From an optimization exercise on the open Yosys and OpenROAD flow, aimed at small area, a short achievable clock period and few clock cycles; shortcuts taken in it are not production practice. RTL that was checked went through simulation tests only; none was proved equivalent to the original. The series may have gaps, and a smaller design here may also do less where the tests do not look. No functional check of the RTL was part of runs 3 to 5 and 7 to 9.

File: flow/design.v
module SP_wocg(
	clk,
	rst_n,
	in_valid,
	in_data,
	in_mode,
	out_valid,
	out_data
);
input clk, rst_n, in_valid;
input [2:0] in_mode;
input [8:0] in_data;
output reg out_valid;
output reg [8:0] out_data;
integer k;
reg [4:0] cnt;           
reg [2:0] mode;
wire start = (cnt == 5'd0) && in_valid;
reg [4:0] os;
always @(*) begin
	case ({mode[2], mode[1]})
		2'b00: os = 5'd6;
		2'b10: os = 5'd9;
		2'b01: os = 5'd11;
		default: os = 5'd16;
	endcase
end
wire last = (cnt == os + 5'd5);
always @(posedge clk or negedge rst_n) begin
	if (!rst_n) cnt <= 5'd0;
	else if (start) cnt <= 5'd1;
	else if (cnt != 5'd0) cnt <= last ? 5'd0 : cnt + 5'd1;
end
always @(posedge clk) if (start) mode <= in_mode;
wire ph_in   = (cnt >= 5'd1)  && (cnt <= 5'd6);    
wire ph_nl   = (cnt >= 5'd2)  && (cnt <= 5'd7);    
wire ph_b    = (cnt >= 5'd3)  && (cnt <= 5'd8);    
wire ph_k    = mode[1] && (cnt >= 5'd8)  && (cnt <= 5'd13);   
wire ph_c    = mode[1] && (cnt >= 5'd10) && (cnt <= 5'd15);   
wire ph_out;              
reg  [2:0] oc;
reg  ph_o;
assign ph_out = ph_o;
always @(posedge clk or negedge rst_n) begin
	if (!rst_n) begin
		ph_o <= 1'b0;
		oc   <= 3'd0;
	end else begin
		ph_o <= (cnt != 5'd0) && (cnt + 5'd1 >= os) && !last;
		oc   <= ph_o ? oc + 3'd1 : 3'd0;
	end
end
function [8:0] qadd;     
	input [8:0] x, y;
	reg [8:0] s, s2;
	begin
		s  = {1'b0, x[7:0]} + {1'b0, y[7:0]};
		s2 = s - 9'd254;
		if (s >= 9'd254) qadd = {~(x[8] ^ y[8]), s2[7:0]};
		else             qadd = {x[8] ^ y[8], s[7:0]};
	end
endfunction
function [8:0] qsub;     
	input [8:0] x, y;
	reg [8:0] d, d2;
	begin
		d  = {1'b0, x[7:0]} - {1'b0, y[7:0]};
		d2 = d + 9'd254;
		if (d[8]) qsub = {~(x[8] ^ y[8]), d2[7:0]};
		else      qsub = {x[8] ^ y[8], d[7:0]};
	end
endfunction
function [8:0] madd;     
	input [8:0] x, y;
	reg [9:0] s, s1;
	begin
		s  = {1'b0, x} + {1'b0, y};
		s1 = s - 10'd509;
		madd = s1[9] ? s[8:0] : s1[8:0];
	end
endfunction
function [8:0] madd3;    
	input [8:0] x, y, z;
	reg [10:0] s, s1, s2;
	begin
		s  = {2'b0, x} + {2'b0, y} + {2'b0, z};
		s1 = s - 11'd509;
		s2 = s - 11'd1018;
		madd3 = !s2[10] ? s2[8:0] : !s1[10] ? s1[8:0] : s[8:0];
	end
endfunction
reg [8:0] a_r;
always @(posedge clk) a_r <= in_data;
wire       a_hi = a_r > 9'd254;
wire [8:0] a_f  = a_hi ? 9'd509 - a_r : a_r;
reg  [8:0] nlog_t;
always @(*) begin
	case (a_f[7:0])
      8'd0: nlog_t = 9'd0;
      8'd1: nlog_t = 9'd0;
      8'd2: nlog_t = 9'd509;
      8'd3: nlog_t = 9'd501;
      8'd4: nlog_t = 9'd508;
      8'd5: nlog_t = 9'd420;
      8'd6: nlog_t = 9'd500;
      8'd7: nlog_t = 9'd185;
      8'd8: nlog_t = 9'd507;
      8'd9: nlog_t = 9'd492;
      8'd10: nlog_t = 9'd419;
      8'd11: nlog_t = 9'd38;
      8'd12: nlog_t = 9'd499;
      8'd13: nlog_t = 9'd131;
      8'd14: nlog_t = 9'd184;
      8'd15: nlog_t = 9'd411;
      8'd16: nlog_t = 9'd506;
      8'd17: nlog_t = 9'd100;
      8'd18: nlog_t = 9'd491;
      8'd19: nlog_t = 9'd25;
      8'd20: nlog_t = 9'd418;
      8'd21: nlog_t = 9'd176;
      8'd22: nlog_t = 9'd37;
      8'd23: nlog_t = 9'd208;
      8'd24: nlog_t = 9'd498;
      8'd25: nlog_t = 9'd330;
      8'd26: nlog_t = 9'd130;
      8'd27: nlog_t = 9'd483;
      8'd28: nlog_t = 9'd183;
      8'd29: nlog_t = 9'd150;
      8'd30: nlog_t = 9'd410;
      8'd31: nlog_t = 9'd391;
      8'd32: nlog_t = 9'd505;
      8'd33: nlog_t = 9'd29;
      8'd34: nlog_t = 9'd99;
      8'd35: nlog_t = 9'd95;
      8'd36: nlog_t = 9'd490;
      8'd37: nlog_t = 9'd308;
      8'd38: nlog_t = 9'd24;
      8'd39: nlog_t = 9'd122;
      8'd40: nlog_t = 9'd417;
      8'd41: nlog_t = 9'd367;
      8'd42: nlog_t = 9'd175;
      8'd43: nlog_t = 9'd196;
      8'd44: nlog_t = 9'd36;
      8'd45: nlog_t = 9'd402;
      8'd46: nlog_t = 9'd207;
      8'd47: nlog_t = 9'd469;
      8'd48: nlog_t = 9'd497;
      8'd49: nlog_t = 9'd372;
      8'd50: nlog_t = 9'd329;
      8'd51: nlog_t = 9'd91;
      8'd52: nlog_t = 9'd129;
      8'd53: nlog_t = 9'd269;
      8'd54: nlog_t = 9'd482;
      8'd55: nlog_t = 9'd458;
      8'd56: nlog_t = 9'd182;
      8'd57: nlog_t = 9'd16;
      8'd58: nlog_t = 9'd149;
      8'd59: nlog_t = 9'd55;
      8'd60: nlog_t = 9'd409;
      8'd61: nlog_t = 9'd435;
      8'd62: nlog_t = 9'd390;
      8'd63: nlog_t = 9'd167;
      8'd64: nlog_t = 9'd504;
      8'd65: nlog_t = 9'd41;
      8'd66: nlog_t = 9'd28;
      8'd67: nlog_t = 9'd486;
      8'd68: nlog_t = 9'd98;
      8'd69: nlog_t = 9'd199;
      8'd70: nlog_t = 9'd94;
      8'd71: nlog_t = 9'd58;
      8'd72: nlog_t = 9'd489;
      8'd73: nlog_t = 9'd324;
      8'd74: nlog_t = 9'd307;
      8'd75: nlog_t = 9'd321;
      8'd76: nlog_t = 9'd23;
      8'd77: nlog_t = 9'd223;
      8'd78: nlog_t = 9'd121;
      8'd79: nlog_t = 9'd361;
      8'd80: nlog_t = 9'd416;
      8'd81: nlog_t = 9'd474;
      8'd82: nlog_t = 9'd366;
      8'd83: nlog_t = 9'd304;
      8'd84: nlog_t = 9'd174;
      8'd85: nlog_t = 9'd10;
      8'd86: nlog_t = 9'd195;
      8'd87: nlog_t = 9'd141;
      8'd88: nlog_t = 9'd35;
      8'd89: nlog_t = 9'd340;
      8'd90: nlog_t = 9'd401;
      8'd91: nlog_t = 9'd318;
      8'd92: nlog_t = 9'd206;
      8'd93: nlog_t = 9'd382;
      8'd94: nlog_t = 9'd468;
      8'd95: nlog_t = 9'd445;
      8'd96: nlog_t = 9'd496;
      8'd97: nlog_t = 9'd334;
      8'd98: nlog_t = 9'd371;
      8'd99: nlog_t = 9'd20;
      8'd100: nlog_t = 9'd328;
      8'd101: nlog_t = 9'd344;
      8'd102: nlog_t = 9'd90;
      8'd103: nlog_t = 9'd80;
      8'd104: nlog_t = 9'd128;
      8'd105: nlog_t = 9'd86;
      8'd106: nlog_t = 9'd268;
      8'd107: nlog_t = 9'd220;
      8'd108: nlog_t = 9'd481;
      8'd109: nlog_t = 9'd70;
      8'd110: nlog_t = 9'd457;
      8'd111: nlog_t = 9'd299;
      8'd112: nlog_t = 9'd181;
      8'd113: nlog_t = 9'd274;
      8'd114: nlog_t = 9'd15;
      8'd115: nlog_t = 9'd118;
      8'd116: nlog_t = 9'd148;
      8'd117: nlog_t = 9'd113;
      8'd118: nlog_t = 9'd54;
      8'd119: nlog_t = 9'd287;
      8'd120: nlog_t = 9'd408;
      8'd121: nlog_t = 9'd76;
      8'd122: nlog_t = 9'd434;
      8'd123: nlog_t = 9'd358;
      8'd124: nlog_t = 9'd389;
      8'd125: nlog_t = 9'd238;
      8'd126: nlog_t = 9'd166;
      8'd127: nlog_t = 9'd258;
      8'd128: nlog_t = 9'd503;
      8'd129: nlog_t = 9'd187;
      8'd130: nlog_t = 9'd40;
      8'd131: nlog_t = 9'd413;
      8'd132: nlog_t = 9'd27;
      8'd133: nlog_t = 9'd210;
      8'd134: nlog_t = 9'd485;
      8'd135: nlog_t = 9'd393;
      8'd136: nlog_t = 9'd97;
      8'd137: nlog_t = 9'd124;
      8'd138: nlog_t = 9'd198;
      8'd139: nlog_t = 9'd471;
      8'd140: nlog_t = 9'd93;
      8'd141: nlog_t = 9'd460;
      8'd142: nlog_t = 9'd57;
      8'd143: nlog_t = 9'd169;
      8'd144: nlog_t = 9'd488;
      8'd145: nlog_t = 9'd60;
      8'd146: nlog_t = 9'd323;
      8'd147: nlog_t = 9'd363;
      8'd148: nlog_t = 9'd306;
      8'd149: nlog_t = 9'd143;
      8'd150: nlog_t = 9'd320;
      8'd151: nlog_t = 9'd447;
      8'd152: nlog_t = 9'd22;
      8'd153: nlog_t = 9'd82;
      8'd154: nlog_t = 9'd222;
      8'd155: nlog_t = 9'd301;
      8'd156: nlog_t = 9'd120;
      8'd157: nlog_t = 9'd289;
      8'd158: nlog_t = 9'd360;
      8'd159: nlog_t = 9'd260;
      8'd160: nlog_t = 9'd415;
      8'd161: nlog_t = 9'd395;
      8'd162: nlog_t = 9'd473;
      8'd163: nlog_t = 9'd171;
      8'd164: nlog_t = 9'd365;
      8'd165: nlog_t = 9'd449;
      8'd166: nlog_t = 9'd303;
      8'd167: nlog_t = 9'd262;
      8'd168: nlog_t = 9'd173;
      8'd169: nlog_t = 9'd264;
      8'd170: nlog_t = 9'd9;
      8'd171: nlog_t = 9'd7;
      8'd172: nlog_t = 9'd194;
      8'd173: nlog_t = 9'd428;
      8'd174: nlog_t = 9'd140;
      8'd175: nlog_t = 9'd5;
      8'd176: nlog_t = 9'd34;
      8'd177: nlog_t = 9'd46;
      8'd178: nlog_t = 9'd339;
      8'd179: nlog_t = 9'd192;
      8'd180: nlog_t = 9'd400;
      8'd181: nlog_t = 9'd108;
      8'd182: nlog_t = 9'd317;
      8'd183: nlog_t = 9'd426;
      8'd184: nlog_t = 9'd205;
      8'd185: nlog_t = 9'd216;
      8'd186: nlog_t = 9'd381;
      8'd187: nlog_t = 9'd138;
      8'd188: nlog_t = 9'd467;
      8'd189: nlog_t = 9'd158;
      8'd190: nlog_t = 9'd444;
      8'd191: nlog_t = 9'd3;
      8'd192: nlog_t = 9'd495;
      8'd193: nlog_t = 9'd103;
      8'd194: nlog_t = 9'd333;
      8'd195: nlog_t = 9'd32;
      8'd196: nlog_t = 9'd370;
      8'd197: nlog_t = 9'd375;
      8'd198: nlog_t = 9'd19;
      8'd199: nlog_t = 9'd44;
      8'd200: nlog_t = 9'd327;
      8'd201: nlog_t = 9'd477;
      8'd202: nlog_t = 9'd343;
      8'd203: nlog_t = 9'd337;
      8'd204: nlog_t = 9'd89;
      8'd205: nlog_t = 9'd277;
      8'd206: nlog_t = 9'd79;
      8'd207: nlog_t = 9'd190;
      8'd208: nlog_t = 9'd127;
      8'd209: nlog_t = 9'd63;
      8'd210: nlog_t = 9'd85;
      8'd211: nlog_t = 9'd398;
      8'd212: nlog_t = 9'd267;
      8'd213: nlog_t = 9'd49;
      8'd214: nlog_t = 9'd219;
      8'd215: nlog_t = 9'd106;
      8'd216: nlog_t = 9'd480;
      8'd217: nlog_t = 9'd66;
      8'd218: nlog_t = 9'd69;
      8'd219: nlog_t = 9'd315;
      8'd220: nlog_t = 9'd456;
      8'd221: nlog_t = 9'd231;
      8'd222: nlog_t = 9'd298;
      8'd223: nlog_t = 9'd424;
      8'd224: nlog_t = 9'd180;
      8'd225: nlog_t = 9'd312;
      8'd226: nlog_t = 9'd273;
      8'd227: nlog_t = 9'd203;
      8'd228: nlog_t = 9'd14;
      8'd229: nlog_t = 9'd348;
      8'd230: nlog_t = 9'd117;
      8'd231: nlog_t = 9'd214;
      8'd232: nlog_t = 9'd147;
      8'd233: nlog_t = 9'd453;
      8'd234: nlog_t = 9'd112;
      8'd235: nlog_t = 9'd379;
      8'd236: nlog_t = 9'd53;
      8'd237: nlog_t = 9'd352;
      8'd238: nlog_t = 9'd286;
      8'd239: nlog_t = 9'd136;
      8'd240: nlog_t = 9'd407;
      8'd241: nlog_t = 9'd228;
      8'd242: nlog_t = 9'd75;
      8'd243: nlog_t = 9'd465;
      8'd244: nlog_t = 9'd433;
      8'd245: nlog_t = 9'd282;
      8'd246: nlog_t = 9'd357;
      8'd247: nlog_t = 9'd156;
      8'd248: nlog_t = 9'd388;
      8'd249: nlog_t = 9'd295;
      8'd250: nlog_t = 9'd237;
      8'd251: nlog_t = 9'd442;
      8'd252: nlog_t = 9'd165;
      8'd253: nlog_t = 9'd246;
      8'd254: nlog_t = 9'd257;
      8'd255: nlog_t = 9'd0;
	endcase
end
wire [8:0] nl_a = {nlog_t[8] ^ a_hi, nlog_t[7:0]};
reg  [8:0] e_in;
reg  [8:0] v_r;
reg  [8:0] ns;
reg  [8:0] exp_t;
always @(*) begin
	case (e_in[7:0])
      8'd0: exp_t = 9'd1;
      8'd1: exp_t = 9'd2;
      8'd2: exp_t = 9'd4;
      8'd3: exp_t = 9'd8;
      8'd4: exp_t = 9'd16;
      8'd5: exp_t = 9'd32;
      8'd6: exp_t = 9'd64;
      8'd7: exp_t = 9'd128;
      8'd8: exp_t = 9'd256;
      8'd9: exp_t = 9'd3;
      8'd10: exp_t = 9'd6;
      8'd11: exp_t = 9'd12;
      8'd12: exp_t = 9'd24;
      8'd13: exp_t = 9'd48;
      8'd14: exp_t = 9'd96;
      8'd15: exp_t = 9'd192;
      8'd16: exp_t = 9'd384;
      8'd17: exp_t = 9'd259;
      8'd18: exp_t = 9'd9;
      8'd19: exp_t = 9'd18;
      8'd20: exp_t = 9'd36;
      8'd21: exp_t = 9'd72;
      8'd22: exp_t = 9'd144;
      8'd23: exp_t = 9'd288;
      8'd24: exp_t = 9'd67;
      8'd25: exp_t = 9'd134;
      8'd26: exp_t = 9'd268;
      8'd27: exp_t = 9'd27;
      8'd28: exp_t = 9'd54;
      8'd29: exp_t = 9'd108;
      8'd30: exp_t = 9'd216;
      8'd31: exp_t = 9'd432;
      8'd32: exp_t = 9'd355;
      8'd33: exp_t = 9'd201;
      8'd34: exp_t = 9'd402;
      8'd35: exp_t = 9'd295;
      8'd36: exp_t = 9'd81;
      8'd37: exp_t = 9'd162;
      8'd38: exp_t = 9'd324;
      8'd39: exp_t = 9'd139;
      8'd40: exp_t = 9'd278;
      8'd41: exp_t = 9'd47;
      8'd42: exp_t = 9'd94;
      8'd43: exp_t = 9'd188;
      8'd44: exp_t = 9'd376;
      8'd45: exp_t = 9'd243;
      8'd46: exp_t = 9'd486;
      8'd47: exp_t = 9'd463;
      8'd48: exp_t = 9'd417;
      8'd49: exp_t = 9'd325;
      8'd50: exp_t = 9'd141;
      8'd51: exp_t = 9'd282;
      8'd52: exp_t = 9'd55;
      8'd53: exp_t = 9'd110;
      8'd54: exp_t = 9'd220;
      8'd55: exp_t = 9'd440;
      8'd56: exp_t = 9'd371;
      8'd57: exp_t = 9'd233;
      8'd58: exp_t = 9'd466;
      8'd59: exp_t = 9'd423;
      8'd60: exp_t = 9'd337;
      8'd61: exp_t = 9'd165;
      8'd62: exp_t = 9'd330;
      8'd63: exp_t = 9'd151;
      8'd64: exp_t = 9'd302;
      8'd65: exp_t = 9'd95;
      8'd66: exp_t = 9'd190;
      8'd67: exp_t = 9'd380;
      8'd68: exp_t = 9'd251;
      8'd69: exp_t = 9'd502;
      8'd70: exp_t = 9'd495;
      8'd71: exp_t = 9'd481;
      8'd72: exp_t = 9'd453;
      8'd73: exp_t = 9'd397;
      8'd74: exp_t = 9'd285;
      8'd75: exp_t = 9'd61;
      8'd76: exp_t = 9'd122;
      8'd77: exp_t = 9'd244;
      8'd78: exp_t = 9'd488;
      8'd79: exp_t = 9'd467;
      8'd80: exp_t = 9'd425;
      8'd81: exp_t = 9'd341;
      8'd82: exp_t = 9'd173;
      8'd83: exp_t = 9'd346;
      8'd84: exp_t = 9'd183;
      8'd85: exp_t = 9'd366;
      8'd86: exp_t = 9'd223;
      8'd87: exp_t = 9'd446;
      8'd88: exp_t = 9'd383;
      8'd89: exp_t = 9'd257;
      8'd90: exp_t = 9'd5;
      8'd91: exp_t = 9'd10;
      8'd92: exp_t = 9'd20;
      8'd93: exp_t = 9'd40;
      8'd94: exp_t = 9'd80;
      8'd95: exp_t = 9'd160;
      8'd96: exp_t = 9'd320;
      8'd97: exp_t = 9'd131;
      8'd98: exp_t = 9'd262;
      8'd99: exp_t = 9'd15;
      8'd100: exp_t = 9'd30;
      8'd101: exp_t = 9'd60;
      8'd102: exp_t = 9'd120;
      8'd103: exp_t = 9'd240;
      8'd104: exp_t = 9'd480;
      8'd105: exp_t = 9'd451;
      8'd106: exp_t = 9'd393;
      8'd107: exp_t = 9'd277;
      8'd108: exp_t = 9'd45;
      8'd109: exp_t = 9'd90;
      8'd110: exp_t = 9'd180;
      8'd111: exp_t = 9'd360;
      8'd112: exp_t = 9'd211;
      8'd113: exp_t = 9'd422;
      8'd114: exp_t = 9'd335;
      8'd115: exp_t = 9'd161;
      8'd116: exp_t = 9'd322;
      8'd117: exp_t = 9'd135;
      8'd118: exp_t = 9'd270;
      8'd119: exp_t = 9'd31;
      8'd120: exp_t = 9'd62;
      8'd121: exp_t = 9'd124;
      8'd122: exp_t = 9'd248;
      8'd123: exp_t = 9'd496;
      8'd124: exp_t = 9'd483;
      8'd125: exp_t = 9'd457;
      8'd126: exp_t = 9'd405;
      8'd127: exp_t = 9'd301;
      8'd128: exp_t = 9'd93;
      8'd129: exp_t = 9'd186;
      8'd130: exp_t = 9'd372;
      8'd131: exp_t = 9'd235;
      8'd132: exp_t = 9'd470;
      8'd133: exp_t = 9'd431;
      8'd134: exp_t = 9'd353;
      8'd135: exp_t = 9'd197;
      8'd136: exp_t = 9'd394;
      8'd137: exp_t = 9'd279;
      8'd138: exp_t = 9'd49;
      8'd139: exp_t = 9'd98;
      8'd140: exp_t = 9'd196;
      8'd141: exp_t = 9'd392;
      8'd142: exp_t = 9'd275;
      8'd143: exp_t = 9'd41;
      8'd144: exp_t = 9'd82;
      8'd145: exp_t = 9'd164;
      8'd146: exp_t = 9'd328;
      8'd147: exp_t = 9'd147;
      8'd148: exp_t = 9'd294;
      8'd149: exp_t = 9'd79;
      8'd150: exp_t = 9'd158;
      8'd151: exp_t = 9'd316;
      8'd152: exp_t = 9'd123;
      8'd153: exp_t = 9'd246;
      8'd154: exp_t = 9'd492;
      8'd155: exp_t = 9'd475;
      8'd156: exp_t = 9'd441;
      8'd157: exp_t = 9'd373;
      8'd158: exp_t = 9'd237;
      8'd159: exp_t = 9'd474;
      8'd160: exp_t = 9'd439;
      8'd161: exp_t = 9'd369;
      8'd162: exp_t = 9'd229;
      8'd163: exp_t = 9'd458;
      8'd164: exp_t = 9'd407;
      8'd165: exp_t = 9'd305;
      8'd166: exp_t = 9'd101;
      8'd167: exp_t = 9'd202;
      8'd168: exp_t = 9'd404;
      8'd169: exp_t = 9'd299;
      8'd170: exp_t = 9'd89;
      8'd171: exp_t = 9'd178;
      8'd172: exp_t = 9'd356;
      8'd173: exp_t = 9'd203;
      8'd174: exp_t = 9'd406;
      8'd175: exp_t = 9'd303;
      8'd176: exp_t = 9'd97;
      8'd177: exp_t = 9'd194;
      8'd178: exp_t = 9'd388;
      8'd179: exp_t = 9'd267;
      8'd180: exp_t = 9'd25;
      8'd181: exp_t = 9'd50;
      8'd182: exp_t = 9'd100;
      8'd183: exp_t = 9'd200;
      8'd184: exp_t = 9'd400;
      8'd185: exp_t = 9'd291;
      8'd186: exp_t = 9'd73;
      8'd187: exp_t = 9'd146;
      8'd188: exp_t = 9'd292;
      8'd189: exp_t = 9'd75;
      8'd190: exp_t = 9'd150;
      8'd191: exp_t = 9'd300;
      8'd192: exp_t = 9'd91;
      8'd193: exp_t = 9'd182;
      8'd194: exp_t = 9'd364;
      8'd195: exp_t = 9'd219;
      8'd196: exp_t = 9'd438;
      8'd197: exp_t = 9'd367;
      8'd198: exp_t = 9'd225;
      8'd199: exp_t = 9'd450;
      8'd200: exp_t = 9'd391;
      8'd201: exp_t = 9'd273;
      8'd202: exp_t = 9'd37;
      8'd203: exp_t = 9'd74;
      8'd204: exp_t = 9'd148;
      8'd205: exp_t = 9'd296;
      8'd206: exp_t = 9'd83;
      8'd207: exp_t = 9'd166;
      8'd208: exp_t = 9'd332;
      8'd209: exp_t = 9'd155;
      8'd210: exp_t = 9'd310;
      8'd211: exp_t = 9'd111;
      8'd212: exp_t = 9'd222;
      8'd213: exp_t = 9'd444;
      8'd214: exp_t = 9'd379;
      8'd215: exp_t = 9'd249;
      8'd216: exp_t = 9'd498;
      8'd217: exp_t = 9'd487;
      8'd218: exp_t = 9'd465;
      8'd219: exp_t = 9'd421;
      8'd220: exp_t = 9'd333;
      8'd221: exp_t = 9'd157;
      8'd222: exp_t = 9'd314;
      8'd223: exp_t = 9'd119;
      8'd224: exp_t = 9'd238;
      8'd225: exp_t = 9'd476;
      8'd226: exp_t = 9'd443;
      8'd227: exp_t = 9'd377;
      8'd228: exp_t = 9'd245;
      8'd229: exp_t = 9'd490;
      8'd230: exp_t = 9'd471;
      8'd231: exp_t = 9'd433;
      8'd232: exp_t = 9'd357;
      8'd233: exp_t = 9'd205;
      8'd234: exp_t = 9'd410;
      8'd235: exp_t = 9'd311;
      8'd236: exp_t = 9'd113;
      8'd237: exp_t = 9'd226;
      8'd238: exp_t = 9'd452;
      8'd239: exp_t = 9'd395;
      8'd240: exp_t = 9'd281;
      8'd241: exp_t = 9'd53;
      8'd242: exp_t = 9'd106;
      8'd243: exp_t = 9'd212;
      8'd244: exp_t = 9'd424;
      8'd245: exp_t = 9'd339;
      8'd246: exp_t = 9'd169;
      8'd247: exp_t = 9'd338;
      8'd248: exp_t = 9'd167;
      8'd249: exp_t = 9'd334;
      8'd250: exp_t = 9'd159;
      8'd251: exp_t = 9'd318;
      8'd252: exp_t = 9'd127;
      8'd253: exp_t = 9'd254;
      8'd254: exp_t = 9'd0;
      8'd255: exp_t = 9'd0;
	endcase
end
always @(posedge clk) v_r <= e_in[8] ? 9'd509 - exp_t : exp_t;
reg [8:0] rs [0:5];      
reg [8:0] rc [0:5];      
reg [2:0] rk [0:5];      
reg       rv [0:5];      
wire [8:0] kexp = mode[0] ? qsub(ns, rc[0]) : qsub(rc[0], ns);
always @(posedge clk) e_in <= ph_k ? kexp : nl_a;
always @(posedge clk) if (ph_nl) ns <= (cnt == 5'd2) ? e_in : qadd(ns, e_in);
wire [8:0] bval = mode[0] ? v_r : rs[1];
wire [8:0] sval = madd(rs[1], bval);
wire       ins_b = mode[2] && !mode[1] && ph_b;    
wire       ins_c = mode[2] && ph_c;                
wire       ins   = ins_b || ins_c;
wire [8:0] ins_x = mode[1] ? v_r : bval;
reg  [5:0] lt;
reg  [2:0] nrank;
always @(*) begin
	nrank = 3'd0;
	for (k = 0; k < 6; k = k + 1) begin
		lt[k] = ins_x < rc[k];
		nrank = nrank + {2'b0, rv[k] & ~lt[k]};
	end
end
always @(posedge clk) begin
	for (k = 0; k < 6; k = k + 1) begin
		rs[(k+1)%6] <= rs[k];
		rc[(k+1)%6] <= rc[k];
		rk[(k+1)%6] <= rk[k] + {2'b0, ins & rv[k] & lt[k]};
		rv[(k+1)%6] <= rv[k] & ~start;
	end
	if (ph_in) rs[0] <= a_r;
	if (ph_nl) rc[1] <= e_in;
	if (ph_b) begin
		rs[2] <= sval;
		rc[2] <= mode[1] ? rc[1] : bval;
	end
	if (ins_b) begin
		rk[2] <= nrank;
		rv[2] <= 1'b1;
	end
	if (ph_c) rc[3] <= v_r;
	if (ins_c) begin
		rk[3] <= nrank;
		rv[3] <= 1'b1;
	end
end
reg  [8:0] o_s, o_c, o_d;
always @(*) begin
	case ({mode[2], mode[1]})
		2'b10:   begin o_s = rs[1]; o_c = rc[1]; end
		2'b11:   begin o_s = rs[2]; o_c = rc[2]; end
		2'b01:   begin o_s = rs[3]; o_c = rc[3]; end
		default: begin o_s = rs[4]; o_c = rc[4]; end
	endcase
	o_d = 9'd0;
	for (k = 0; k < 6; k = k + 1)
		o_d = o_d | ((rk[k] == oc) ? rc[k] : 9'd0);
	if (!mode[2]) o_d = o_c;
end
wire [8:0] e_val = madd3(o_s, o_c, o_d);
always @(posedge clk or negedge rst_n) begin
	if (!rst_n) begin
		out_valid <= 1'b0;
		out_data  <= 9'd0;
	end else begin
		out_valid <= ph_out;
		out_data  <= ph_out ? e_val : 9'd0;
	end
end
endmodule
File: flow/run.sh
#!/bin/bash
# synth_recipe.tcl (not shown) runs the flow's synth.tcl, then flattens the netlist and writes it again
# the make line also repeats each setting of config.mk as NAME=value (left out here)
make -C /OpenROAD-flow-scripts/flow DESIGN_CONFIG=/design/flow/config.mk WORK_HOME=/design/flow/orfs CLKGATE_MAP_FILE= SYNTH_SCRIPT=/design/flow/synth_recipe.tcl finish
File: flow/config.mk
export PLATFORM = sky130hd
export DESIGN_NAME = SP_wocg
export DESIGN_NICKNAME = SP_wocg
export VERILOG_FILES = /design/flow/design.v
export SDC_FILE = /design/flow/constraint.sdc
export NUM_CORES = 4
export LEC_CHECK = 0
export ABC_AREA = 1
export ABC_CLOCK_PERIOD_IN_PS = 4000
export CAP_MARGIN = 20
export CORE_MARGIN = 2
export CORE_UTILIZATION = 40
export SETUP_SLACK_MARGIN = 4.0
export SLEW_MARGIN = 20
export SYNTH_MEMORY_MAX_BITS = 16384
File: flow/constraint.sdc
create_clock -name core_clock -period 8.0 [get_ports {clk}]
set_input_delay 1.6000 -clock core_clock [delete_from_list [all_inputs] [get_ports {clk}]]
set_output_delay 1.6000 -clock core_clock [all_outputs]
set_load 0.01 [all_outputs]
==> run_1/placement_by_type.png <==
Drawn at 2 px/um.
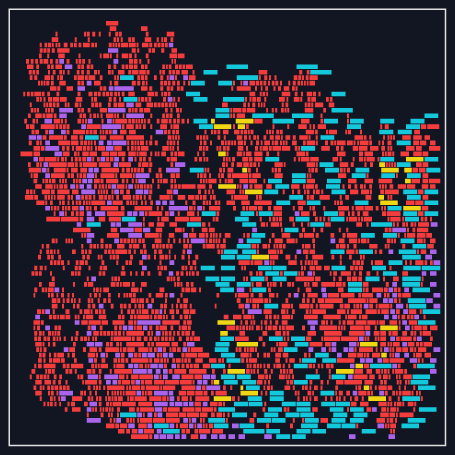
Yellow is clock drivers and dummy loads, cells 32, share of their area 2.5%. Purple is remaining buffers and delay cells, cells 269, share of their area 11%. Cyan is sequential cells, cells 199, share of their area 18%. Red is combinational and other logic, cells 2,482, share of their area 68%.
fraction of area in registers: 0.175
Final Core Density: 0.536
CORE AREA: 45,200 sq um

==> run_1/detail.png <==
Region (99, 99) to (119, 119) um. Cells in grey, sequential cells in the stronger grey; small squares are vias.
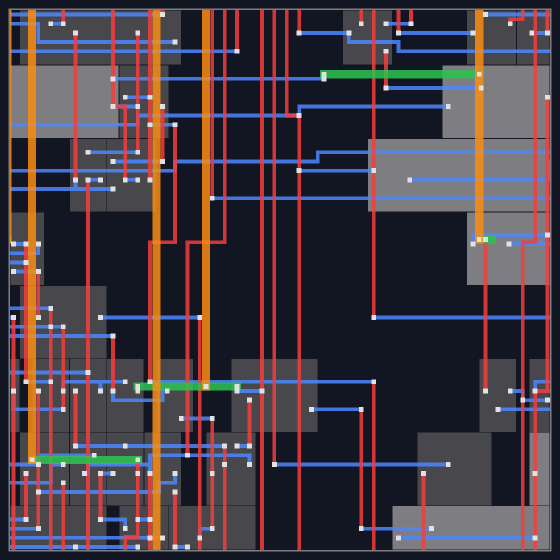
Red is metal 2. Orange is metal 4. Blue is metal 1. Green is metal 3.
Sequential cells in the window: 4. Netlist names of flops here include rc (2). Most frequent: nand2_1 (5), o21ai_0 (4), dfxtp_1 (4). 28 logic cells have their middle in the window.

==> summary.txt, run 1 <==
Global routing
  • Largest net degree at the start of global routing: 58
  • Overflow after GRT: 0

Final layout
  • Clkbuf count: 17
  • Fillers: 4,230
  • Multi-input gates: 2,178
  • Layout Cells excl Fill: 3,582
  • Nonclk inv count: 304
  • Reg area: 4230 sq um

Drt
  • Antenna Violating Nets Remaining: 0
  • WL/cell: 23.8 um
  • Number of remaining DRC errors: 0
  • Router iterations before antenna repair: 12

Worst setup path
  • Critical Path RT: 8390 ps
  • WP data arrival: 5100 ps
  • Crit-path max FO: 8

Synthesis
  • Part of the Yosys area used for sequential elements: 0.230
  • Ys async rst share: 0.0955
  • Count leader, synth: nand2_1
  • Yosys warning total: 5

Floorplan
  • Tap cell count: 600
  • Top Ports: 25

Clock network
  • Skew-Pair Late Insertion Delay: 460 ps
  • Worst-path clk slew: 80 ps

Timing
  • Final Skew: 19.0 ps
  • Final cycle utilization of the critical path: 0.589

Placed design
  • RePlAce Congestion: 1.07

Status
  • Status: no timing/DRC/antenna violations
Testbench counts for the RTL of run 1, summed over its fixed seeds: cycles 6,715.
==> run_1/cell_density.png <==
Drawn at 1.5 px/um. 22 x 22 tiles, from dark purple (low) to yellow (high), 0 to 100% covered.
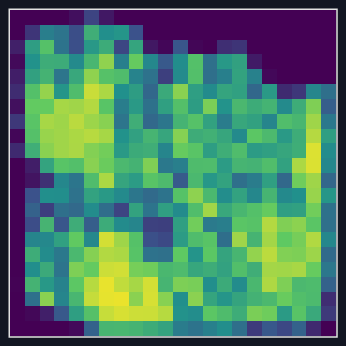
14% of the tiles are nearly empty. 21% of the tiles are over 75% full. The emptiest ninth of the die: upper right. The mean over all tiles is 50%.
initial core utilization: 0.403

[run 1: timing repair]
action / CTS / global route
gates resized for setup: 367 / 287
hold buffers: 0 / 0
setup buffers: 134 / 87
cloned: 19 / 10
endpoints found under the setup margin: 46 / 27
pin swaps: 99 / 129
[run 1: metrics by stage]
stage	instance area, sq um	util	setup WS, ps
2_1_floorplan	18400	-	3490
3_3_place_gp	18800	0.415	2000
3_5_place_dp	18800	0.415	2090
4_1_cts	22200	0.490	3590
5_1_grt	24200	0.536	3030
6_report	24200	0.536	3290
[run 1: worst paths after layout]
| path | cells past startpoint | startpoint | to | slack [ps] |
|---|---|---|---|---|
| max | 27 | mode[2]$_DFFE_PP_ | out_data[5]$_DFF_PN0_ | 3290 |
| min in group asynchronous | 1 | rst_n | out_data[1]$_DFF_PN0_ | 1600 |
| min reg2reg | 0 | rs[0][1]$_DFF_P_ | rs[1][1]$_DFF_P_ | 320 |
| min | 0 | rs[0][1]$_DFF_P_ | rs[1][1]$_DFF_P_ | 320 |
| max reg2reg | 27 | mode[2]$_DFFE_PP_ | out_data[5]$_DFF_PN0_ | 3290 |
| max in group asynchronous | 1 | rst_n | oc[1]$_DFF_PN0_ | 5860 |
[run 1: logic make-up after synthesis]
family                     count (synthesis)  synth area share
adders and majority gates                181             0.131
buffers and inverters                    433             0.103
AOI/OAI and AO/OA                        475             0.149
and+or+nand+nor                         1431             0.350
xor gates and xnor gates                  74            0.0360
muxes                                      1          0.000618
DFF                                      199             0.230
[run 1: critical path, cell delays in order (launching register included)]
cell and delay [ps]:
edfxtp_1 380, buf_12 140, buf_4 130, ha_4 160
inv_4 60, o21ai_0 320, a221oi_2 100, a21oi_2 240
nor2_1 90, a41oi_2 280, fa_1 490, ha_1 380
inv_1 80, o21bai_2 220, a21oi_2 80, o21ai_2 130
xor2_1 190, nand2_1 90, or2_4 220, and2_4 160
nand2_4 70, nor2_4 40, nor2_4 150, nor2_2 50
nand2_1 100, buf_4 110, nand2_1 60, a21oi_2 130
[run 1: layer usage]
metal | global-route usage | share of wire
met1 | 0.407 | 0.37
met2 | 0.515 | 0.42
met3 | 0.0840 | 0.12
met4 | 0.227 | 0.087
met5 | 0.00729 | 0.00077
==> run 1 -> run 2 <==
--- a/flow/config.mk
+++ b/flow/config.mk
@@ -6,10 +6,10 @@
 export NUM_CORES = 4
 export LEC_CHECK = 0
 export ABC_AREA = 1
-export ABC_CLOCK_PERIOD_IN_PS = 4000
+export ABC_CLOCK_PERIOD_IN_PS = 3000
 export CAP_MARGIN = 20
 export CORE_MARGIN = 2
 export CORE_UTILIZATION = 40
-export SETUP_SLACK_MARGIN = 4.0
+export SETUP_SLACK_MARGIN = 5.0
 export SLEW_MARGIN = 20
 export SYNTH_MEMORY_MAX_BITS = 16384
==> run_2/cell_density.png <==
Drawn at 1.5 px/um. 22 x 22 tiles, from dark purple (low) to yellow (high), 0 to 100% covered.
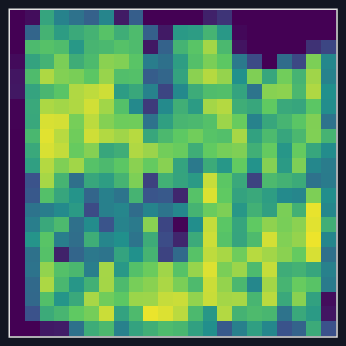
The emptiest ninth of the die: upper right. The fullest tile reaches 97%. The mean over all tiles is 56%. 8.9% of the tiles are nearly empty. 29% of the tiles are over 75% full.
Final Core Density: 0.605

==> run_2/placement_by_type.png <==
Drawn at 2 px/um.
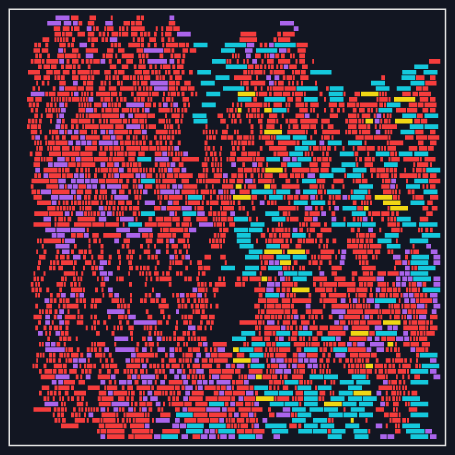
post-layout instance area: 27,400 sq um
fraction of area in registers: 0.155
# rows: 78

==> summary.txt, run 2 <==
Clock network
  • Hold_buf cts: 0
  • Worst-path clk slew: 80 ps
  • CTS root buf: clkbuf_16
  • Skew-Pair Late Insertion Delay: 470 ps

Status
  • Status: no timing/DRC/antenna violations

Synthesis
  • Count leader, synth: nand2_1
  • Part of the Yosys area used for sequential elements: 0.230
  • Ys async rst share: 0.0955
  • Yosys warning total: 5
  • Most frequent cells after synthesis: 615 x nand2_1, 603 x nand3_1, 283 x inv_1

Worst setup path
  • Crit-path max FO: 8
  • Critical Path RT: 8390 ps
  • Crit-path max cell delay: 560 ps
  • WP data arrival: 5030 ps
  • R2r endpoint: out_data[7]$_DFF_PN0_
  • CP dominant cell by count: nor2_1
  • CP max-delay cell: fa_1
  • Reg2Reg Depth: 25
  • Reg2reg start: mode[2]$_DFFE_PP_

Drt
  • Router iterations before antenna repair: 13
  • Antenna Violating Nets Remaining: 0
  • Number of remaining DRC errors: 0
  • WL/cell: 24.6 um

Floorplan
  • CORE AREA: 45,200 sq um
  • Initial core utilization: 0.403

Global routing
  • Largest net degree at the start of global routing: 53
  • Overflow after GRT: 0

Final layout
  • Layout cell share with drive strength beyond 1: 0.359
  • Fillers: 3,887
  • Biggest regs: rc x54, rs x54, rk x18
  • Layout Cells excl Fill: 3,722
  • Reg area: 4240 sq um

Hold path
  • Hold endpoint: rs[1][8]$_DFF_P_
  • Depth of the worst hold-timing path: 0
  • Hold path startpoint: rs[0][8]$_DFF_P_
  • Worst hold path class: reg2reg

Placed design
  • Dpl cell area: 19,100 sq um
  • Pre-CTS WS: 2400 ps
  • RePlAce Congestion: 0.997

Timing
  • Setup-failing EPs final: 0
  • Final cycle utilization of the critical path: 0.580
  • Final WS setup: 3360 ps
  • Final Skew: 13.5 ps
-- run 2: cell types whose count changed in the layout (fill, tap and decap cells not counted), sizes merged --
| cell | delta |
|---|---|
| buf | +131 |
| clkbuf | +3 |
| nand2 | +5 |
| nand3 | +2 |
| diode | +1 |
| inv | -4 |
| clkinv | -2 |
| clkinvlp | +4 |
-- run 2: worst max path at each step --
stage,endpoint,depth (start not counted),startpoint,slack [ps]
after floorplan,out_data[7]$_DFF_PN0_,31,mode[1]$_DFFE_PP_,3490
after global placement,out_data[7]$_DFF_PN0_,30,mode[2]$_DFFE_PP_,2460
after detailed placement,out_data[7]$_DFF_PN0_,30,mode[2]$_DFFE_PP_,2400
after CTS,out_data[7]$_DFF_PN0_,29,oc[2]$_DFF_PN0_,3560
after global routing,out_data[6]$_DFF_PN0_,23,mode[2]$_DFFE_PP_,3230
final,out_data[7]$_DFF_PN0_,25,mode[2]$_DFFE_PP_,3360
-- run 2: area by class of cell --
cell class | instances | area share
Antenna cell | 1 | 0.0000915
Clock buffer | 18 | 0.0165
Tap cell | 600 | 0.0274
Clock inverter | 14 | 0.00554
Timing Repair inverter | 6 | 0.00238
Inverter | 297 | 0.0479
Timing Repair Buffer | 402 | 0.144
Multi-Input combinational cell | 2185 | 0.602
Sequential cell | 199 | 0.155
-- run 2: metal layers --
layer	wire, um	GRT usage	vias up
met4	7600	0.251	0
li1	-	-	10100
met5	0	0	-
met1	33100	0.430	10700
met3	10300	0.0904	630
met2	40400	0.569	1701
-- run 2: critical path: cells and delay by family (launching register included) --
kind,cells,cell delay (ps)
AOI/OAI and AO/OA,7,1180
adders and majority gates,3,960
buffers and inverters,4,620
xor gates and xnor gates,1,100
DFF,1,520
and+or+nand+nor,10,1180
-- run 2: timing repair --
action,4_1_cts,5_1_grt
pin swaps,222,230
endpoints found under the setup margin,62,59
resized for setup,633,363
buffers inserted,225,124
gates cloned,29,9
-- run 2: logic make-up after synthesis --
| family | Yosys count | synth area share |
|---|---|---|
| AND/OR/NAND/NOR | 1431 | 0.350 |
| AO/OA/AOI/OAI | 475 | 0.149 |
| buffers and inverters | 433 | 0.103 |
| flip-flops | 199 | 0.230 |
| adder cells (fa/ha/maj) | 181 | 0.131 |
| XOR/XNOR | 74 | 0.0360 |
| multiplexers | 1 | 0.000618 |
==> run 2 -> run 3 <==
--- a/flow/design.v
+++ b/flow/design.v
@@ -37,6 +37,7 @@
 wire ph_b    = (cnt >= 5'd3)  && (cnt <= 5'd8);    
 wire ph_k    = mode[1] && (cnt >= 5'd8)  && (cnt <= 5'd13);   
 wire ph_c    = mode[1] && (cnt >= 5'd10) && (cnt <= 5'd15);   
+wire ph_s    = ph_c || (!mode[1] && (cnt >= 5'd4) && (cnt <= 5'd9));   
 wire ph_out;              
 reg  [2:0] oc;
 reg  ph_o;
@@ -79,16 +80,6 @@
 		madd = s1[9] ? s[8:0] : s1[8:0];
 	end
 endfunction
-function [8:0] madd3;    
-	input [8:0] x, y, z;
-	reg [10:0] s, s1, s2;
-	begin
-		s  = {2'b0, x} + {2'b0, y} + {2'b0, z};
-		s1 = s - 11'd509;
-		s2 = s - 11'd1018;
-		madd3 = !s2[10] ? s2[8:0] : !s1[10] ? s1[8:0] : s[8:0];
-	end
-endfunction
 reg [8:0] a_r;
 always @(posedge clk) a_r <= in_data;
 wire       a_hi = a_r > 9'd254;
@@ -624,7 +615,7 @@
 reg [8:0] rc [0:5];      
 reg [2:0] rk [0:5];      
 reg       rv [0:5];      
-wire [8:0] kexp = mode[0] ? qsub(ns, rc[0]) : qsub(rc[0], ns);
+wire [8:0] kexp = qsub(mode[0] ? ns : rc[0], mode[0] ? rc[0] : ns);
 always @(posedge clk) e_in <= ph_k ? kexp : nl_a;
 always @(posedge clk) if (ph_nl) ns <= (cnt == 5'd2) ? e_in : qadd(ns, e_in);
 wire [8:0] bval = mode[0] ? v_r : rs[1];
@@ -660,6 +651,7 @@
 		rv[2] <= 1'b1;
 	end
 	if (ph_c) rc[3] <= v_r;
+	if (ph_s) rs[3] <= madd(rs[2], mode[1] ? v_r : rc[2]);
 	if (ins_c) begin
 		rk[3] <= nrank;
 		rv[3] <= 1'b1;
@@ -678,7 +670,7 @@
 		o_d = o_d | ((rk[k] == oc) ? rc[k] : 9'd0);
 	if (!mode[2]) o_d = o_c;
 end
-wire [8:0] e_val = madd3(o_s, o_c, o_d);
+wire [8:0] e_val = madd(o_s, o_d);
 always @(posedge clk or negedge rst_n) begin
 	if (!rst_n) begin
 		out_valid <= 1'b0;
--- a/flow/config.mk
+++ b/flow/config.mk
@@ -6,10 +6,11 @@
 export NUM_CORES = 4
 export LEC_CHECK = 0
 export ABC_AREA = 1
-export ABC_CLOCK_PERIOD_IN_PS = 3000
+export ABC_CLOCK_PERIOD_IN_PS = 4000
 export CAP_MARGIN = 20
 export CORE_MARGIN = 2
 export CORE_UTILIZATION = 40
-export SETUP_SLACK_MARGIN = 5.0
+export SETUP_SLACK_MARGIN = 4.5
 export SLEW_MARGIN = 20
 export SYNTH_MEMORY_MAX_BITS = 16384
+export TNS_END_PERCENT = 5
==> run_3/flops_by_reg.png <==
Drawn at 2 px/um. Other sequential cells in the stronger grey, the rest of the logic in the fainter grey.
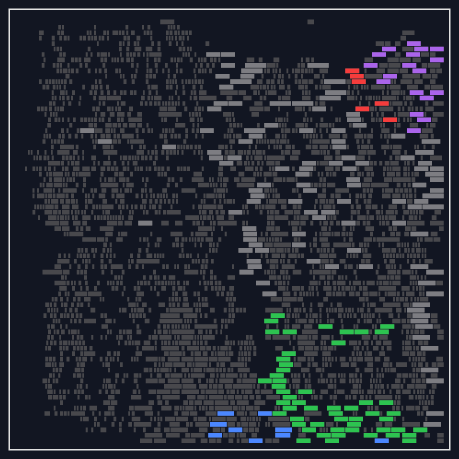
Purple is rk, sequential cells 18, where upper right. Green is rs, sequential cells 54, where lower right. Blue is a_r, sequential cells 9, where bottom centre. Red is rv, sequential cells 6, where upper right.
Reg area: 4220 sq um
Final Core Density: 0.509
fraction of area in registers: 0.182

==> run_3/placement_by_type.png <==
Drawn at 2 px/um.
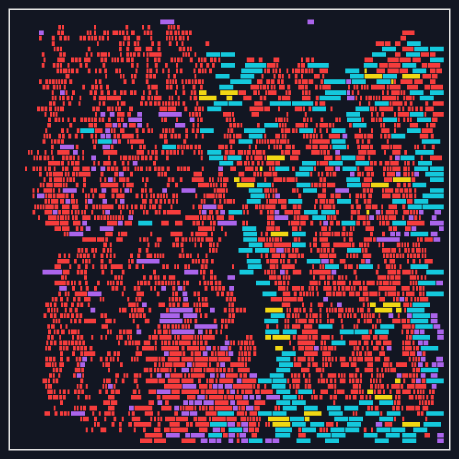
post-layout instance area: 23,200 sq um
CORE AREA: 45,600 sq um

==> summary.txt, run 3 <==
Floorplan
  • Top Ports: 25
  • Tap cell count: 600
  • Initial core utilization: 0.407

Drt
  • Number of remaining DRC errors: 0
  • Router iterations before antenna repair: 8
  • Antenna Violating Nets Remaining: 0

Placed design
  • Dpl cell area: 19,000 sq um
  • RePlAce Congestion: 1.07
  • Pre-CTS WS: 2080 ps

Synthesis
  • Yosys warning total: 5
  • Part of the Yosys area used for sequential elements: 0.226
  • Count leader, synth: nand2_1
  • Most frequent cells after synthesis: 704 x nand2_1, 599 x nand3_1, 275 x inv_1

Final layout
  • Signal buffers: 197
  • Clkbuf count: 18
  • Sequential cell count: 199
  • Fillers: 4,447
  • Clock buf/inv share: 0.0243
  • Layout cell share with drive strength beyond 1: 0.183
  • Antenna diodes: 0
  • Signal buf overhead: 0.0906
  • Fraction of area in multi-input gates: 0.620
  • Biggest regs: rc x54, rs x54, rk x18

Clock network
  • Worst-path clk slew: 80 ps
  • CTS root buf: clkbuf_16

Worst setup path
  • CP dominant cell by count: nand2_1
  • Reg2Reg Depth: 26
  • R2R setup slack: 3740 ps
  • Crit-path max FO: 8
  • CP max-delay cell: dfrtp_2
  • CP bufs+invs: 4
  • Critical Path RT: 8340 ps
  • R2r endpoint: out_data[4]$_DFF_PN0_

Timing
  • Final Skew: 15.2 ps

Status
  • Status: no timing/DRC/antenna violations

Hold path
  • Hold path startpoint: rs[0][1]$_DFF_P_
  • Worst hold path class: reg2reg
  • Hold endpoint: rs[1][1]$_DFF_P_
-- run 3: layer usage --
| layer | global-route usage | up-vias | routed length, um |
|---|---|---|---|
| met1 | 0.439 | 10400 | 33400 |
| met4 | 0.214 | 2 | 5830 |
| met5 | 0 | - | 10 |
| li1 | - | 9973 | - |
| met2 | 0.561 | 1510 | 37700 |
| met3 | 0.0924 | 396 | 9360 |
-- run 3: repair_timing --
action	in CTS	in global routing
endpoints found under the hold margin	0	0
setup endpoints to repair	60	65
buffers inserted	120	18
gates cloned	29	0
pin swaps	76	43
gates resized for setup	368	69
-- run 3: worst reg2reg max path, stage by stage (launching register included) --
cell and delay (ps):
dfrtp_2 530, xnor2_2 240, nand3_4 170, buf_4 210
o22ai_1 180, nor3_2 90, o22ai_2 230, ha_1 290
nand3_1 90, nand2_1 70, nand2_2 100, nand2_1 100
a21oi_2 160, o21ai_0 110, a21o_1 210, xor2_2 190
nor2_2 120, nand2_1 80, nand2_1 70, nand2_2 80
nor3_2 200, nand2_1 130, buf_4 150, buf_4 120
buf_4 120, nand2_1 60, a21oi_2 40
-- run 3: logic make-up (layout without fill, tap and decap cells) --
| logic type | count (synthesis) | count (layout) | synth area share |
|---|---|---|---|
| and+or+nand+nor | 1547 | 1562 | 0.368 |
| muxes | 12 | 12 | 0.00728 |
| buffers and inverters | 430 | 519 | 0.103 |
| DFF | 199 | 199 | 0.226 |
| adders and majority gates | 171 | 171 | 0.118 |
| xor gates and xnor gates | 85 | 85 | 0.0401 |
| AOI/OAI and AO/OA | 448 | 449 | 0.138 |
-- run 3: worst max path at each step --
stage                      startpoint  slack, ps                    end  depth (start not counted)
floorplan           mode[0]$_DFFE_PP_       4090       rk[3][1]$_DFF_P_                         21
global placement       a_r[1]$_DFF_P_       2100       exp_t[7]$_DFF_P_                         25
global route          oc[2]$_DFF_PN0_       3490  out_data[4]$_DFF_PN0_                         27
CTS                   oc[2]$_DFF_PN0_       3730  out_data[8]$_DFF_PN0_                         27
detailed placement     a_r[1]$_DFF_P_       2080       exp_t[2]$_DFF_P_                         28
finish                oc[2]$_DFF_PN0_       3740  out_data[4]$_DFF_PN0_                         26
==> run 3 -> run 4 <==
--- a/flow/design.v
+++ b/flow/design.v
@@ -13,52 +13,14 @@
 output reg out_valid;
 output reg [8:0] out_data;
 integer k;
-reg [4:0] cnt;           
-reg [2:0] mode;
-wire start = (cnt == 5'd0) && in_valid;
-reg [4:0] os;
-always @(*) begin
-	case ({mode[2], mode[1]})
-		2'b00: os = 5'd6;
-		2'b10: os = 5'd9;
-		2'b01: os = 5'd11;
-		default: os = 5'd16;
-	endcase
-end
-wire last = (cnt == os + 5'd5);
-always @(posedge clk or negedge rst_n) begin
-	if (!rst_n) cnt <= 5'd0;
-	else if (start) cnt <= 5'd1;
-	else if (cnt != 5'd0) cnt <= last ? 5'd0 : cnt + 5'd1;
-end
-always @(posedge clk) if (start) mode <= in_mode;
-wire ph_in   = (cnt >= 5'd1)  && (cnt <= 5'd6);    
-wire ph_nl   = (cnt >= 5'd2)  && (cnt <= 5'd7);    
-wire ph_b    = (cnt >= 5'd3)  && (cnt <= 5'd8);    
-wire ph_k    = mode[1] && (cnt >= 5'd8)  && (cnt <= 5'd13);   
-wire ph_c    = mode[1] && (cnt >= 5'd10) && (cnt <= 5'd15);   
-wire ph_s    = ph_c || (!mode[1] && (cnt >= 5'd4) && (cnt <= 5'd9));   
-wire ph_out;              
-reg  [2:0] oc;
-reg  ph_o;
-assign ph_out = ph_o;
-always @(posedge clk or negedge rst_n) begin
-	if (!rst_n) begin
-		ph_o <= 1'b0;
-		oc   <= 3'd0;
-	end else begin
-		ph_o <= (cnt != 5'd0) && (cnt + 5'd1 >= os) && !last;
-		oc   <= ph_o ? oc + 3'd1 : 3'd0;
-	end
-end
 function [8:0] qadd;     
 	input [8:0] x, y;
-	reg [8:0] s, s2;
+	reg [9:0] s, s2;
 	begin
-		s  = {1'b0, x[7:0]} + {1'b0, y[7:0]};
-		s2 = s - 9'd254;
-		if (s >= 9'd254) qadd = {~(x[8] ^ y[8]), s2[7:0]};
-		else             qadd = {x[8] ^ y[8], s[7:0]};
+		s  = {2'b0, x[7:0]} + {2'b0, y[7:0]};
+		s2 = {2'b0, x[7:0]} + {2'b0, y[7:0]} + 10'd258;   
+		if (s2[9]) qadd = {~(x[8] ^ y[8]), s2[7:0]};
+		else       qadd = {x[8] ^ y[8], s[7:0]};
 	end
 endfunction
 function [8:0] qsub;     
@@ -66,27 +28,162 @@
 	reg [8:0] d, d2;
 	begin
 		d  = {1'b0, x[7:0]} - {1'b0, y[7:0]};
-		d2 = d + 9'd254;
+		d2 = {1'b0, x[7:0]} - {1'b0, y[7:0]} + 9'd254;
 		if (d[8]) qsub = {~(x[8] ^ y[8]), d2[7:0]};
 		else      qsub = {x[8] ^ y[8], d[7:0]};
 	end
 endfunction
-function [8:0] madd;     
+function [8:0] maddq;    
 	input [8:0] x, y;
+	input       n;
 	reg [9:0] s, s1;
 	begin
-		s  = {1'b0, x} + {1'b0, y};
-		s1 = s - 10'd509;
-		madd = s1[9] ? s[8:0] : s1[8:0];
+		if (n) begin
+			s  = {1'b0, x} - {1'b0, y};
+			s1 = {1'b0, x} - {1'b0, y} + 10'd509;
+			maddq = s[9] ? s1[8:0] : s[8:0];
+		end else begin
+			s  = {1'b0, x} + {1'b0, y};
+			s1 = {1'b0, x} + {1'b0, y} + 10'd3;      
+			maddq = (s1[9] | s[9]) ? s1[8:0] : s[8:0];
+		end
+	end
+endfunction
+function [2:0] pop6;
+	input [5:0] v;
+	begin
+		case (v)
+			6'd0: pop6 = 3'd0;
+			6'd1: pop6 = 3'd1;
+			6'd2: pop6 = 3'd1;
+			6'd3: pop6 = 3'd2;
+			6'd4: pop6 = 3'd1;
+			6'd5: pop6 = 3'd2;
+			6'd6: pop6 = 3'd2;
+			6'd7: pop6 = 3'd3;
+			6'd8: pop6 = 3'd1;
+			6'd9: pop6 = 3'd2;
+			6'd10: pop6 = 3'd2;
+			6'd11: pop6 = 3'd3;
+			6'd12: pop6 = 3'd2;
+			6'd13: pop6 = 3'd3;
+			6'd14: pop6 = 3'd3;
+			6'd15: pop6 = 3'd4;
+			6'd16: pop6 = 3'd1;
+			6'd17: pop6 = 3'd2;
+			6'd18: pop6 = 3'd2;
+			6'd19: pop6 = 3'd3;
+			6'd20: pop6 = 3'd2;
+			6'd21: pop6 = 3'd3;
+			6'd22: pop6 = 3'd3;
+			6'd23: pop6 = 3'd4;
+			6'd24: pop6 = 3'd2;
+			6'd25: pop6 = 3'd3;
+			6'd26: pop6 = 3'd3;
+			6'd27: pop6 = 3'd4;
+			6'd28: pop6 = 3'd3;
+			6'd29: pop6 = 3'd4;
+			6'd30: pop6 = 3'd4;
+			6'd31: pop6 = 3'd5;
+			6'd32: pop6 = 3'd1;
+			6'd33: pop6 = 3'd2;
+			6'd34: pop6 = 3'd2;
+			6'd35: pop6 = 3'd3;
+			6'd36: pop6 = 3'd2;
+			6'd37: pop6 = 3'd3;
+			6'd38: pop6 = 3'd3;
+			6'd39: pop6 = 3'd4;
+			6'd40: pop6 = 3'd2;
+			6'd41: pop6 = 3'd3;
+			6'd42: pop6 = 3'd3;
+			6'd43: pop6 = 3'd4;
+			6'd44: pop6 = 3'd3;
+			6'd45: pop6 = 3'd4;
+			6'd46: pop6 = 3'd4;
+			6'd47: pop6 = 3'd5;
+			6'd48: pop6 = 3'd2;
+			6'd49: pop6 = 3'd3;
+			6'd50: pop6 = 3'd3;
+			6'd51: pop6 = 3'd4;
+			6'd52: pop6 = 3'd3;
+			6'd53: pop6 = 3'd4;
+			6'd54: pop6 = 3'd4;
+			6'd55: pop6 = 3'd5;
+			6'd56: pop6 = 3'd3;
+			6'd57: pop6 = 3'd4;
+			6'd58: pop6 = 3'd4;
+			6'd59: pop6 = 3'd5;
+			6'd60: pop6 = 3'd4;
+			6'd61: pop6 = 3'd5;
+			6'd62: pop6 = 3'd5;
+			6'd63: pop6 = 3'd6;
+		endcase
 	end
 endfunction
+reg [4:0] cnt;           
+reg [2:0] mode;
+wire start = (cnt == 5'd0) && in_valid;
+reg [4:0] os;            
+always @(*) begin
+	case ({mode[2], mode[1]})
+		2'b00: os = 5'd6;
+		2'b10: os = 5'd10;
+		2'b01: os = 5'd11;
+		default: os = 5'd17;
+	endcase
+end
+wire last = (cnt == os + 5'd5);
+wire [4:0] cnt_n = start ? 5'd1 : (cnt == 5'd0 || last) ? 5'd0 : cnt + 5'd1;
+wire [2:0] mode_n = start ? in_mode : mode;
+always @(posedge clk or negedge rst_n) begin
+	if (!rst_n) cnt <= 5'd0;
+	else        cnt <= cnt_n;
+end
+always @(posedge clk) if (start) mode <= in_mode;
+reg ph_in;       
+reg ph_nl;       
+reg ph_b;        
+reg ph_k;        
+reg ph_c;        
+reg ph_s;        
+reg ins_3;       
+reg ins_4;       
+reg ph_o;        
+reg first;       
+reg [2:0] oc;
+always @(posedge clk or negedge rst_n) begin
+	if (!rst_n) begin
+		ph_in <= 1'b0; ph_nl <= 1'b0; ph_b <= 1'b0; ph_k <= 1'b0;
+		ph_c <= 1'b0; ph_s <= 1'b0; ins_3 <= 1'b0; ins_4 <= 1'b0;
+		ph_o <= 1'b0; first <= 1'b0; oc <= 3'd0;
+	end else begin
+		ph_in <= (cnt_n >= 5'd1) && (cnt_n <= 5'd6);
+		ph_nl <= (cnt_n >= 5'd2) && (cnt_n <= 5'd7);
+		first <= (cnt_n == 5'd2);
+		ph_b  <= (cnt_n >= 5'd3) && (cnt_n <= 5'd8);
+		ph_k  <= mode_n[1] && (cnt_n >= 5'd8) && (cnt_n <= 5'd13);
+		ph_c  <= mode_n[1] && (cnt_n >= 5'd10) && (cnt_n <= 5'd15);
+		ph_s  <= mode_n[1] ? (cnt_n >= 5'd10) && (cnt_n <= 5'd15)
+		                   : (cnt_n >= 5'd4) && (cnt_n <= 5'd9);
+		ins_3 <= mode_n[2] && !mode_n[1] && (cnt_n >= 5'd4) && (cnt_n <= 5'd9);
+		ins_4 <= mode_n[2] && mode_n[1] && (cnt_n >= 5'd11) && (cnt_n <= 5'd16);
+		ph_o  <= (cnt_n != 5'd0) && (cnt_n >= os);
+		oc    <= ph_o ? oc + 3'd1 : 3'd0;
+	end
+end
 reg [8:0] a_r;
-always @(posedge clk) a_r <= in_data;
-wire       a_hi = a_r > 9'd254;
-wire [8:0] a_f  = a_hi ? 9'd509 - a_r : a_r;
+reg [7:0] af_r;          
+reg       ahi_r;         
+wire      in_hi = in_data > 9'd254;
+wire [8:0] in_f = in_hi ? 9'd509 - in_data : in_data;
+always @(posedge clk) begin
+	a_r   <= in_data;
+	af_r  <= in_f[7:0];
+	ahi_r <= in_hi;
+end
 reg  [8:0] nlog_t;
 always @(*) begin
-	case (a_f[7:0])
+	case (af_r)
       8'd0: nlog_t = 9'd0;
       8'd1: nlog_t = 9'd0;
       8'd2: nlog_t = 9'd509;
@@ -345,10 +442,11 @@
       8'd255: nlog_t = 9'd0;
 	endcase
 end
-wire [8:0] nl_a = {nlog_t[8] ^ a_hi, nlog_t[7:0]};
+wire [8:0] nl_a = {nlog_t[8] ^ ahi_r, nlog_t[7:0]};
 reg  [8:0] e_in;
-reg  [8:0] v_r;
 reg  [8:0] ns;
+reg  [8:0] t_r;          
+reg        tq_r;         
 reg  [8:0] exp_t;
 always @(*) begin
 	case (e_in[7:0])
@@ -610,29 +708,32 @@
       8'd255: exp_t = 9'd0;
 	endcase
 end
-always @(posedge clk) v_r <= e_in[8] ? 9'd509 - exp_t : exp_t;
+always @(posedge clk) begin
+	t_r  <= exp_t;
+	tq_r <= e_in[8];
+end
+wire [8:0] v_r = tq_r ? 9'd509 - t_r : t_r;
 reg [8:0] rs [0:5];      
 reg [8:0] rc [0:5];      
 reg [2:0] rk [0:5];      
 reg       rv [0:5];      
-wire [8:0] kexp = qsub(mode[0] ? ns : rc[0], mode[0] ? rc[0] : ns);
-always @(posedge clk) e_in <= ph_k ? kexp : nl_a;
-always @(posedge clk) if (ph_nl) ns <= (cnt == 5'd2) ? e_in : qadd(ns, e_in);
+reg [8:0] x_r;           
+wire [8:0] k_x = mode[0] ? ns : rc[0];
+wire [8:0] k_y = mode[0] ? rc[0] : ns;
+always @(posedge clk) e_in <= ph_k ? qsub(k_x, k_y) : nl_a;
+always @(posedge clk) if (ph_nl) ns <= first ? e_in : qadd(ns, e_in);
 wire [8:0] bval = mode[0] ? v_r : rs[1];
-wire [8:0] sval = madd(rs[1], bval);
-wire       ins_b = mode[2] && !mode[1] && ph_b;    
-wire       ins_c = mode[2] && ph_c;                
-wire       ins   = ins_b || ins_c;
-wire [8:0] ins_x = mode[1] ? v_r : bval;
+always @(posedge clk) x_r <= mode[1] ? v_r : bval;
+wire       ins = ins_3 || ins_4;
 reg  [5:0] lt;
-reg  [2:0] nrank;
+reg  [5:0] ge;
 always @(*) begin
-	nrank = 3'd0;
 	for (k = 0; k < 6; k = k + 1) begin
-		lt[k] = ins_x < rc[k];
-		nrank = nrank + {2'b0, rv[k] & ~lt[k]};
+		lt[k] = x_r < rc[k];
+		ge[k] = rv[k] & ~lt[k];
 	end
 end
+wire [2:0] nrank = pop6(ge);
 always @(posedge clk) begin
 	for (k = 0; k < 6; k = k + 1) begin
 		rs[(k+1)%6] <= rs[k];
@@ -643,41 +744,40 @@
 	if (ph_in) rs[0] <= a_r;
 	if (ph_nl) rc[1] <= e_in;
 	if (ph_b) begin
-		rs[2] <= sval;
+		rs[2] <= maddq(rs[1], mode[0] ? t_r : rs[1], mode[0] & tq_r);
 		rc[2] <= mode[1] ? rc[1] : bval;
 	end
-	if (ins_b) begin
-		rk[2] <= nrank;
-		rv[2] <= 1'b1;
-	end
 	if (ph_c) rc[3] <= v_r;
-	if (ph_s) rs[3] <= madd(rs[2], mode[1] ? v_r : rc[2]);
-	if (ins_c) begin
+	if (ph_s) rs[3] <= maddq(rs[2], mode[1] ? t_r : rc[2], mode[1] & tq_r);
+	if (ins_3) begin
 		rk[3] <= nrank;
 		rv[3] <= 1'b1;
 	end
+	if (ins_4) begin
+		rk[4] <= nrank;
+		rv[4] <= 1'b1;
+	end
 end
 reg  [8:0] o_s, o_c, o_d;
 always @(*) begin
 	case ({mode[2], mode[1]})
-		2'b10:   begin o_s = rs[1]; o_c = rc[1]; end
-		2'b11:   begin o_s = rs[2]; o_c = rc[2]; end
-		2'b01:   begin o_s = rs[3]; o_c = rc[3]; end
-		default: begin o_s = rs[4]; o_c = rc[4]; end
+		2'b00:   begin o_s = rs[4]; o_c = rc[4]; end
+		2'b10:   begin o_s = rs[2]; o_c = rc[2]; end
+		default: begin o_s = rs[3]; o_c = rc[3]; end
 	endcase
 	o_d = 9'd0;
 	for (k = 0; k < 6; k = k + 1)
 		o_d = o_d | ((rk[k] == oc) ? rc[k] : 9'd0);
 	if (!mode[2]) o_d = o_c;
 end
-wire [8:0] e_val = madd(o_s, o_d);
+wire [8:0] e_val = maddq(o_s, o_d, 1'b0);
 always @(posedge clk or negedge rst_n) begin
 	if (!rst_n) begin
 		out_valid <= 1'b0;
 		out_data  <= 9'd0;
 	end else begin
-		out_valid <= ph_out;
-		out_data  <= ph_out ? e_val : 9'd0;
+		out_valid <= ph_o;
+		out_data  <= ph_o ? e_val : 9'd0;
 	end
 end
 endmodule
--- a/flow/config.mk
+++ b/flow/config.mk
@@ -6,7 +6,7 @@
 export NUM_CORES = 4
 export LEC_CHECK = 0
 export ABC_AREA = 1
-export ABC_CLOCK_PERIOD_IN_PS = 4000
+export ABC_CLOCK_PERIOD_IN_PS = 3500
 export CAP_MARGIN = 20
 export CORE_MARGIN = 2
 export CORE_UTILIZATION = 40
==> run_4/cell_density.png <==
Drawn at 1.5 px/um. 23 x 23 tiles, from dark purple (low) to yellow (high), 0 to 100% covered.
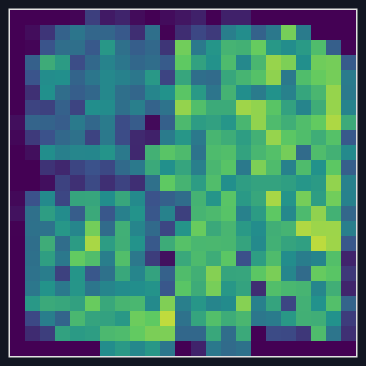
initial core utilization: 0.402
CORE AREA: 51,100 sq um
Final Core Density: 0.471

==> run_4/flops_by_reg.png <==
Drawn at 2 px/um. Other sequential cells in the stronger grey, the rest of the logic in the fainter grey.
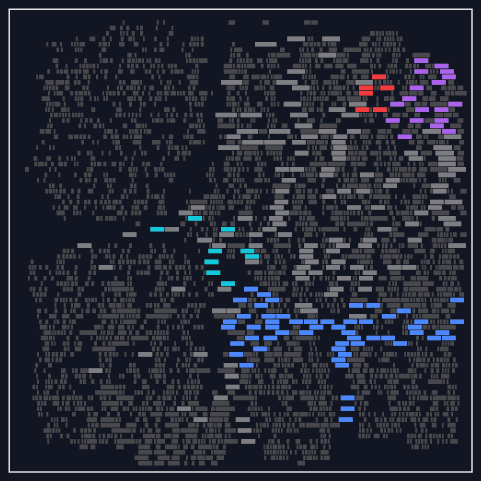
fraction of area in registers: 0.193
Reg area: 4640 sq um

==> summary.txt, run 4 <==
Status
  • Status: no timing/DRC/antenna violations

Clock network
  • Hold_buf cts: 0
  • Worst-path clk slew: 60 ps
  • CTS root buf: clkbuf_16
  • Skew-Pair Late Insertion Delay: 560 ps

Drt
  • WL/cell: 21.8 um
  • Metal3 WL: 7.36 mm
  • WL met1: 34.9 mm
  • Number of remaining DRC errors: 0
  • Antenna Violating Nets Remaining: 0
  • Top Metal Used: met4
  • Met2 routed WL: 38.7 mm
  • Router iterations before antenna repair: 8

Final layout
  • Biggest regs: rc x54, rs x54, rk x18
  • Fillers: 5,320
  • Layout cell share with drive strength beyond 1: 0.114

Global routing
  • Overflow after GRT: 0
  • Largest net degree at the start of global routing: 61
  • GRT Overall Usage: 0.312
  • First-pass GRT wire length: 131 mm

Timing
  • Final cycle utilization of the critical path: 0.445
  • Final Skew: 29.1 ps
  • Setup-failing EPs final: 0
  • Setup_tns: 0 ps
  • Slew HR: 0.393

Worst setup path
  • Reg2Reg Depth: 20
  • CP Cell Sequence: clkinvlp_4 -> ha_4 -> buf_6 -> nor2_4 -> buf_4 -> a221oi_1 -> a21oi_2 -> ha_4 -> nand2_1 -> inv_1 -> nand4_1 -> o211ai_1 -> buf_4 -> xor2_4 -> nand3_2 -> nor2_4 -> nand2_4 -> nand2_8 -> o21ai_1 -> nor2_2
  • WP data arrival: 4030 ps
  • Critical Path RT: 8470 ps
  • R2R setup slack: 4440 ps
  • CP max-delay cell: dfxtp_4
  • Crit-path max cell delay: 360 ps
  • Crit path capture: out_data[0]$_DFF_PN0_
  • Critical path origin: mode[1]$_DFF_P_
  • Crit-path max FO: 20
  • Reg2reg start: mode[1]$_DFF_P_

Placed design
  • Hpwl dp: 60.8 mm
  • RePlAce Congestion: 1.02

Synthesis
  • Most frequent cells after synthesis: 821 x nand2_1, 526 x nand3_1, 352 x inv_1
  • Ys async rst share: 0.128
  • Yosys warning total: 5

Hold path
  • Depth of the worst hold-timing path: 0
  • Worst hold path class: reg2reg
  • Hold endpoint: rs[1][4]$_DFF_P_

Floorplan
  • DIE AREA: 53,200 sq um
  • # rows: 83
  • Top Ports: 25
[run 4: changes by cell type after synthesis, sizes merged, moves of 13 or more]
cell	delta
a21oi	+15
buf	-35
clkbuf	+38
dfxtp	+13
inv	+79
nand2	+117
nand3	-84
nand4	+14
nor2	+46
nor3	+15
o211ai	+17
o21ai	+79
o22ai	-26
[run 4: what timing repair did]
| item | 4_1_cts | 5_1_grt |
|---|---|---|
| resized for setup | 163 | 110 |
| endpoints found under the setup margin | 43 | 44 |
| pin swaps | 19 | 35 |
| gates cloned | 14 | 4 |
| setup buffers | 44 | 25 |
[run 4: layout make-up]
class,count,share of cell area
Antenna cell,1,0.000104
Tap cell,680,0.0353
Multi-Input combinational cell,2537,0.621
Inverter,366,0.0590
Sequential cell,219,0.193
Timing Repair Buffer,123,0.0535
Timing Repair inverter,3,0.000728
Clock buffer,39,0.0329
Clock inverter,11,0.00515
[run 4: worst max-delay path, delay by kind of cell, from the launching register on]
| family | cells | cell delay, ps |
|---|---|---|
| compound gates | 4 | 500 |
| fa+ha+maj | 2 | 500 |
| flops | 1 | 360 |
| simple gates | 8 | 1110 |
| buf+inv | 5 | 760 |
| xor+xnor | 1 | 210 |
[run 4: metal layers]
metal	global-route usage	vias to the layer above
met5	0	-
met4	0.176	0
met3	0.0450	392
met2	0.506	1376
met1	0.399	11100
li1	-	11000
[run 4: metrics by stage]
step,instances,cell area (sq um),utilization,worst slack [ps]
global route,3978,24100,0.471,4290
finish,3979,24100,0.471,4440
floorplan,3261,20600,-,4460
detailed placement,3841,21200,0.415,2590
global placement,3841,21200,0.415,2550
CTS,3949,23400,0.457,4300
[run 4: logic make-up (layout without fill, tap and decap cells)]
| group | after synthesis | count (layout) | share of synthesized area |
|---|---|---|---|
| simple gates | 1672 | 1681 | 0.354 |
| compound gates | 571 | 571 | 0.162 |
| buf+inv | 514 | 542 | 0.100 |
| flops | 219 | 219 | 0.225 |
| fa+ha+maj | 182 | 182 | 0.113 |
| xor+xnor | 94 | 94 | 0.0413 |
| mux | 9 | 9 | 0.00493 |
| other cells | 0 | 1 | 0 |
==> run 4 -> run 5 <==
--- a/flow/config.mk
+++ b/flow/config.mk
@@ -10,7 +10,5 @@
 export CAP_MARGIN = 20
 export CORE_MARGIN = 2
 export CORE_UTILIZATION = 40
-export SETUP_SLACK_MARGIN = 4.5
 export SLEW_MARGIN = 20
 export SYNTH_MEMORY_MAX_BITS = 16384
-export TNS_END_PERCENT = 5
==> run_5/placement_by_type.png <==
Drawn at 2 px/um.
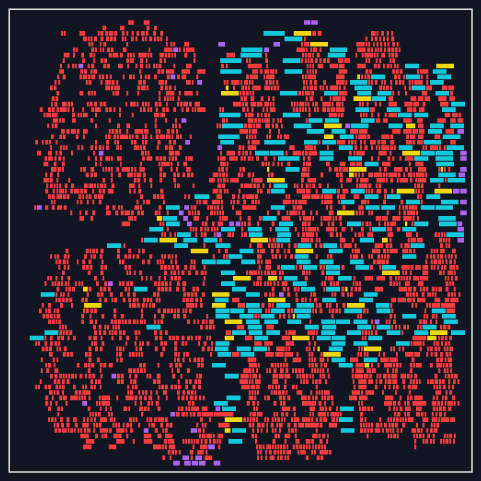
Cyan is sequential cells, cells 219, share of their area 22%. Red is combinational and other logic, cells 2,894, share of their area 72%. Purple is remaining buffers and delay cells, cells 51, share of their area 2.1%. Yellow is clock drivers and dummy loads, cells 48, share of their area 4.1%.

==> run_5/detail.png <==
Region (105, 105) to (125, 125) um. Cells in grey, sequential cells in the stronger grey; small squares are vias.
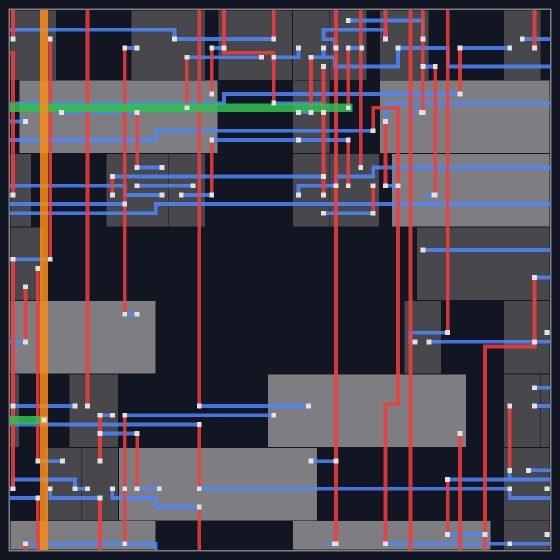
Orange is metal 4. Red is metal 2. Green is metal 3. Blue is metal 1.
Netlist names of flops here include e_in (3), rc (2). 27 logic cells have their middle in the window. Sequential cells in the window: 6. Most frequent: nand2_1 (7), dfxtp_1 (5), o21ai_0 (4).

==> summary.txt, run 5 <==
Status
  • Status: no timing/DRC/antenna violations

Timing
  • Setup_tns: 0 ps
  • Slew HR: 0.272
  • Final Skew: 25.7 ps
  • Final cycle utilization of the critical path: 0.696

Worst setup path
  • CP bufs+invs: 2
  • WP data arrival: 6020 ps
  • Cell count along the critical path: 16
  • Critical Path RT: 8450 ps
  • CP top delay family: simple AND/OR/NAND/NOR gates
  • CP max-delay cell: clkdlybuf4s50_1
  • Reg2Reg Depth: 19
  • Crit-path max cell delay: 1190 ps

Clock network
  • Hold_buf cts: 0
  • Skew-Pair Late Insertion Delay: 560 ps
  • Post-cts resize count: 0
  • Post-CTS Setup Bufs: 0

Final layout
  • Fillers: 5,514
  • Post-layout instance area: 22,000 sq um
  • Layout cell share with drive strength beyond 1: 0.0433
  • Antenna diodes: 0

Global routing
  • Overflow after GRT: 0
  • GRT Overall Usage: 0.293

Floorplan
  • Top Ports: 25
  • DIE AREA: 53,200 sq um
  • CORE AREA: 51,100 sq um

Drt
  • Number of remaining DRC errors: 0

Placed design
  • Dpl cell area: 21,200 sq um

Synthesis
  • Part of the Yosys area used for sequential elements: 0.225
  • Ys async rst share: 0.128
  • Most frequent cells after synthesis: 821 x nand2_1, 526 x nand3_1, 352 x inv_1
  • Count leader, synth: nand2_1

Hold path
  • Worst hold path class: reg2reg
run 5: final timing paths:
check / startpoint / to / slack [ps]
worst min register to register: rs[0][1]$_DFF_P_ / rs[1][1]$_DFF_P_ / 330
worst min-delay path: rs[0][1]$_DFF_P_ / rs[1][1]$_DFF_P_ / 330
worst max register to register: mode[1]$_DFF_P_ / out_data[1]$_DFF_PN0_ / 2730
worst max-delay path: in_data[1] / nlog_t[8]$_DFF_P_ / 2430
min in group asynchronous: rst_n / out_data[5]$_DFF_PN0_ / 1450
max in group asynchronous: rst_n / cnt[3]$_DFF_PN0_ / 6230
run 5: area by class of cell:
class	instances	share of cell area
inverters	366	0.0623
multi-input cells	2528	0.630
repair buffers	51	0.0201
well taps	680	0.0386
clock buffers	39	0.0359
flip-flops and latches	219	0.210
clock inverters	9	0.00357
run 5: cell families after synthesis:
family	after synthesis	synth area share
simple gates	1672	0.354
compound gates	571	0.162
buf+inv	514	0.100
flops	219	0.225
fa+ha+maj	182	0.113
xor+xnor	94	0.0413
mux	9	0.00493
run 5: metrics by stage:
step	util	worst slack [ps]
detailed placement	0.415	2040
global route	0.432	2190
finish	0.432	2430
global placement	0.415	2110
floorplan	-	3910
CTS	0.432	2620
run 5: layer usage:
metal	part of all wire	GRT usage
met3	0.091	0.0476
met2	0.45	0.472
met1	0.40	0.376
met4	0.058	0.153
met5	0.00053	0
==> run 5 -> run 6 <==
--- a/flow/design.v
+++ b/flow/design.v
@@ -38,15 +38,18 @@
 	input       n;
 	reg [9:0] s, s1;
 	begin
-		if (n) begin
-			s  = {1'b0, x} - {1'b0, y};
-			s1 = {1'b0, x} - {1'b0, y} + 10'd509;
-			maddq = s[9] ? s1[8:0] : s[8:0];
-		end else begin
-			s  = {1'b0, x} + {1'b0, y};
-			s1 = {1'b0, x} + {1'b0, y} + 10'd3;      
-			maddq = (s1[9] | s[9]) ? s1[8:0] : s[8:0];
-		end
+		s  = {1'b0, x} + {1'b0, y ^ {9{n}}} + {9'd0, n};    
+		s1 = s + (n ? 10'd509 : 10'd3);                     
+		maddq = (n ? ~s[9] : s1[9]) ? s1[8:0] : s[8:0];
+	end
+endfunction
+function [8:0] madd;     
+	input [8:0] x, y;
+	reg [9:0] s, s1;
+	begin
+		s  = {1'b0, x} + {1'b0, y};
+		s1 = {1'b0, x} + {1'b0, y} + 10'd3;      
+		madd = s1[9] ? s1[8:0] : s[8:0];
 	end
 endfunction
 function [2:0] pop6;
@@ -770,7 +773,7 @@
 		o_d = o_d | ((rk[k] == oc) ? rc[k] : 9'd0);
 	if (!mode[2]) o_d = o_c;
 end
-wire [8:0] e_val = maddq(o_s, o_d, 1'b0);
+wire [8:0] e_val = madd(o_s, o_d);
 always @(posedge clk or negedge rst_n) begin
 	if (!rst_n) begin
 		out_valid <= 1'b0;
--- a/flow/config.mk
+++ b/flow/config.mk
@@ -10,5 +10,7 @@
 export CAP_MARGIN = 20
 export CORE_MARGIN = 2
 export CORE_UTILIZATION = 40
+export SETUP_SLACK_MARGIN = 4.5
 export SLEW_MARGIN = 20
 export SYNTH_MEMORY_MAX_BITS = 16384
+export TNS_END_PERCENT = 5
==> run_6/placement_by_type.png <==
Drawn at 2 px/um.
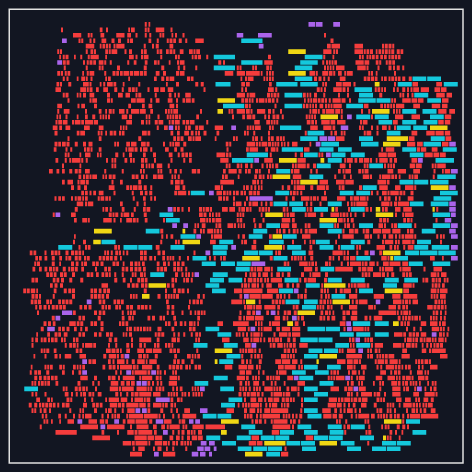
Purple is remaining buffers and delay cells, cells 91, share of their area 3.8%. Cyan is sequential cells, cells 219, share of their area 21%. Red is combinational and other logic, cells 2,737, share of their area 71%. Yellow is clock drivers and dummy loads, cells 50, share of their area 4.4%.

==> run_6/cell_density.png <==
Drawn at 1.5 px/um. 23 x 23 tiles, from dark purple (low) to yellow (high), 0 to 100% covered.
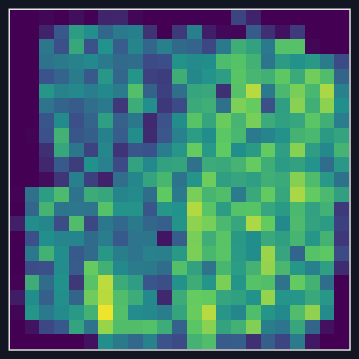
The emptiest ninth of the die: upper left. The mean over all tiles is 43%. The fullest tile reaches 98%.

==> summary.txt, run 6 <==
Final layout
  • Most frequent cells in the layout: 754 x nand2_1, 481 x nand3_1, 302 x inv_1
  • Layout cell share with drive strength beyond 1: 0.103
  • Biggest regs: rc x54, rs x54, rk x18
  • Final Core Density: 0.463
  • Layout Cells excl Fill: 3,763

Clock network
  • Hold_buf cts: 0
  • Skew-Pair Late Insertion Delay: 560 ps
  • CTS root buf: clkbuf_16
  • CTS max path bufs: 3
  • CTS tree: built

Synthesis
  • Number of enable flip-flop cells after synthesis: 10
  • Yosys warning total: 5
  • Part of the Yosys area used for sequential elements: 0.234
  • Largest family of logic cells by synthesized area: simple AND/OR/NAND/NOR gates
  • Post-Synth Simple-Gate Area: 0.348
  • Most frequent cells after synthesis: 775 x nand2_1, 509 x nand3_1, 318 x inv_1
  • Compound-cell area share of the yosys netlist: 0.162
  • Ys async rst share: 0.128
  • Adder-cell share of the synthesized area: 0.108
  • Mux cell area share after synthesis: 0.00513

Timing
  • Final Skew: 20.7 ps
  • Slew HR: 0.295
  • Setup-failing EPs final: 0
  • Final WS setup: 4210 ps
  • Setup_tns: 0 ps
  • Final cycle utilization of the critical path: 0.474

Worst setup path
  • WP data arrival: 4230 ps
  • Critical Path RT: 8440 ps
  • Crit-path max FO: 8

Placed design
  • Hpwl dp: 56.4 mm
  • Pre-CTS WS: 2450 ps
  • Dpl cells: 3,661

Floorplan
  • Initial core utilization: 0.404
  • DIE AREA: 51,100 sq um
  • CORE AREA: 48,800 sq um
  • # rows: 81

Drt
  • Router iterations before antenna repair: 8
  • WL/cell: 21.2 um
  • Number of remaining DRC errors: 0

Status
  • Status: no timing/DRC/antenna violations

Hold path
  • Worst hold path class: reg2reg

Global routing
  • Overflow after GRT: 0
  • Largest net degree at the start of global routing: 67
  • GRT Overall Usage: 0.303
Testbench counts for the RTL of run 6, summed over its fixed seeds: cycles 6,903.
run 6: layout make-up:
type / count / area, sq um
Timing Repair Buffer: 91 / 818
Clock buffer: 33 / 761
Tap cell: 664 / 831
Clock inverter: 17 / 194
Antenna cell: 2 / 5.00
Multi-Input combinational cell: 2405 / 14100
Fill cell: 5037 / 26200
Timing Repair inverter: 3 / 16.3
Sequential cell: 219 / 4640
Inverter: 329 / 1280
run 6: cell families after synthesis:
group / count (synthesis)
compound gates: 538
buf+inv: 472
flops: 219
xor+xnor: 101
simple gates: 1583
fa+ha+maj: 168
mux: 9
run 6: timing repair:
item / 4_1_cts / 5_1_grt
resized for setup: 149 / 68
gates cloned: 7 / 3
setup endpoints to repair: 37 / 46
buffers inserted: 28 / 12
pin swaps: 23 / 24
run 6: layer usage:
metal	vias to the layer above	routed length, um	track usage
li1	10400	-	-
met1	10300	32100	0.382
met2	1266	35900	0.497
met3	324	7230	0.0514
met4	0	4600	0.152
met5	-	0	0
run 6: path summary, 6_finish.rpt:
path	from	to	slack [ps]	cells after the start
min in group asynchronous	rst_n	out_data[5]$_DFF_PN0_	1440	2
hold / removal	rs[0][3]$_DFF_P_	rs[1][3]$_DFF_P_	320	0
hold reg to reg	rs[0][3]$_DFF_P_	rs[1][3]$_DFF_P_	320	0
setup reg to reg	mode[0]$_DFFE_PP_	rs[2][1]$_DFF_P_	4320	23
setup / recovery	in_data[8]	nlog_t[7]$_DFF_P_	4210	15
max in group asynchronous	rst_n	oc[1]$_DFF_PN0_	6250	2
run 6: critical path, cell delays in order:
cell             delay, ps
clkdlybuf4s50_1        540
clkinvlp_4             130
buf_4                  190
buf_12                 140
nand3_2                120
nand2_8                100
ha_4                   210
inv_1                  120
nand3_2                260
nand3_1                230
nand3_1                110
nand3_1                120
nand3_1                 70
nand3_1                170
nand2_1                110
run 6: per-stage QoR:
stage / hold WS (ps) / cell area [sq um]
floorplan: 310 / 19900
global placement: 311 / 20400
detailed placement: 314 / 20400
CTS: 325 / 22200
global route: 329 / 22600
finish: 324 / 22600
## Run 7: files that changed since run 6, shown whole
==> flow/design.v <==
module SP_wocg(
	clk,
	rst_n,
	in_valid,
	in_data,
	in_mode,
	out_valid,
	out_data
);
input clk, rst_n, in_valid;
input [2:0] in_mode;
input [8:0] in_data;
output reg out_valid;
output reg [8:0] out_data;
genvar idx;
integer i;
localparam IDLE = 4'b0000;
localparam INV  = 4'b0001;
localparam MUL  = 4'b0010;
localparam SORT = 4'b0100;
localparam SUM  = 4'b1000;
reg [3:0] cur_state,next_state;
reg [4:0] cnt;
reg [2:0] cnt_data;
reg [8:0] data_temp;
reg [10:0] data_sum [0:5]; 
reg [2:0] mode_r;
wire idle_state = cur_state == IDLE;
wire inv_in_valid  = cur_state[0] && cnt < 6;
wire mul_in_valid  = cur_state[1] && cnt < 6;
wire sort_in_valid = cur_state[2] && cnt < 6;
wire sum_in_valid  = cur_state[3] && cnt < 6;
wire inv_out_valid,mul_out_valid,sort_out_valid;
wire [8:0] inv_out_data,mul_out_data,sort_out_data;
wire [8:0] sum_mod_out_w;   
wire inv_done  = cur_state[0] && cnt == 'd18;
wire mul_done  = cur_state[1] && cnt == 'd12;
wire sort_done = cur_state[2] && cnt == 'd11;
reg  sum_done ;
wire mode0_cnt_flag = cur_state[3] && mode_r == 'd0 && cnt == 'd5;
always @(posedge clk or negedge rst_n) begin
	if (!rst_n) begin
		cur_state <= IDLE;
	end
	else begin
		cur_state <= next_state;
	end
end
always @(*) begin
	case(cur_state)
		IDLE : next_state = in_valid  ? in_mode[0] ? INV : in_mode[1] ? MUL : in_mode[2] ? SORT : SUM : IDLE;
		INV  : next_state = inv_done  ? mode_r[1] ? MUL : mode_r[2] ? SORT : SUM : INV;
		MUL  : next_state = mul_done  ? mode_r[2] ? SORT : SUM : MUL;
		SORT : next_state = sort_done ? SUM : SORT;
		SUM  : next_state = sum_done  ? IDLE : SUM;
		default : next_state = IDLE;
	endcase
end
always @(*) begin 
	if(cur_state[3]) begin
		if(mode_r == 'd0) sum_done = cnt == 'd12;
		else sum_done = cnt == 'd7;
	end
	else sum_done = 0;
end
always @(posedge clk or negedge rst_n) begin
	if (!rst_n) begin
		cnt <= 'd0;
	end
	else begin
		if(idle_state) cnt <= 'd0;
		else if(inv_done | mul_done | sort_done) cnt <= 'd0;
		else cnt <= cnt + 'd1;
	end
end
always @(posedge clk or negedge rst_n) begin
	if (!rst_n) begin
		cnt_data <= 'd0;
	end
	else begin
		if(inv_in_valid)  cnt_data <= cnt_data + 'd1;
		else if(mul_in_valid)  cnt_data <= cnt_data + 'd1;
		else if(sort_in_valid) cnt_data <= cnt_data + 'd1;
		else if(mode0_cnt_flag) cnt_data <= 'd1;
		else if(cur_state[3])  cnt_data <= cnt_data + 'd1;
		else if(inv_done | mul_done | sort_done | sum_done) cnt_data <= 'd0;
	end
end
always @(posedge clk or negedge rst_n) begin
	if (!rst_n) begin
		mode_r <= 'd0;
	end
	else if(in_valid && idle_state)begin
		mode_r <= in_mode;
	end
end
always @(posedge clk or negedge rst_n) begin
	if (!rst_n) begin
		data_temp <= 'd0;
	end
	else begin
		if(in_valid) data_temp <= in_data;
		else if(inv_out_valid)  data_temp <= inv_out_data;
		else if(mul_out_valid)  data_temp <= mul_out_data;
		else if(sort_out_valid) data_temp <= sort_out_data;
	end
end
always @(posedge clk or negedge rst_n) begin
	if (!rst_n) begin
		for(i=0;i<6;i=i+1) begin
			data_sum[i] <= 'd0;
		end
	end
	else begin
		if(inv_in_valid) begin
			data_sum[cnt_data] <= data_sum[cnt_data] + data_temp;   
		end
		else if(mul_in_valid)  begin 
			if(mode_r[0]) data_sum[cnt_data] <= data_sum[cnt_data] + data_temp;   
			else data_sum[cnt_data] <= data_sum[cnt_data] + (data_temp << 1);   
		end
		else if(sort_in_valid) begin
			if(mode_r[1:0] == 'd0) data_sum[cnt_data] <= (data_sum[cnt_data] + data_temp) + (data_temp << 1);   
			else if(mode_r[1]) data_sum[cnt_data] <= data_sum[cnt_data] + data_temp;  
			else data_sum[cnt_data] <= data_sum[cnt_data] + (data_temp << 1);  
		end
		else if(sum_in_valid)  begin
			if(mode_r[2:0] == 'd0) data_sum[cnt_data] <= data_sum[cnt_data] + (data_temp << 2);   
			else if(mode_r[2]) data_sum[cnt_data] <= data_sum[cnt_data] + data_temp;  
			else if(mode_r[1]) data_sum[cnt_data] <= data_sum[cnt_data] + (data_temp << 1);  
			else data_sum[cnt_data] <= (data_sum[cnt_data] + data_temp) + (data_temp << 1);  
		end
		else if(idle_state) begin
			for(i=0;i<6;i=i+1) begin
				data_sum[i] <= 'd0;
			end
		end
	end
end
always @(posedge clk or negedge rst_n) begin
	if (!rst_n) begin
		out_data <= 'd0;
	end
	else begin
		if(sum_done) out_data <= 'd0;
		else if(cur_state[3]) begin 
			if(mode_r == 'd0) out_data <= cnt > 'd5 ? sum_mod_out_w : 'd0;
			else out_data <= cnt > 'd0 ? sum_mod_out_w : 'd0;
		end
	end
end
always @(posedge clk or negedge rst_n) begin
	if (!rst_n) begin
		out_valid <= 0;
	end
	else begin
		if(sum_done) out_valid <= 0;
		else if(cur_state[3]) begin 
			if(mode_r == 'd0) out_valid <= cnt > 'd5 ? 1 : 0;
			else out_valid <= cnt > 'd0 ? 1 : 0;
		end
	end
end
Modular_Inv Inv_inst (.clk(clk),.rst_n(rst_n),.in_valid(inv_in_valid),.in_data(data_temp),.out_valid(inv_out_valid) ,.out_data(inv_out_data));
Modular_Mul Mul_inst (.clk(clk),.rst_n(rst_n),.in_valid(mul_in_valid),.in_data(data_temp),.out_valid(mul_out_valid) ,.out_data(mul_out_data));
Sort      Sort_inst (.clk(clk),.rst_n(rst_n),.in_valid(sort_in_valid),.in_data(data_temp),.out_valid(sort_out_valid),.out_data(sort_out_data));
Modular_509 U_inst_C(.in_data({7'd0,data_sum[cnt_data - 1]}),.out_data(sum_mod_out_w));
endmodule
module Modular_509(in_data,out_data);
parameter BIAS = 9'd509;
input [17:0] in_data;
output reg [8:0] out_data;
wire  [10:0] tmp = (in_data[8:0] + in_data[17:9]) + (in_data[17:9] << 1);
wire  [10:0] tmp_bias_509  = tmp - BIAS;
wire  [10:0] tmp_bias_1018 = tmp - (BIAS<<1);
wire  [10:0] tmp_bias_1527 = tmp - (BIAS<<1) - BIAS;
wire  [10:0] tmp_bias_2036 = tmp - (BIAS<<2);
always @(*) begin
	if(tmp < BIAS) out_data = tmp;
	else if(tmp_bias_509  < BIAS) out_data = tmp_bias_509 ;
	else if(tmp_bias_1018 < BIAS) out_data = tmp_bias_1018;
	else if(tmp_bias_1527 < BIAS) out_data = tmp_bias_1527;
	else out_data = tmp_bias_2036;
end
endmodule
module Modular_Inv(clk,rst_n,in_valid,in_data,out_valid,out_data);
input  [8:0] in_data;
input  clk,rst_n,in_valid;
output out_valid;
output [8:0] out_data;
localparam IDLE = 2'b00;
localparam CAL  = 2'b01;
localparam OUT  = 2'b10;
reg [1:0] cur_state,next_state;
reg [5:0] st_end_flag_r;
reg pulse;
reg [3:0] cnt;
reg [17:0] data_A_r[0:5],data_B_r[0:5];
wire cal_done = cnt == 'd12;
wire out_done = cnt == 'd5 && cur_state[1];
reg  [5:0] stall_flag_r;
wire  [8:0] modA_out_w[0:2];
wire  [8:0] modB_out_w[0:2];
reg  [17:0] modA_in_w [0:2];
reg  [17:0] modB_in_w [0:2];
wire [17:0] mulA_out_w[0:2];
wire [17:0] mulB_out_w[0:2];
reg   [8:0] mulA_in_w [0:2];
reg   [8:0] mulB_in_w [0:2];
genvar idx;
integer i;
assign out_valid = cur_state[1];
assign out_data = out_valid ? data_A_r[cnt] : 'd0;
always @(posedge clk or negedge rst_n) begin
	if (!rst_n) begin
		cur_state <= IDLE;
	end
	else begin
		cur_state <= next_state;
	end
end
always @(*) begin
	case(cur_state)
		IDLE:next_state = in_valid ? CAL : IDLE;
		CAL :next_state = cal_done ? OUT : CAL ;
		OUT :next_state = out_done ? IDLE: OUT ;
		default: next_state = IDLE;
	endcase
end
generate
	for(idx=0;idx<3;idx=idx+1) begin
		Modular_509 U_inst_A(.in_data(modA_in_w[idx]),.out_data(modA_out_w[idx]));
		Modular_509 U_inst_B(.in_data(modB_in_w[idx]),.out_data(modB_out_w[idx]));
	end
endgenerate
generate
	for(idx=0;idx<3;idx=idx+1) begin
		assign mulA_out_w[idx] =  mulA_in_w[idx] * mulB_in_w[idx];
		assign mulB_out_w[idx] =  mulB_in_w[idx] * mulB_in_w[idx];
	end
endgenerate
always @(*) begin 
	for(i=0;i<3;i=i+1) begin
		if(pulse)
			mulA_in_w[i] = data_A_r[2*i];
		else
			mulA_in_w[i] = data_A_r[2*i+1];
	end
end
always @(*) begin 
	for(i=0;i<3;i=i+1) begin
		if(pulse)
			mulB_in_w[i] = data_B_r[2*i];
		else
			mulB_in_w[i] = data_B_r[2*i+1];
	end
end
always @(*) begin 
	for(i=0;i<3;i=i+1) begin
		if(!pulse)
			modA_in_w[i] = data_A_r[2*i];
		else
			modA_in_w[i] = data_A_r[2*i+1];
	end
end
always @(*) begin 
	for(i=0;i<3;i=i+1) begin
		if(!pulse)
			modB_in_w[i] = data_B_r[2*i];
		else
			modB_in_w[i] = data_B_r[2*i+1];
	end
end
always @(posedge clk or negedge rst_n) begin
	if (!rst_n) begin
		cnt <= 'd0;
	end
	else begin
		if(in_valid) cnt <= cnt + 'd1;
		else if(cal_done | out_done) cnt <= 'd0;
		else if(cur_state[1]) cnt <= cnt + 'd1;
		else if(pulse) cnt <= cnt + 'd1;
	end
end
always @(posedge clk or negedge rst_n) begin
	if (!rst_n) begin
		stall_flag_r <= 'd0;
	end
	else begin
		if(cnt == 'd3 && cur_state[0]) stall_flag_r <= 6'b000001;
		else if(cnt == 'd4 && cur_state[0]) stall_flag_r <= 6'b000011;
		else stall_flag_r <= stall_flag_r << 1;
	end
end
always @(posedge clk or negedge rst_n) begin
	if (!rst_n) begin
		pulse <= 0;
	end
	else begin
		if(out_done) pulse <= 0;
		else if(cur_state[0] | cur_state[1]) pulse <= ~pulse;
	end
end
always @(posedge clk or negedge rst_n) begin
	if (!rst_n) begin
		st_end_flag_r <= 'd0;
	end
	else begin
		if(in_valid) st_end_flag_r[cnt] <= 1;
		else if(cur_state[1]) st_end_flag_r[cnt] <= 0;
	end
end
always @(posedge clk or negedge rst_n) begin
	if (!rst_n) begin
		for(i=0;i<6;i=i+1) begin
			data_A_r[i] <= 'd0;
		end
	end
	else begin
		for(i=0;i<6;i=i+2) begin  
			if(in_valid && cnt == i)  data_A_r[i] <= in_data;
			else if(stall_flag_r[i])  data_A_r[i] <= data_A_r[i];
			else if(st_end_flag_r[i]) data_A_r[i] <= !pulse ? modA_out_w[i>>1] : mulA_out_w[i>>1];
			else data_A_r[i] <= 'd0;
		end
		for(i=1;i<6;i=i+2) begin  
			if(in_valid && cnt == i)  data_A_r[i] <= in_data;
			else if(stall_flag_r[i])  data_A_r[i] <= data_A_r[i];
			else if(st_end_flag_r[i]) data_A_r[i] <= !pulse ? mulA_out_w[i>>1] : modA_out_w[i>>1];
			else data_A_r[i] <= 'd0;
		end
	end
end
always @(posedge clk or negedge rst_n) begin
	if (!rst_n) begin
		for(i=0;i<6;i=i+1) begin
			data_B_r[i] <= 'd0;
		end
	end
	else begin
		for(i=0;i<6;i=i+2) begin  
			if(in_valid && cnt == i) data_B_r[i] <= in_data*in_data;
			else if(st_end_flag_r[i]) data_B_r[i] <= !pulse ? modB_out_w[i>>1] : mulB_out_w[i>>1] ;
			else data_B_r[i] <= 'd0;
		end
		for(i=1;i<6;i=i+2) begin  
			if(in_valid && cnt == i) data_B_r[i] <= in_data*in_data;
			else if(st_end_flag_r[i]) data_B_r[i] <= !pulse ? mulB_out_w[i>>1] : modB_out_w[i>>1];
			else data_B_r[i] <= 'd0;
		end
	end
end
endmodule
module Modular_Mul(clk,rst_n,in_valid,in_data,out_valid,out_data);
input  [8:0] in_data;
input  clk,rst_n,in_valid;
output out_valid;
output [8:0] out_data;
localparam IDLE = 2'b00;
localparam CAL  = 2'b01;
localparam OUT  = 2'b10;
reg [1:0] cur_state,next_state;
reg [3:0] cnt;
reg [8:0] b_r[0:5];
reg [8:0] tmp_mod_r;
reg [8:0] tmp1_r;
reg [8:0] tmp2_r;
reg [8:0] tmp3_r;
reg [8:0] tmp4_r;
reg [17:0] tmp_r;
genvar idx;
integer i;
wire [8:0] mod_out_w;
reg  [8:0] in_mul_A_w,in_mul_B_w;
Modular_509 U_inst_C(.in_data(tmp_r),.out_data(mod_out_w));
assign out_valid = cur_state[1];
assign out_data  = out_valid ? tmp_mod_r : 'd0;
always @(posedge clk or negedge rst_n) begin
	if (!rst_n) begin
		cur_state <= IDLE;
	end
	else begin
		cur_state <= next_state;
	end
end
always @(*) begin
	case(cur_state)
		IDLE:next_state = in_valid ? CAL : IDLE;
		CAL :next_state = cnt == 'd10 ? OUT : CAL ;
		OUT :next_state = cnt == 'd0 ? IDLE: OUT ;
		default: next_state = IDLE;
	endcase
end
always @(*) begin
	if(in_valid) begin
		in_mul_A_w = b_r[0];
	end
	else begin
		case(cnt)
			'd5 :in_mul_A_w = b_r[0];
			'd6 :in_mul_A_w = tmp_mod_r;
			'd7 :in_mul_A_w = tmp2_r;
			'd8 :in_mul_A_w = tmp1_r;
			'd9 :in_mul_A_w = b_r[0];
			'd10:in_mul_A_w = b_r[1];
			'd11:in_mul_A_w = b_r[2];
			'd12:in_mul_A_w = b_r[3];
			'd13:in_mul_A_w = b_r[4];
			'd14:in_mul_A_w = b_r[5];
			default:in_mul_A_w = 'd0;
		endcase
	end
end
always @(*) begin
	if(in_valid) begin
		in_mul_B_w = in_data;
	end
	else begin
		case(cnt)
			'd5 :in_mul_B_w = b_r[5];
			'd6 :in_mul_B_w = tmp4_r;
			'd7 :in_mul_B_w = tmp4_r;
			'd8 :in_mul_B_w = tmp4_r;
			'd9 :in_mul_B_w = tmp_mod_r;
			'd10:in_mul_B_w = tmp_mod_r;
			'd11:in_mul_B_w = tmp3_r;
			'd12:in_mul_B_w = tmp3_r;
			'd13:in_mul_B_w = tmp1_r;
			'd14:in_mul_B_w = tmp2_r;
			default:in_mul_B_w = 'd0;
		endcase
	end
end
always @(posedge clk or negedge rst_n) begin
	if (!rst_n) begin
		cnt <= 'd0;
	end
	else begin
		if(cur_state[0] | cur_state[1]) cnt <= cnt + 'd1; 
		else if(cur_state == IDLE) cnt <= 'd0;
	end
end
always @(posedge clk or negedge rst_n) begin
	if (!rst_n) begin
		for(i=0;i<6;i=i+1) begin
			b_r[i] <= 'd0;
		end
	end
	else begin
		if(in_valid) begin
			for(i=0;i<5;i=i+1) begin
				b_r[0] <= in_data;
				b_r[i+1] <= b_r[i];
			end
		end
	end
end
always @(posedge clk or negedge rst_n) begin
	if (!rst_n) begin
		tmp_r <= 'd0;
	end
	else begin
		tmp_r <= in_mul_A_w * in_mul_B_w;
	end
end
always @(posedge clk or negedge rst_n) begin
	if (!rst_n) begin
		tmp_mod_r <= 'd0;
	end
	else begin
		tmp_mod_r <= mod_out_w;
	end
end
always @(posedge clk or negedge rst_n) begin
	if (!rst_n) begin
		tmp1_r <= 'd0;
	end
	else begin
		tmp1_r <= cur_state[1] ? tmp1_r : tmp_mod_r;
	end
end
always @(posedge clk or negedge rst_n) begin
	if (!rst_n) begin
		tmp2_r <= 'd0;
	end
	else begin
		tmp2_r <= cur_state[1] ? tmp2_r : tmp1_r;
	end
end
always @(posedge clk or negedge rst_n) begin
	if (!rst_n) begin
		tmp3_r <= 'd0;
	end
	else begin
		tmp3_r <= cur_state[1] ? tmp3_r : tmp2_r;
	end
end
always @(posedge clk or negedge rst_n) begin
	if (!rst_n) begin
		tmp4_r <= 'd0;
	end
	else begin
		tmp4_r <= tmp3_r;
	end
end
endmodule
module Sort(clk,rst_n,in_valid,in_data,out_valid,out_data);
input  [8:0] in_data;
input  clk,rst_n,in_valid;
output out_valid;
output [8:0] out_data;
integer i;
reg [8:0] data_r[0:5];
reg [4:0] st_flag_r;
reg [1:0] cur_state,next_state;
localparam IDLE = 2'b00;
localparam RD   = 2'b01;
localparam SORT = 2'b10;
localparam OUT  = 2'b11;
wire sort_done = st_flag_r == 'd1 && cur_state == SORT;
wire rd_done = st_flag_r[0] && cur_state == RD;
wire out_done = st_flag_r == 0 && cur_state == OUT;
assign out_valid = cur_state == OUT;
assign out_data  = out_valid ? data_r[5] : 'd0;
always @(posedge clk or negedge rst_n) begin
	if (!rst_n) begin
		cur_state <= IDLE;
	end
	else begin
		cur_state <= next_state;
	end
end
always @(*) begin
	case(cur_state)
		IDLE:next_state = in_valid  ? RD   : IDLE;
		RD  :next_state = rd_done   ? SORT : RD  ;
		SORT:next_state = sort_done ? OUT  : SORT;
		OUT: next_state = out_done  ? IDLE : OUT ;
		default: next_state = IDLE;
	endcase
end
always @(posedge clk or negedge rst_n) begin
	if (!rst_n) begin
		st_flag_r <= 'd0;
	end
	else if (cur_state == IDLE || sort_done) begin
		st_flag_r <= 'b10000;
	end
	else if(rd_done) begin
		st_flag_r <= 'b10101;
	end
	else begin
		st_flag_r <= st_flag_r >> 1;
	end
end
always @(posedge clk or negedge rst_n) begin
	if (!rst_n) begin
		for(i=0;i<6;i=i+1) begin
			data_r[i] <= 'd0;
		end
	end
	else begin
		if(in_valid) begin
			if(in_data > data_r[0]) begin
				data_r[0] <= in_data;
				data_r[1] <= data_r[0];
				data_r[2] <= data_r[1];
				data_r[3] <= data_r[2];
				data_r[4] <= data_r[3];
				data_r[5] <= data_r[4];
			end
			else begin
				data_r[1] <= in_data;
				data_r[2] <= data_r[1];
				data_r[3] <= data_r[2];
				data_r[4] <= data_r[3];
				data_r[5] <= data_r[4];
			end
		end
		else if(cur_state == SORT && st_flag_r[0]) begin   
      		for(i=1;i<5;i=i+2)
      		begin
      		  data_r[i  ] <= (data_r[i] < data_r[i+1]) ? data_r[i+1] : data_r[i  ];
      		  data_r[i+1] <= (data_r[i] < data_r[i+1]) ? data_r[i  ] : data_r[i+1];
      		end
		end
		else if(cur_state == SORT && !st_flag_r[0]) begin
      		for(i=2;i<5;i=i+2)
      		begin
      		  data_r[i  ] <= (data_r[i] < data_r[i+1]) ? data_r[i+1] : data_r[i  ];
      		  data_r[i+1] <= (data_r[i] < data_r[i+1]) ? data_r[i  ] : data_r[i+1];
      		end
		end
		else if(cur_state == OUT) begin
      		for(i=0;i<5;i=i+1)
      		begin
      		  data_r[i+1] <= data_r[i];
      		end
		end
		else if(cur_state == IDLE) begin
			for(i=0;i<6;i=i+1) begin
				data_r[i] <= 'd0;
			end
		end
	end
end
endmodule
==> flow/config.mk <==
export PLATFORM = sky130hd
export DESIGN_NAME = SP_wocg
export DESIGN_NICKNAME = SP_wocg
export VERILOG_FILES = /design/flow/design.v
export SDC_FILE = /design/flow/constraint.sdc
export NUM_CORES = 4
export LEC_CHECK = 0
export CAP_MARGIN = 20
export CORE_MARGIN = 2
export CORE_UTILIZATION = 40
export SLEW_MARGIN = 20
export SYNTH_MEMORY_MAX_BITS = 16384
==> run_7/clock_tree.png <==
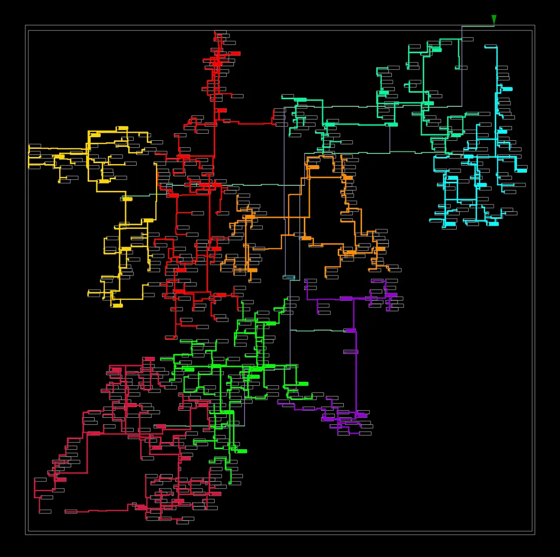
CTS root buf: clkbuf_16
total CTS buffers: 68
H-tree levels: 3
CTS sink count: 519
sequential cell count: 519

==> run_7/cell_density.png <==
Drawn at 1 px/um. 39 x 39 tiles, from dark purple (low) to yellow (high), 0 to 100% covered.
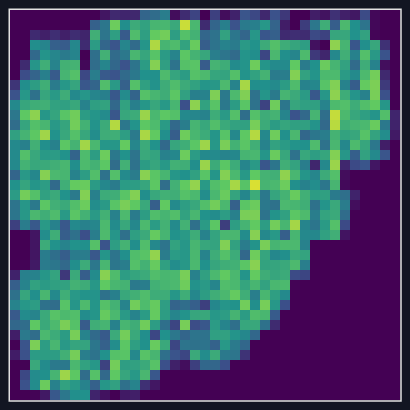
The fullest tile reaches 94%. The densest ninth of the die: centre. The emptiest ninth of the die: lower right.
CORE AREA: 148,000 sq um
initial core utilization: 0.403

==> summary.txt, run 7 <==
Status
  • Status: no timing/DRC/antenna violations

Floorplan
  • Tap cell count: 1,930

Synthesis
  • Ys async rst share: 1.00
  • Count leader, synth: nand2_1
  • Number of enable flip-flop cells after synthesis: 0
  • Compound-cell area share of the yosys netlist: 0.200
  • Mux cell area share after synthesis: 0.0671
  • Largest family of logic cells by synthesized area: adder cells
  • XOR/XNOR Fraction of Synth Area: 0.0455
  • Part of the Yosys area used for sequential elements: 0.218

Final layout
  • Largest cell class by area: multi-input gates
  • Antenna diodes: 1
  • Clkbuf count: 94
  • Fraction of area in registers: 0.201
  • Layout Cells excl Fill: 8,833
  • Most frequent cells in the layout: 789 x nand2_1, 699 x inv_1, 574 x nor2_1
  • Clock buf/inv share: 0.0354
  • Nonclk inv count: 719
  • Signal buffers: 164

Drt
  • WL/cell: 21.2 um
  • Router iterations before antenna repair: 10

Worst setup path
  • CP max-delay cell: dfrtp_4
  • CP bufs+invs: 2
  • CP Cell Sequence: buf_12 -> mux2_2 -> fa_1 -> ha_1 -> fa_1 -> inv_1 -> ha_1 -> nand3b_1 -> o21ai_0 -> nand4_1 -> or3_1 -> or4_4 -> a221oi_4 -> or2_1 -> nor3_2 -> o31a_1 -> a21oi_1 -> o221ai_1
  • Critical path origin: Inv_inst.pulse$_DFFE_PN0P_
  • Reg2Reg Depth: 18
  • R2r endpoint: Inv_inst.data_B_r[1][8]$_DFF_PN0_
  • CP top delay family: simple AND/OR/NAND/NOR gates
  • Crit-path max FO: 50

Clock network
  • CTS max path bufs: 3
  • Hold_buf cts: 0
  • Worst-path clk slew: 60 ps
  • Post-cts resize count: 0
  • CTS tree: built
  • Post-CTS Setup Bufs: 0

Global routing
  • Largest net degree at the start of global routing: 176
  • Overflow after GRT: 0

Timing
  • Final cycle utilization of the critical path: 0.912
  • Setup-failing EPs final: 0
  • Setup_tns: 0 ps

Placed design
  • Dpl cells: 8,710
[run 7: changes by cell type after synthesis, sizes merged, moves of 181 or more]
cell,previous run,this run
mux2,9,241
ha,163,538
a21oi,131,320
dfrtp,28,519
inv,325,706
nand3,516,109
nor2,204,576
dfxtp,181,0
fa,5,413
[run 7: metal layers]
layer | vias to the layer above | GRT usage | wire (um)
li1 | 24300 | - | -
met1 | 26000 | 0.331 | 82000
met2 | 1709 | 0.396 | 86700
met3 | 366 | 0.0393 | 12000
met4 | 10 | 0.0813 | 6390
met5 | - | 0 | 59
[run 7: worst min-delay path by stage]
stage	from	to	cells past startpoint
5_1_grt	Mul_inst.tmp3_r[2]$_DFFE_PN0N_	Mul_inst.tmp4_r[2]$_DFF_PN0_	0
4_1_cts	Mul_inst.tmp3_r[2]$_DFFE_PN0N_	Mul_inst.tmp4_r[2]$_DFF_PN0_	0
3_5_place_dp	Mul_inst.tmp3_r[7]$_DFFE_PN0N_	Mul_inst.tmp4_r[7]$_DFF_PN0_	0
6_report	Mul_inst.tmp3_r[2]$_DFFE_PN0N_	Mul_inst.tmp4_r[2]$_DFF_PN0_	0
2_1_floorplan	Mul_inst.tmp3_r[0]$_DFFE_PN0N_	Mul_inst.tmp4_r[0]$_DFF_PN0_	0
3_3_place_gp	Mul_inst.tmp3_r[3]$_DFFE_PN0N_	Mul_inst.tmp4_r[3]$_DFF_PN0_	0
[run 7: stage by stage]
| step | instance area, sq um | util | hold WS [ps] | worst slack (ps) |
|---|---|---|---|---|
| 3_3_place_gp | 62400 | 0.422 | 381 | 955 |
| 6_report | 64700 | 0.437 | 403 | 703 |
| 2_1_floorplan | 59700 | - | 370 | 1350 |
| 3_5_place_dp | 62400 | 0.422 | 396 | 798 |
| 4_1_cts | 64700 | 0.437 | 388 | 763 |
| 5_1_grt | 64700 | 0.437 | 402 | 124 |
[run 7: cell families (layout without fill, tap and decap cells)]
| logic type | after synthesis | after routing |
|---|---|---|
| AOI/OAI and AO/OA | 1728 | 1728 |
| xor gates and xnor gates | 291 | 291 |
| adders and majority gates | 951 | 951 |
| buffers and inverters | 1006 | 1005 |
| DFF | 519 | 519 |
| muxes | 370 | 370 |
| other | 0 | 1 |
| and+or+nand+nor | 2038 | 2038 |
--- run 8: outline of the changes from run 7 ---
flow/design.v: 607 -> 783 lines; modules unchanged: 0
  SP_wocg: edited, 168 -> 783 lines
  removed: Modular_509, Modular_Inv, Modular_Mul, Sort
--- a/flow/config.mk
+++ b/flow/config.mk
@@ -6,7 +6,11 @@
 export NUM_CORES = 4
 export LEC_CHECK = 0
+export ABC_AREA = 1
+export ABC_CLOCK_PERIOD_IN_PS = 3500
 export CAP_MARGIN = 20
 export CORE_MARGIN = 2
 export CORE_UTILIZATION = 40
+export SETUP_SLACK_MARGIN = 4.0
 export SLEW_MARGIN = 20
 export SYNTH_MEMORY_MAX_BITS = 16384
+export TNS_END_PERCENT = 5
==> run_8/detail.png <==
Region (101, 101) to (121, 121) um. Cells in grey, sequential cells in the stronger grey; small squares are vias.
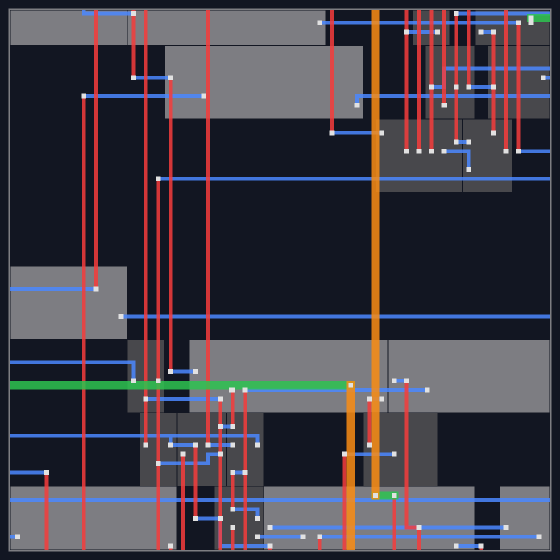
Blue is metal 1. Green is metal 3. Orange is metal 4. Red is metal 2.
Most frequent: dfxtp_1 (5). 16 logic cells have their middle in the window. Netlist names of flops here include e_in (3), t_r (3). Sequential cells in the window: 6.

==> run_8/cell_density.png <==
Drawn at 1.5 px/um. 22 x 22 tiles, from dark purple (low) to yellow (high), 0 to 100% covered.
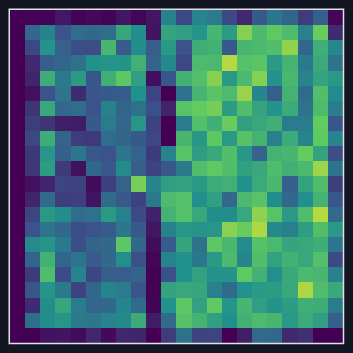
4.8% of the tiles are over 75% full. 8.3% of the tiles are nearly empty. The fullest tile reaches 89%. The mean over all tiles is 41%.

==> summary.txt, run 8 <==
Clock network
  • Skew-Pair Late Insertion Delay: 560 ps
  • CTS tree: built
  • CTS root buf: clkbuf_16
  • Worst-path clk slew: 80 ps
  • CTS max path bufs: 3
  • Total CTS buffers: 24
  • Hold_buf cts: 0

Synthesis
  • Yosys warning total: 5
  • Ys async rst share: 0.139
  • Most frequent cells after synthesis: 784 x nand2_1, 329 x inv_1, 322 x nand3_1
  • Adder-cell share of the synthesized area: 0.119
  • Compound-cell area share of the yosys netlist: 0.202
  • Post-Synth Simple-Gate Area: 0.308
  • Mux cell area share after synthesis: 0
  • Part of the Yosys area used for sequential elements: 0.225
  • Largest family of logic cells by synthesized area: simple AND/OR/NAND/NOR gates
  • Number of enable flip-flop cells after synthesis: 10

Final layout
  • Reg area: 4280 sq um
  • Biggest regs: rc x54, rs x54, rk x18
  • Area occupied by multi-input gates: 13,200 sq um
  • Antenna diodes: 0
  • Most frequent cells in the layout: 774 x nand2_1, 324 x inv_1, 321 x nand3_1

Placed design
  • Hpwl dp: 59.6 mm

Worst setup path
  • CP Cell Sequence: clkdlybuf4s50_1 -> inv_1 -> nand2_1 -> nand2_2 -> inv_4 -> ha_1 -> inv_1 -> nor2_1 -> nand2_2 -> inv_1 -> nor2_1 -> o211ai_1 -> nand3_1 -> nand3_1 -> nand3_1 -> nand2_1
  • Critical Path RT: 8460 ps
  • CP max-delay cell: clkdlybuf4s50_1
  • Crit-path max FO: 14

Global routing
  • Met2 GRT Util: 0.500
  • Met3 GRT Util: 0.0525
  • Overflow after GRT: 0
  • GRT busiest layer: met2
  • Largest net degree at the start of global routing: 61
  • First-pass GRT wire length: 120 mm

Status
  • Status: no timing/DRC/antenna violations

Floorplan
  • Top Ports: 25
  • DIE AREA: 49,200 sq um
  • Initial core utilization: 0.407
  • # rows: 79

Drt
  • Antenna Violating Nets Remaining: 0
  • Router iterations before antenna repair: 6
  • Number of remaining DRC errors: 0
  • WL/cell: 22.4 um

Hold path
  • Worst hold path class: reg2reg

Timing
  • Final Skew: 27.2 ps
  • Setup-failing EPs final: 0
  • Final cycle utilization of the critical path: 0.497
==> run 8: cell count changes after synthesis, moves of 159 or more <==
cell	before	now
mux2_2	241	0
dfxtp_1	0	163
clkbuf_1	253	60
inv_1	699	329
ha_1	538	173
dfrtp_1	519	28
a21oi_1	320	130
fa_1	413	5
nand3_1	109	322
xnor2_1	201	42
nor2_1	574	181
==> run 8: what timing repair did <==
item / in CTS / in global routing
setup endpoints to repair: 36 / 39
pin swaps: 5 / 15
setup buffers: 13 / 18
gates cloned: 1 / 2
resized for setup: 51 / 72
endpoints found under the hold margin: 0 / 0
==> run 8: path summary, 6_finish.rpt <==
check | start | to | slack (ps) | cells after the start
max | in_data[0] | nlog_t[8]$_DFF_P_ | 4020 | 16
min | rs[1][3]$_DFF_P_ | rs[2][3]$_DFF_P_ | 320 | 0
max reg2reg | mode[0]$_DFFE_PP_ | rs[3][8]$_DFF_P_ | 4080 | 26
min reg2reg | rs[1][3]$_DFF_P_ | rs[2][3]$_DFF_P_ | 320 | 0
max in group asynchronous | rst_n | oc[2]$_DFF_PN0_ | 6270 | 2
min in group asynchronous | rst_n | out_data[3]$_DFF_PN0_ | 1440 | 2
==> run 8: critical path, delay by kind of cell <==
kind	cells	cell delay, ps
and+or+nand+nor	9	1200
AOI/OAI and AO/OA	1	190
adders and majority gates	1	270
buffers and inverters	5	1170
==> run 8: area by class of cell <==
| type | count | share of cell area |
|---|---|---|
| tap | 607 | 0.0359 |
| clock inverter | 15 | 0.00580 |
| inverter | 348 | 0.0651 |
| sequential | 201 | 0.202 |
| clock buffer | 28 | 0.0311 |
| timing repair buffer | 84 | 0.0362 |
| multi-input combinational | 2286 | 0.624 |
==> run 8: routing by layer <==
layer,vias up,part of all wire
li1,9960,-
met3,312,0.084
met4,0,0.061
met5,-,0
met2,1170,0.44
met1,9869,0.41
==> run 8: per-stage QoR <==
step | area [sq um] | util | cells | setup WS, ps
4_1_cts | 20700 | 0.444 | 3549 | 3960
3_5_place_dp | 19600 | 0.421 | 3492 | 2600
3_3_place_gp | 19600 | 0.421 | 3492 | 2520
2_1_floorplan | 19000 | - | 2954 | 4240
5_1_grt | 21200 | 0.453 | 3569 | 3770
6_report | 21200 | 0.453 | 3569 | 4020
==> run 8 -> run 9 <==
--- a/flow/config.mk
+++ b/flow/config.mk
@@ -10,7 +10,7 @@
 export CAP_MARGIN = 20
 export CORE_MARGIN = 2
 export CORE_UTILIZATION = 40
-export SETUP_SLACK_MARGIN = 4.0
+export SETUP_SLACK_MARGIN = 4.4
 export SLEW_MARGIN = 20
 export SYNTH_MEMORY_MAX_BITS = 16384
 export TNS_END_PERCENT = 5
==> run_9/clock_tree.png <==
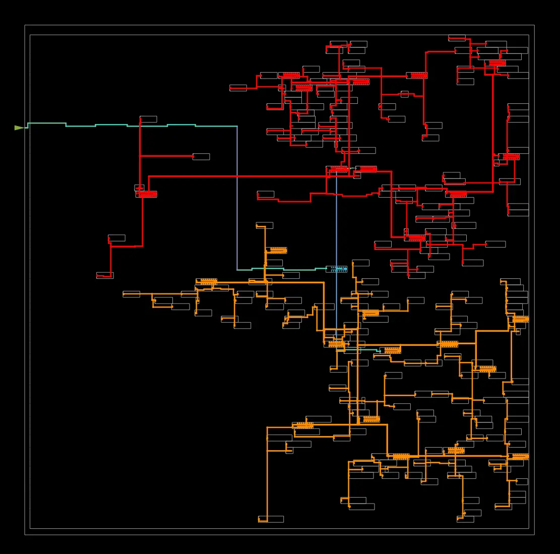
total CTS buffers: 25
sequential cell count: 201
CTS sink count: 201

==> run_9/cell_density.png <==
Drawn at 1.5 px/um. 22 x 22 tiles, from dark purple (low) to yellow (high), 0 to 100% covered.
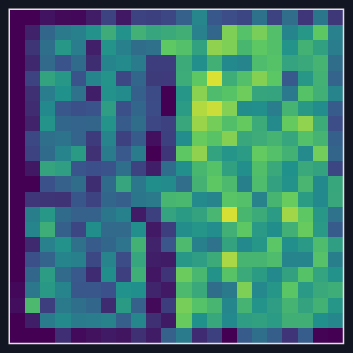
The mean over all tiles is 42%. 6.4% of the tiles are over 75% full. 6.2% of the tiles are nearly empty. The densest ninth of the die: middle right. The fullest tile reaches 95%.

==> summary.txt, run 9 <==
Clock network
  • H-tree levels: 1
  • CTS max path bufs: 3
  • Worst-path clk slew: 70 ps
  • CTS tree: built

Synthesis
  • Number of enable flip-flop cells after synthesis: 10
  • Ys async rst share: 0.139
  • Part of the Yosys area used for sequential elements: 0.225

Worst setup path
  • Reg2reg start: mode[0]$_DFFE_PP_
  • Reg2Reg Depth: 25
  • CP max-delay cell: clkdlybuf4s50_1
  • R2r endpoint: rs[3][8]$_DFF_P_
  • Critical Path RT: 8430 ps
  • Crit-path max cell delay: 570 ps
  • Critical path origin: in_data[0]
  • WP data arrival: 4350 ps

Hold path
  • Depth of the worst hold-timing path: 0
  • Worst hold path class: reg2reg

Global routing
  • First-pass GRT wire length: 124 mm
  • Overflow after GRT: 0
  • GRT Overall Usage: 0.323

Drt
  • Number of remaining DRC errors: 0
  • WL/cell: 22.9 um

Floorplan
  • CORE AREA: 46,700 sq um
  • # rows: 79
  • DIE AREA: 49,200 sq um
  • Initial core utilization: 0.407

Timing
  • Final cycle utilization of the critical path: 0.490
  • Final Skew: 14.8 ps
  • Setup-failing EPs final: 0
  • Final WS setup: 4080 ps
  • Slew HR: 0.305

Placed design
  • Dpl cell area: 19,700 sq um
  • RePlAce Congestion: 1.05
  • Hpwl dp: 60.6 mm

Final layout
  • Final Core Density: 0.463
  • Most frequent cells in the layout: 767 x nand2_1, 319 x inv_1, 318 x nand3_1

Status
  • Status: no timing/DRC/antenna violations
## run 9: cell count changes in the layout (fill, tap and decap cells not counted), sizes merged, moves of 3 or more
cell      before  now
clkinv        15   12
inv          337  343
clkbuf        31   35
bufinv         0    3
buf           57   76
clkinvlp      11    4
## run 9: what timing repair did
action                     4_1_cts  5_1_grt
buffers inserted                25       21
setup endpoints to repair       40       47
pin swaps                       17       29
gates resized for setup        122       55
gates cloned                     5        1
## run 9: routing by layer
metal  wire (um)  vias to the layer above  global-route usage  part of all wire
met1       33800                    10100               0.417              0.41
met4        4440                        0               0.154             0.054
li1            -                    10000                   -                 -
met5           0                        -                   0                 0
met2       37200                     1160               0.528              0.45
met3        6950                      292              0.0506             0.084
## run 9: worst max-delay path, delay by kind of cell
family / cells / cell delay (ps)
AOI/OAI and AO/OA: 1 / 330
adders and majority gates: 1 / 240
and+or+nand+nor: 8 / 1210
buffers and inverters: 3 / 940
## run 9: area by class of cell
class | count | area [sq um] | share of cell area
timing repair inverter | 2 | 17.5 | 0.000811
inverter | 348 | 1380 | 0.0639
timing repair buffer | 103 | 931 | 0.0431
clock buffer | 34 | 711 | 0.0329
sequential | 201 | 4290 | 0.198
multi-input combinational | 2286 | 13400 | 0.618
tap | 607 | 759 | 0.0352
clock inverter | 12 | 160 | 0.00741
## run 9: per-stage QoR
step | instances | hold WS [ps]
6_report | 3593 | 319
5_1_grt | 3593 | 331
4_1_cts | 3571 | 324
3_5_place_dp | 3495 | 312
3_3_place_gp | 3495 | 311
2_1_floorplan | 2954 | 310
## run 9: cells by family after synthesis
family,after synthesis,share of synthesized area
AND/OR/NAND/NOR,1385,0.308
AO/OA/AOI/OAI,623,0.202
buffers and inverters,469,0.0994
flip-flops,201,0.225
adder cells (fa/ha/maj),178,0.119
XOR/XNOR,98,0.0468

==> layout pictures side by side <==
Placed cells, one colour a class.
picture 1
Drawn at 2 px/um.
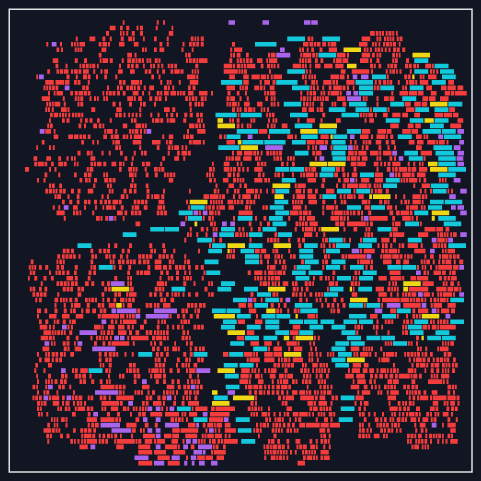
picture 2
Drawn at 1 px/um.
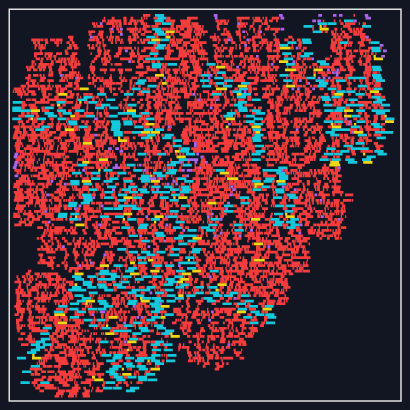
picture 3
Drawn at 2 px/um.
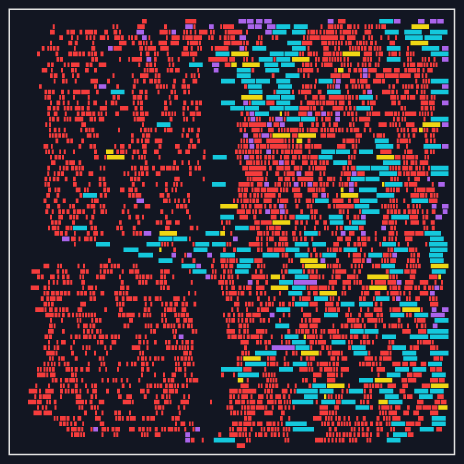
run 7: picture 2
run 9: picture 3
run 4: picture 1

[port drivers added, routing unchanged]
The flow's constraints put no driver on any port. The routed layouts listed below were extracted and timed again, unchanged, in two steps. Step 1: set_driving_cell puts a clkbuf_16 on clk and a buf_2 on each other input, an assumption about the parent block. Step 2, shift: input delay + t, output delay - t, t = (earliest + latest rising clock arrival at the registers) / 2. This alone moves slack from input paths to output paths. Three values: ideal ports, drivers, drivers and shift; two values: the first two.
| run | t (ns) | slack for setup (ns) | hold WS [ns] | worst setup path after step 2 |
|---|---|---|---|---|
| run 1 | 0.498 | 3.285 / 3.285 / 3.285 | 0.324 / 0.324 / 0.324 | register to register |
| run 2 | 0.510 | 3.360 / 3.360 / 3.360 | 0.328 / 0.328 / 0.328 | register to register |
| run 3 | 0.512 | 3.740 / 3.740 / 3.740 | 0.329 / 0.329 / 0.329 | register to register |
| run 4 | 0.601 | 4.437 / 4.437 / 3.874 | 0.324 / 0.324 / 0.324 | input to register |
| run 5 | 0.603 | 2.432 / 2.461 / 1.858 | 0.327 / 0.327 / 0.327 | input to register |
| run 6 | 0.601 | 4.211 / 4.238 / 3.637 | 0.324 / 0.324 / 0.324 | input to register |
| run 7 | 0.738 | 0.703 / 0.703 / 0.703 | 0.403 / 0.403 / 0.403 | register to register |
| run 8 | 0.605 | 4.023 / 4.063 / 3.458 | 0.320 / 0.320 / 0.320 | input to register |
| run 9 | 0.599 | 4.077 / 4.110 / 3.511 | 0.319 / 0.319 / 0.319 | input to register |
After both steps setup and hold are still met in every run listed.
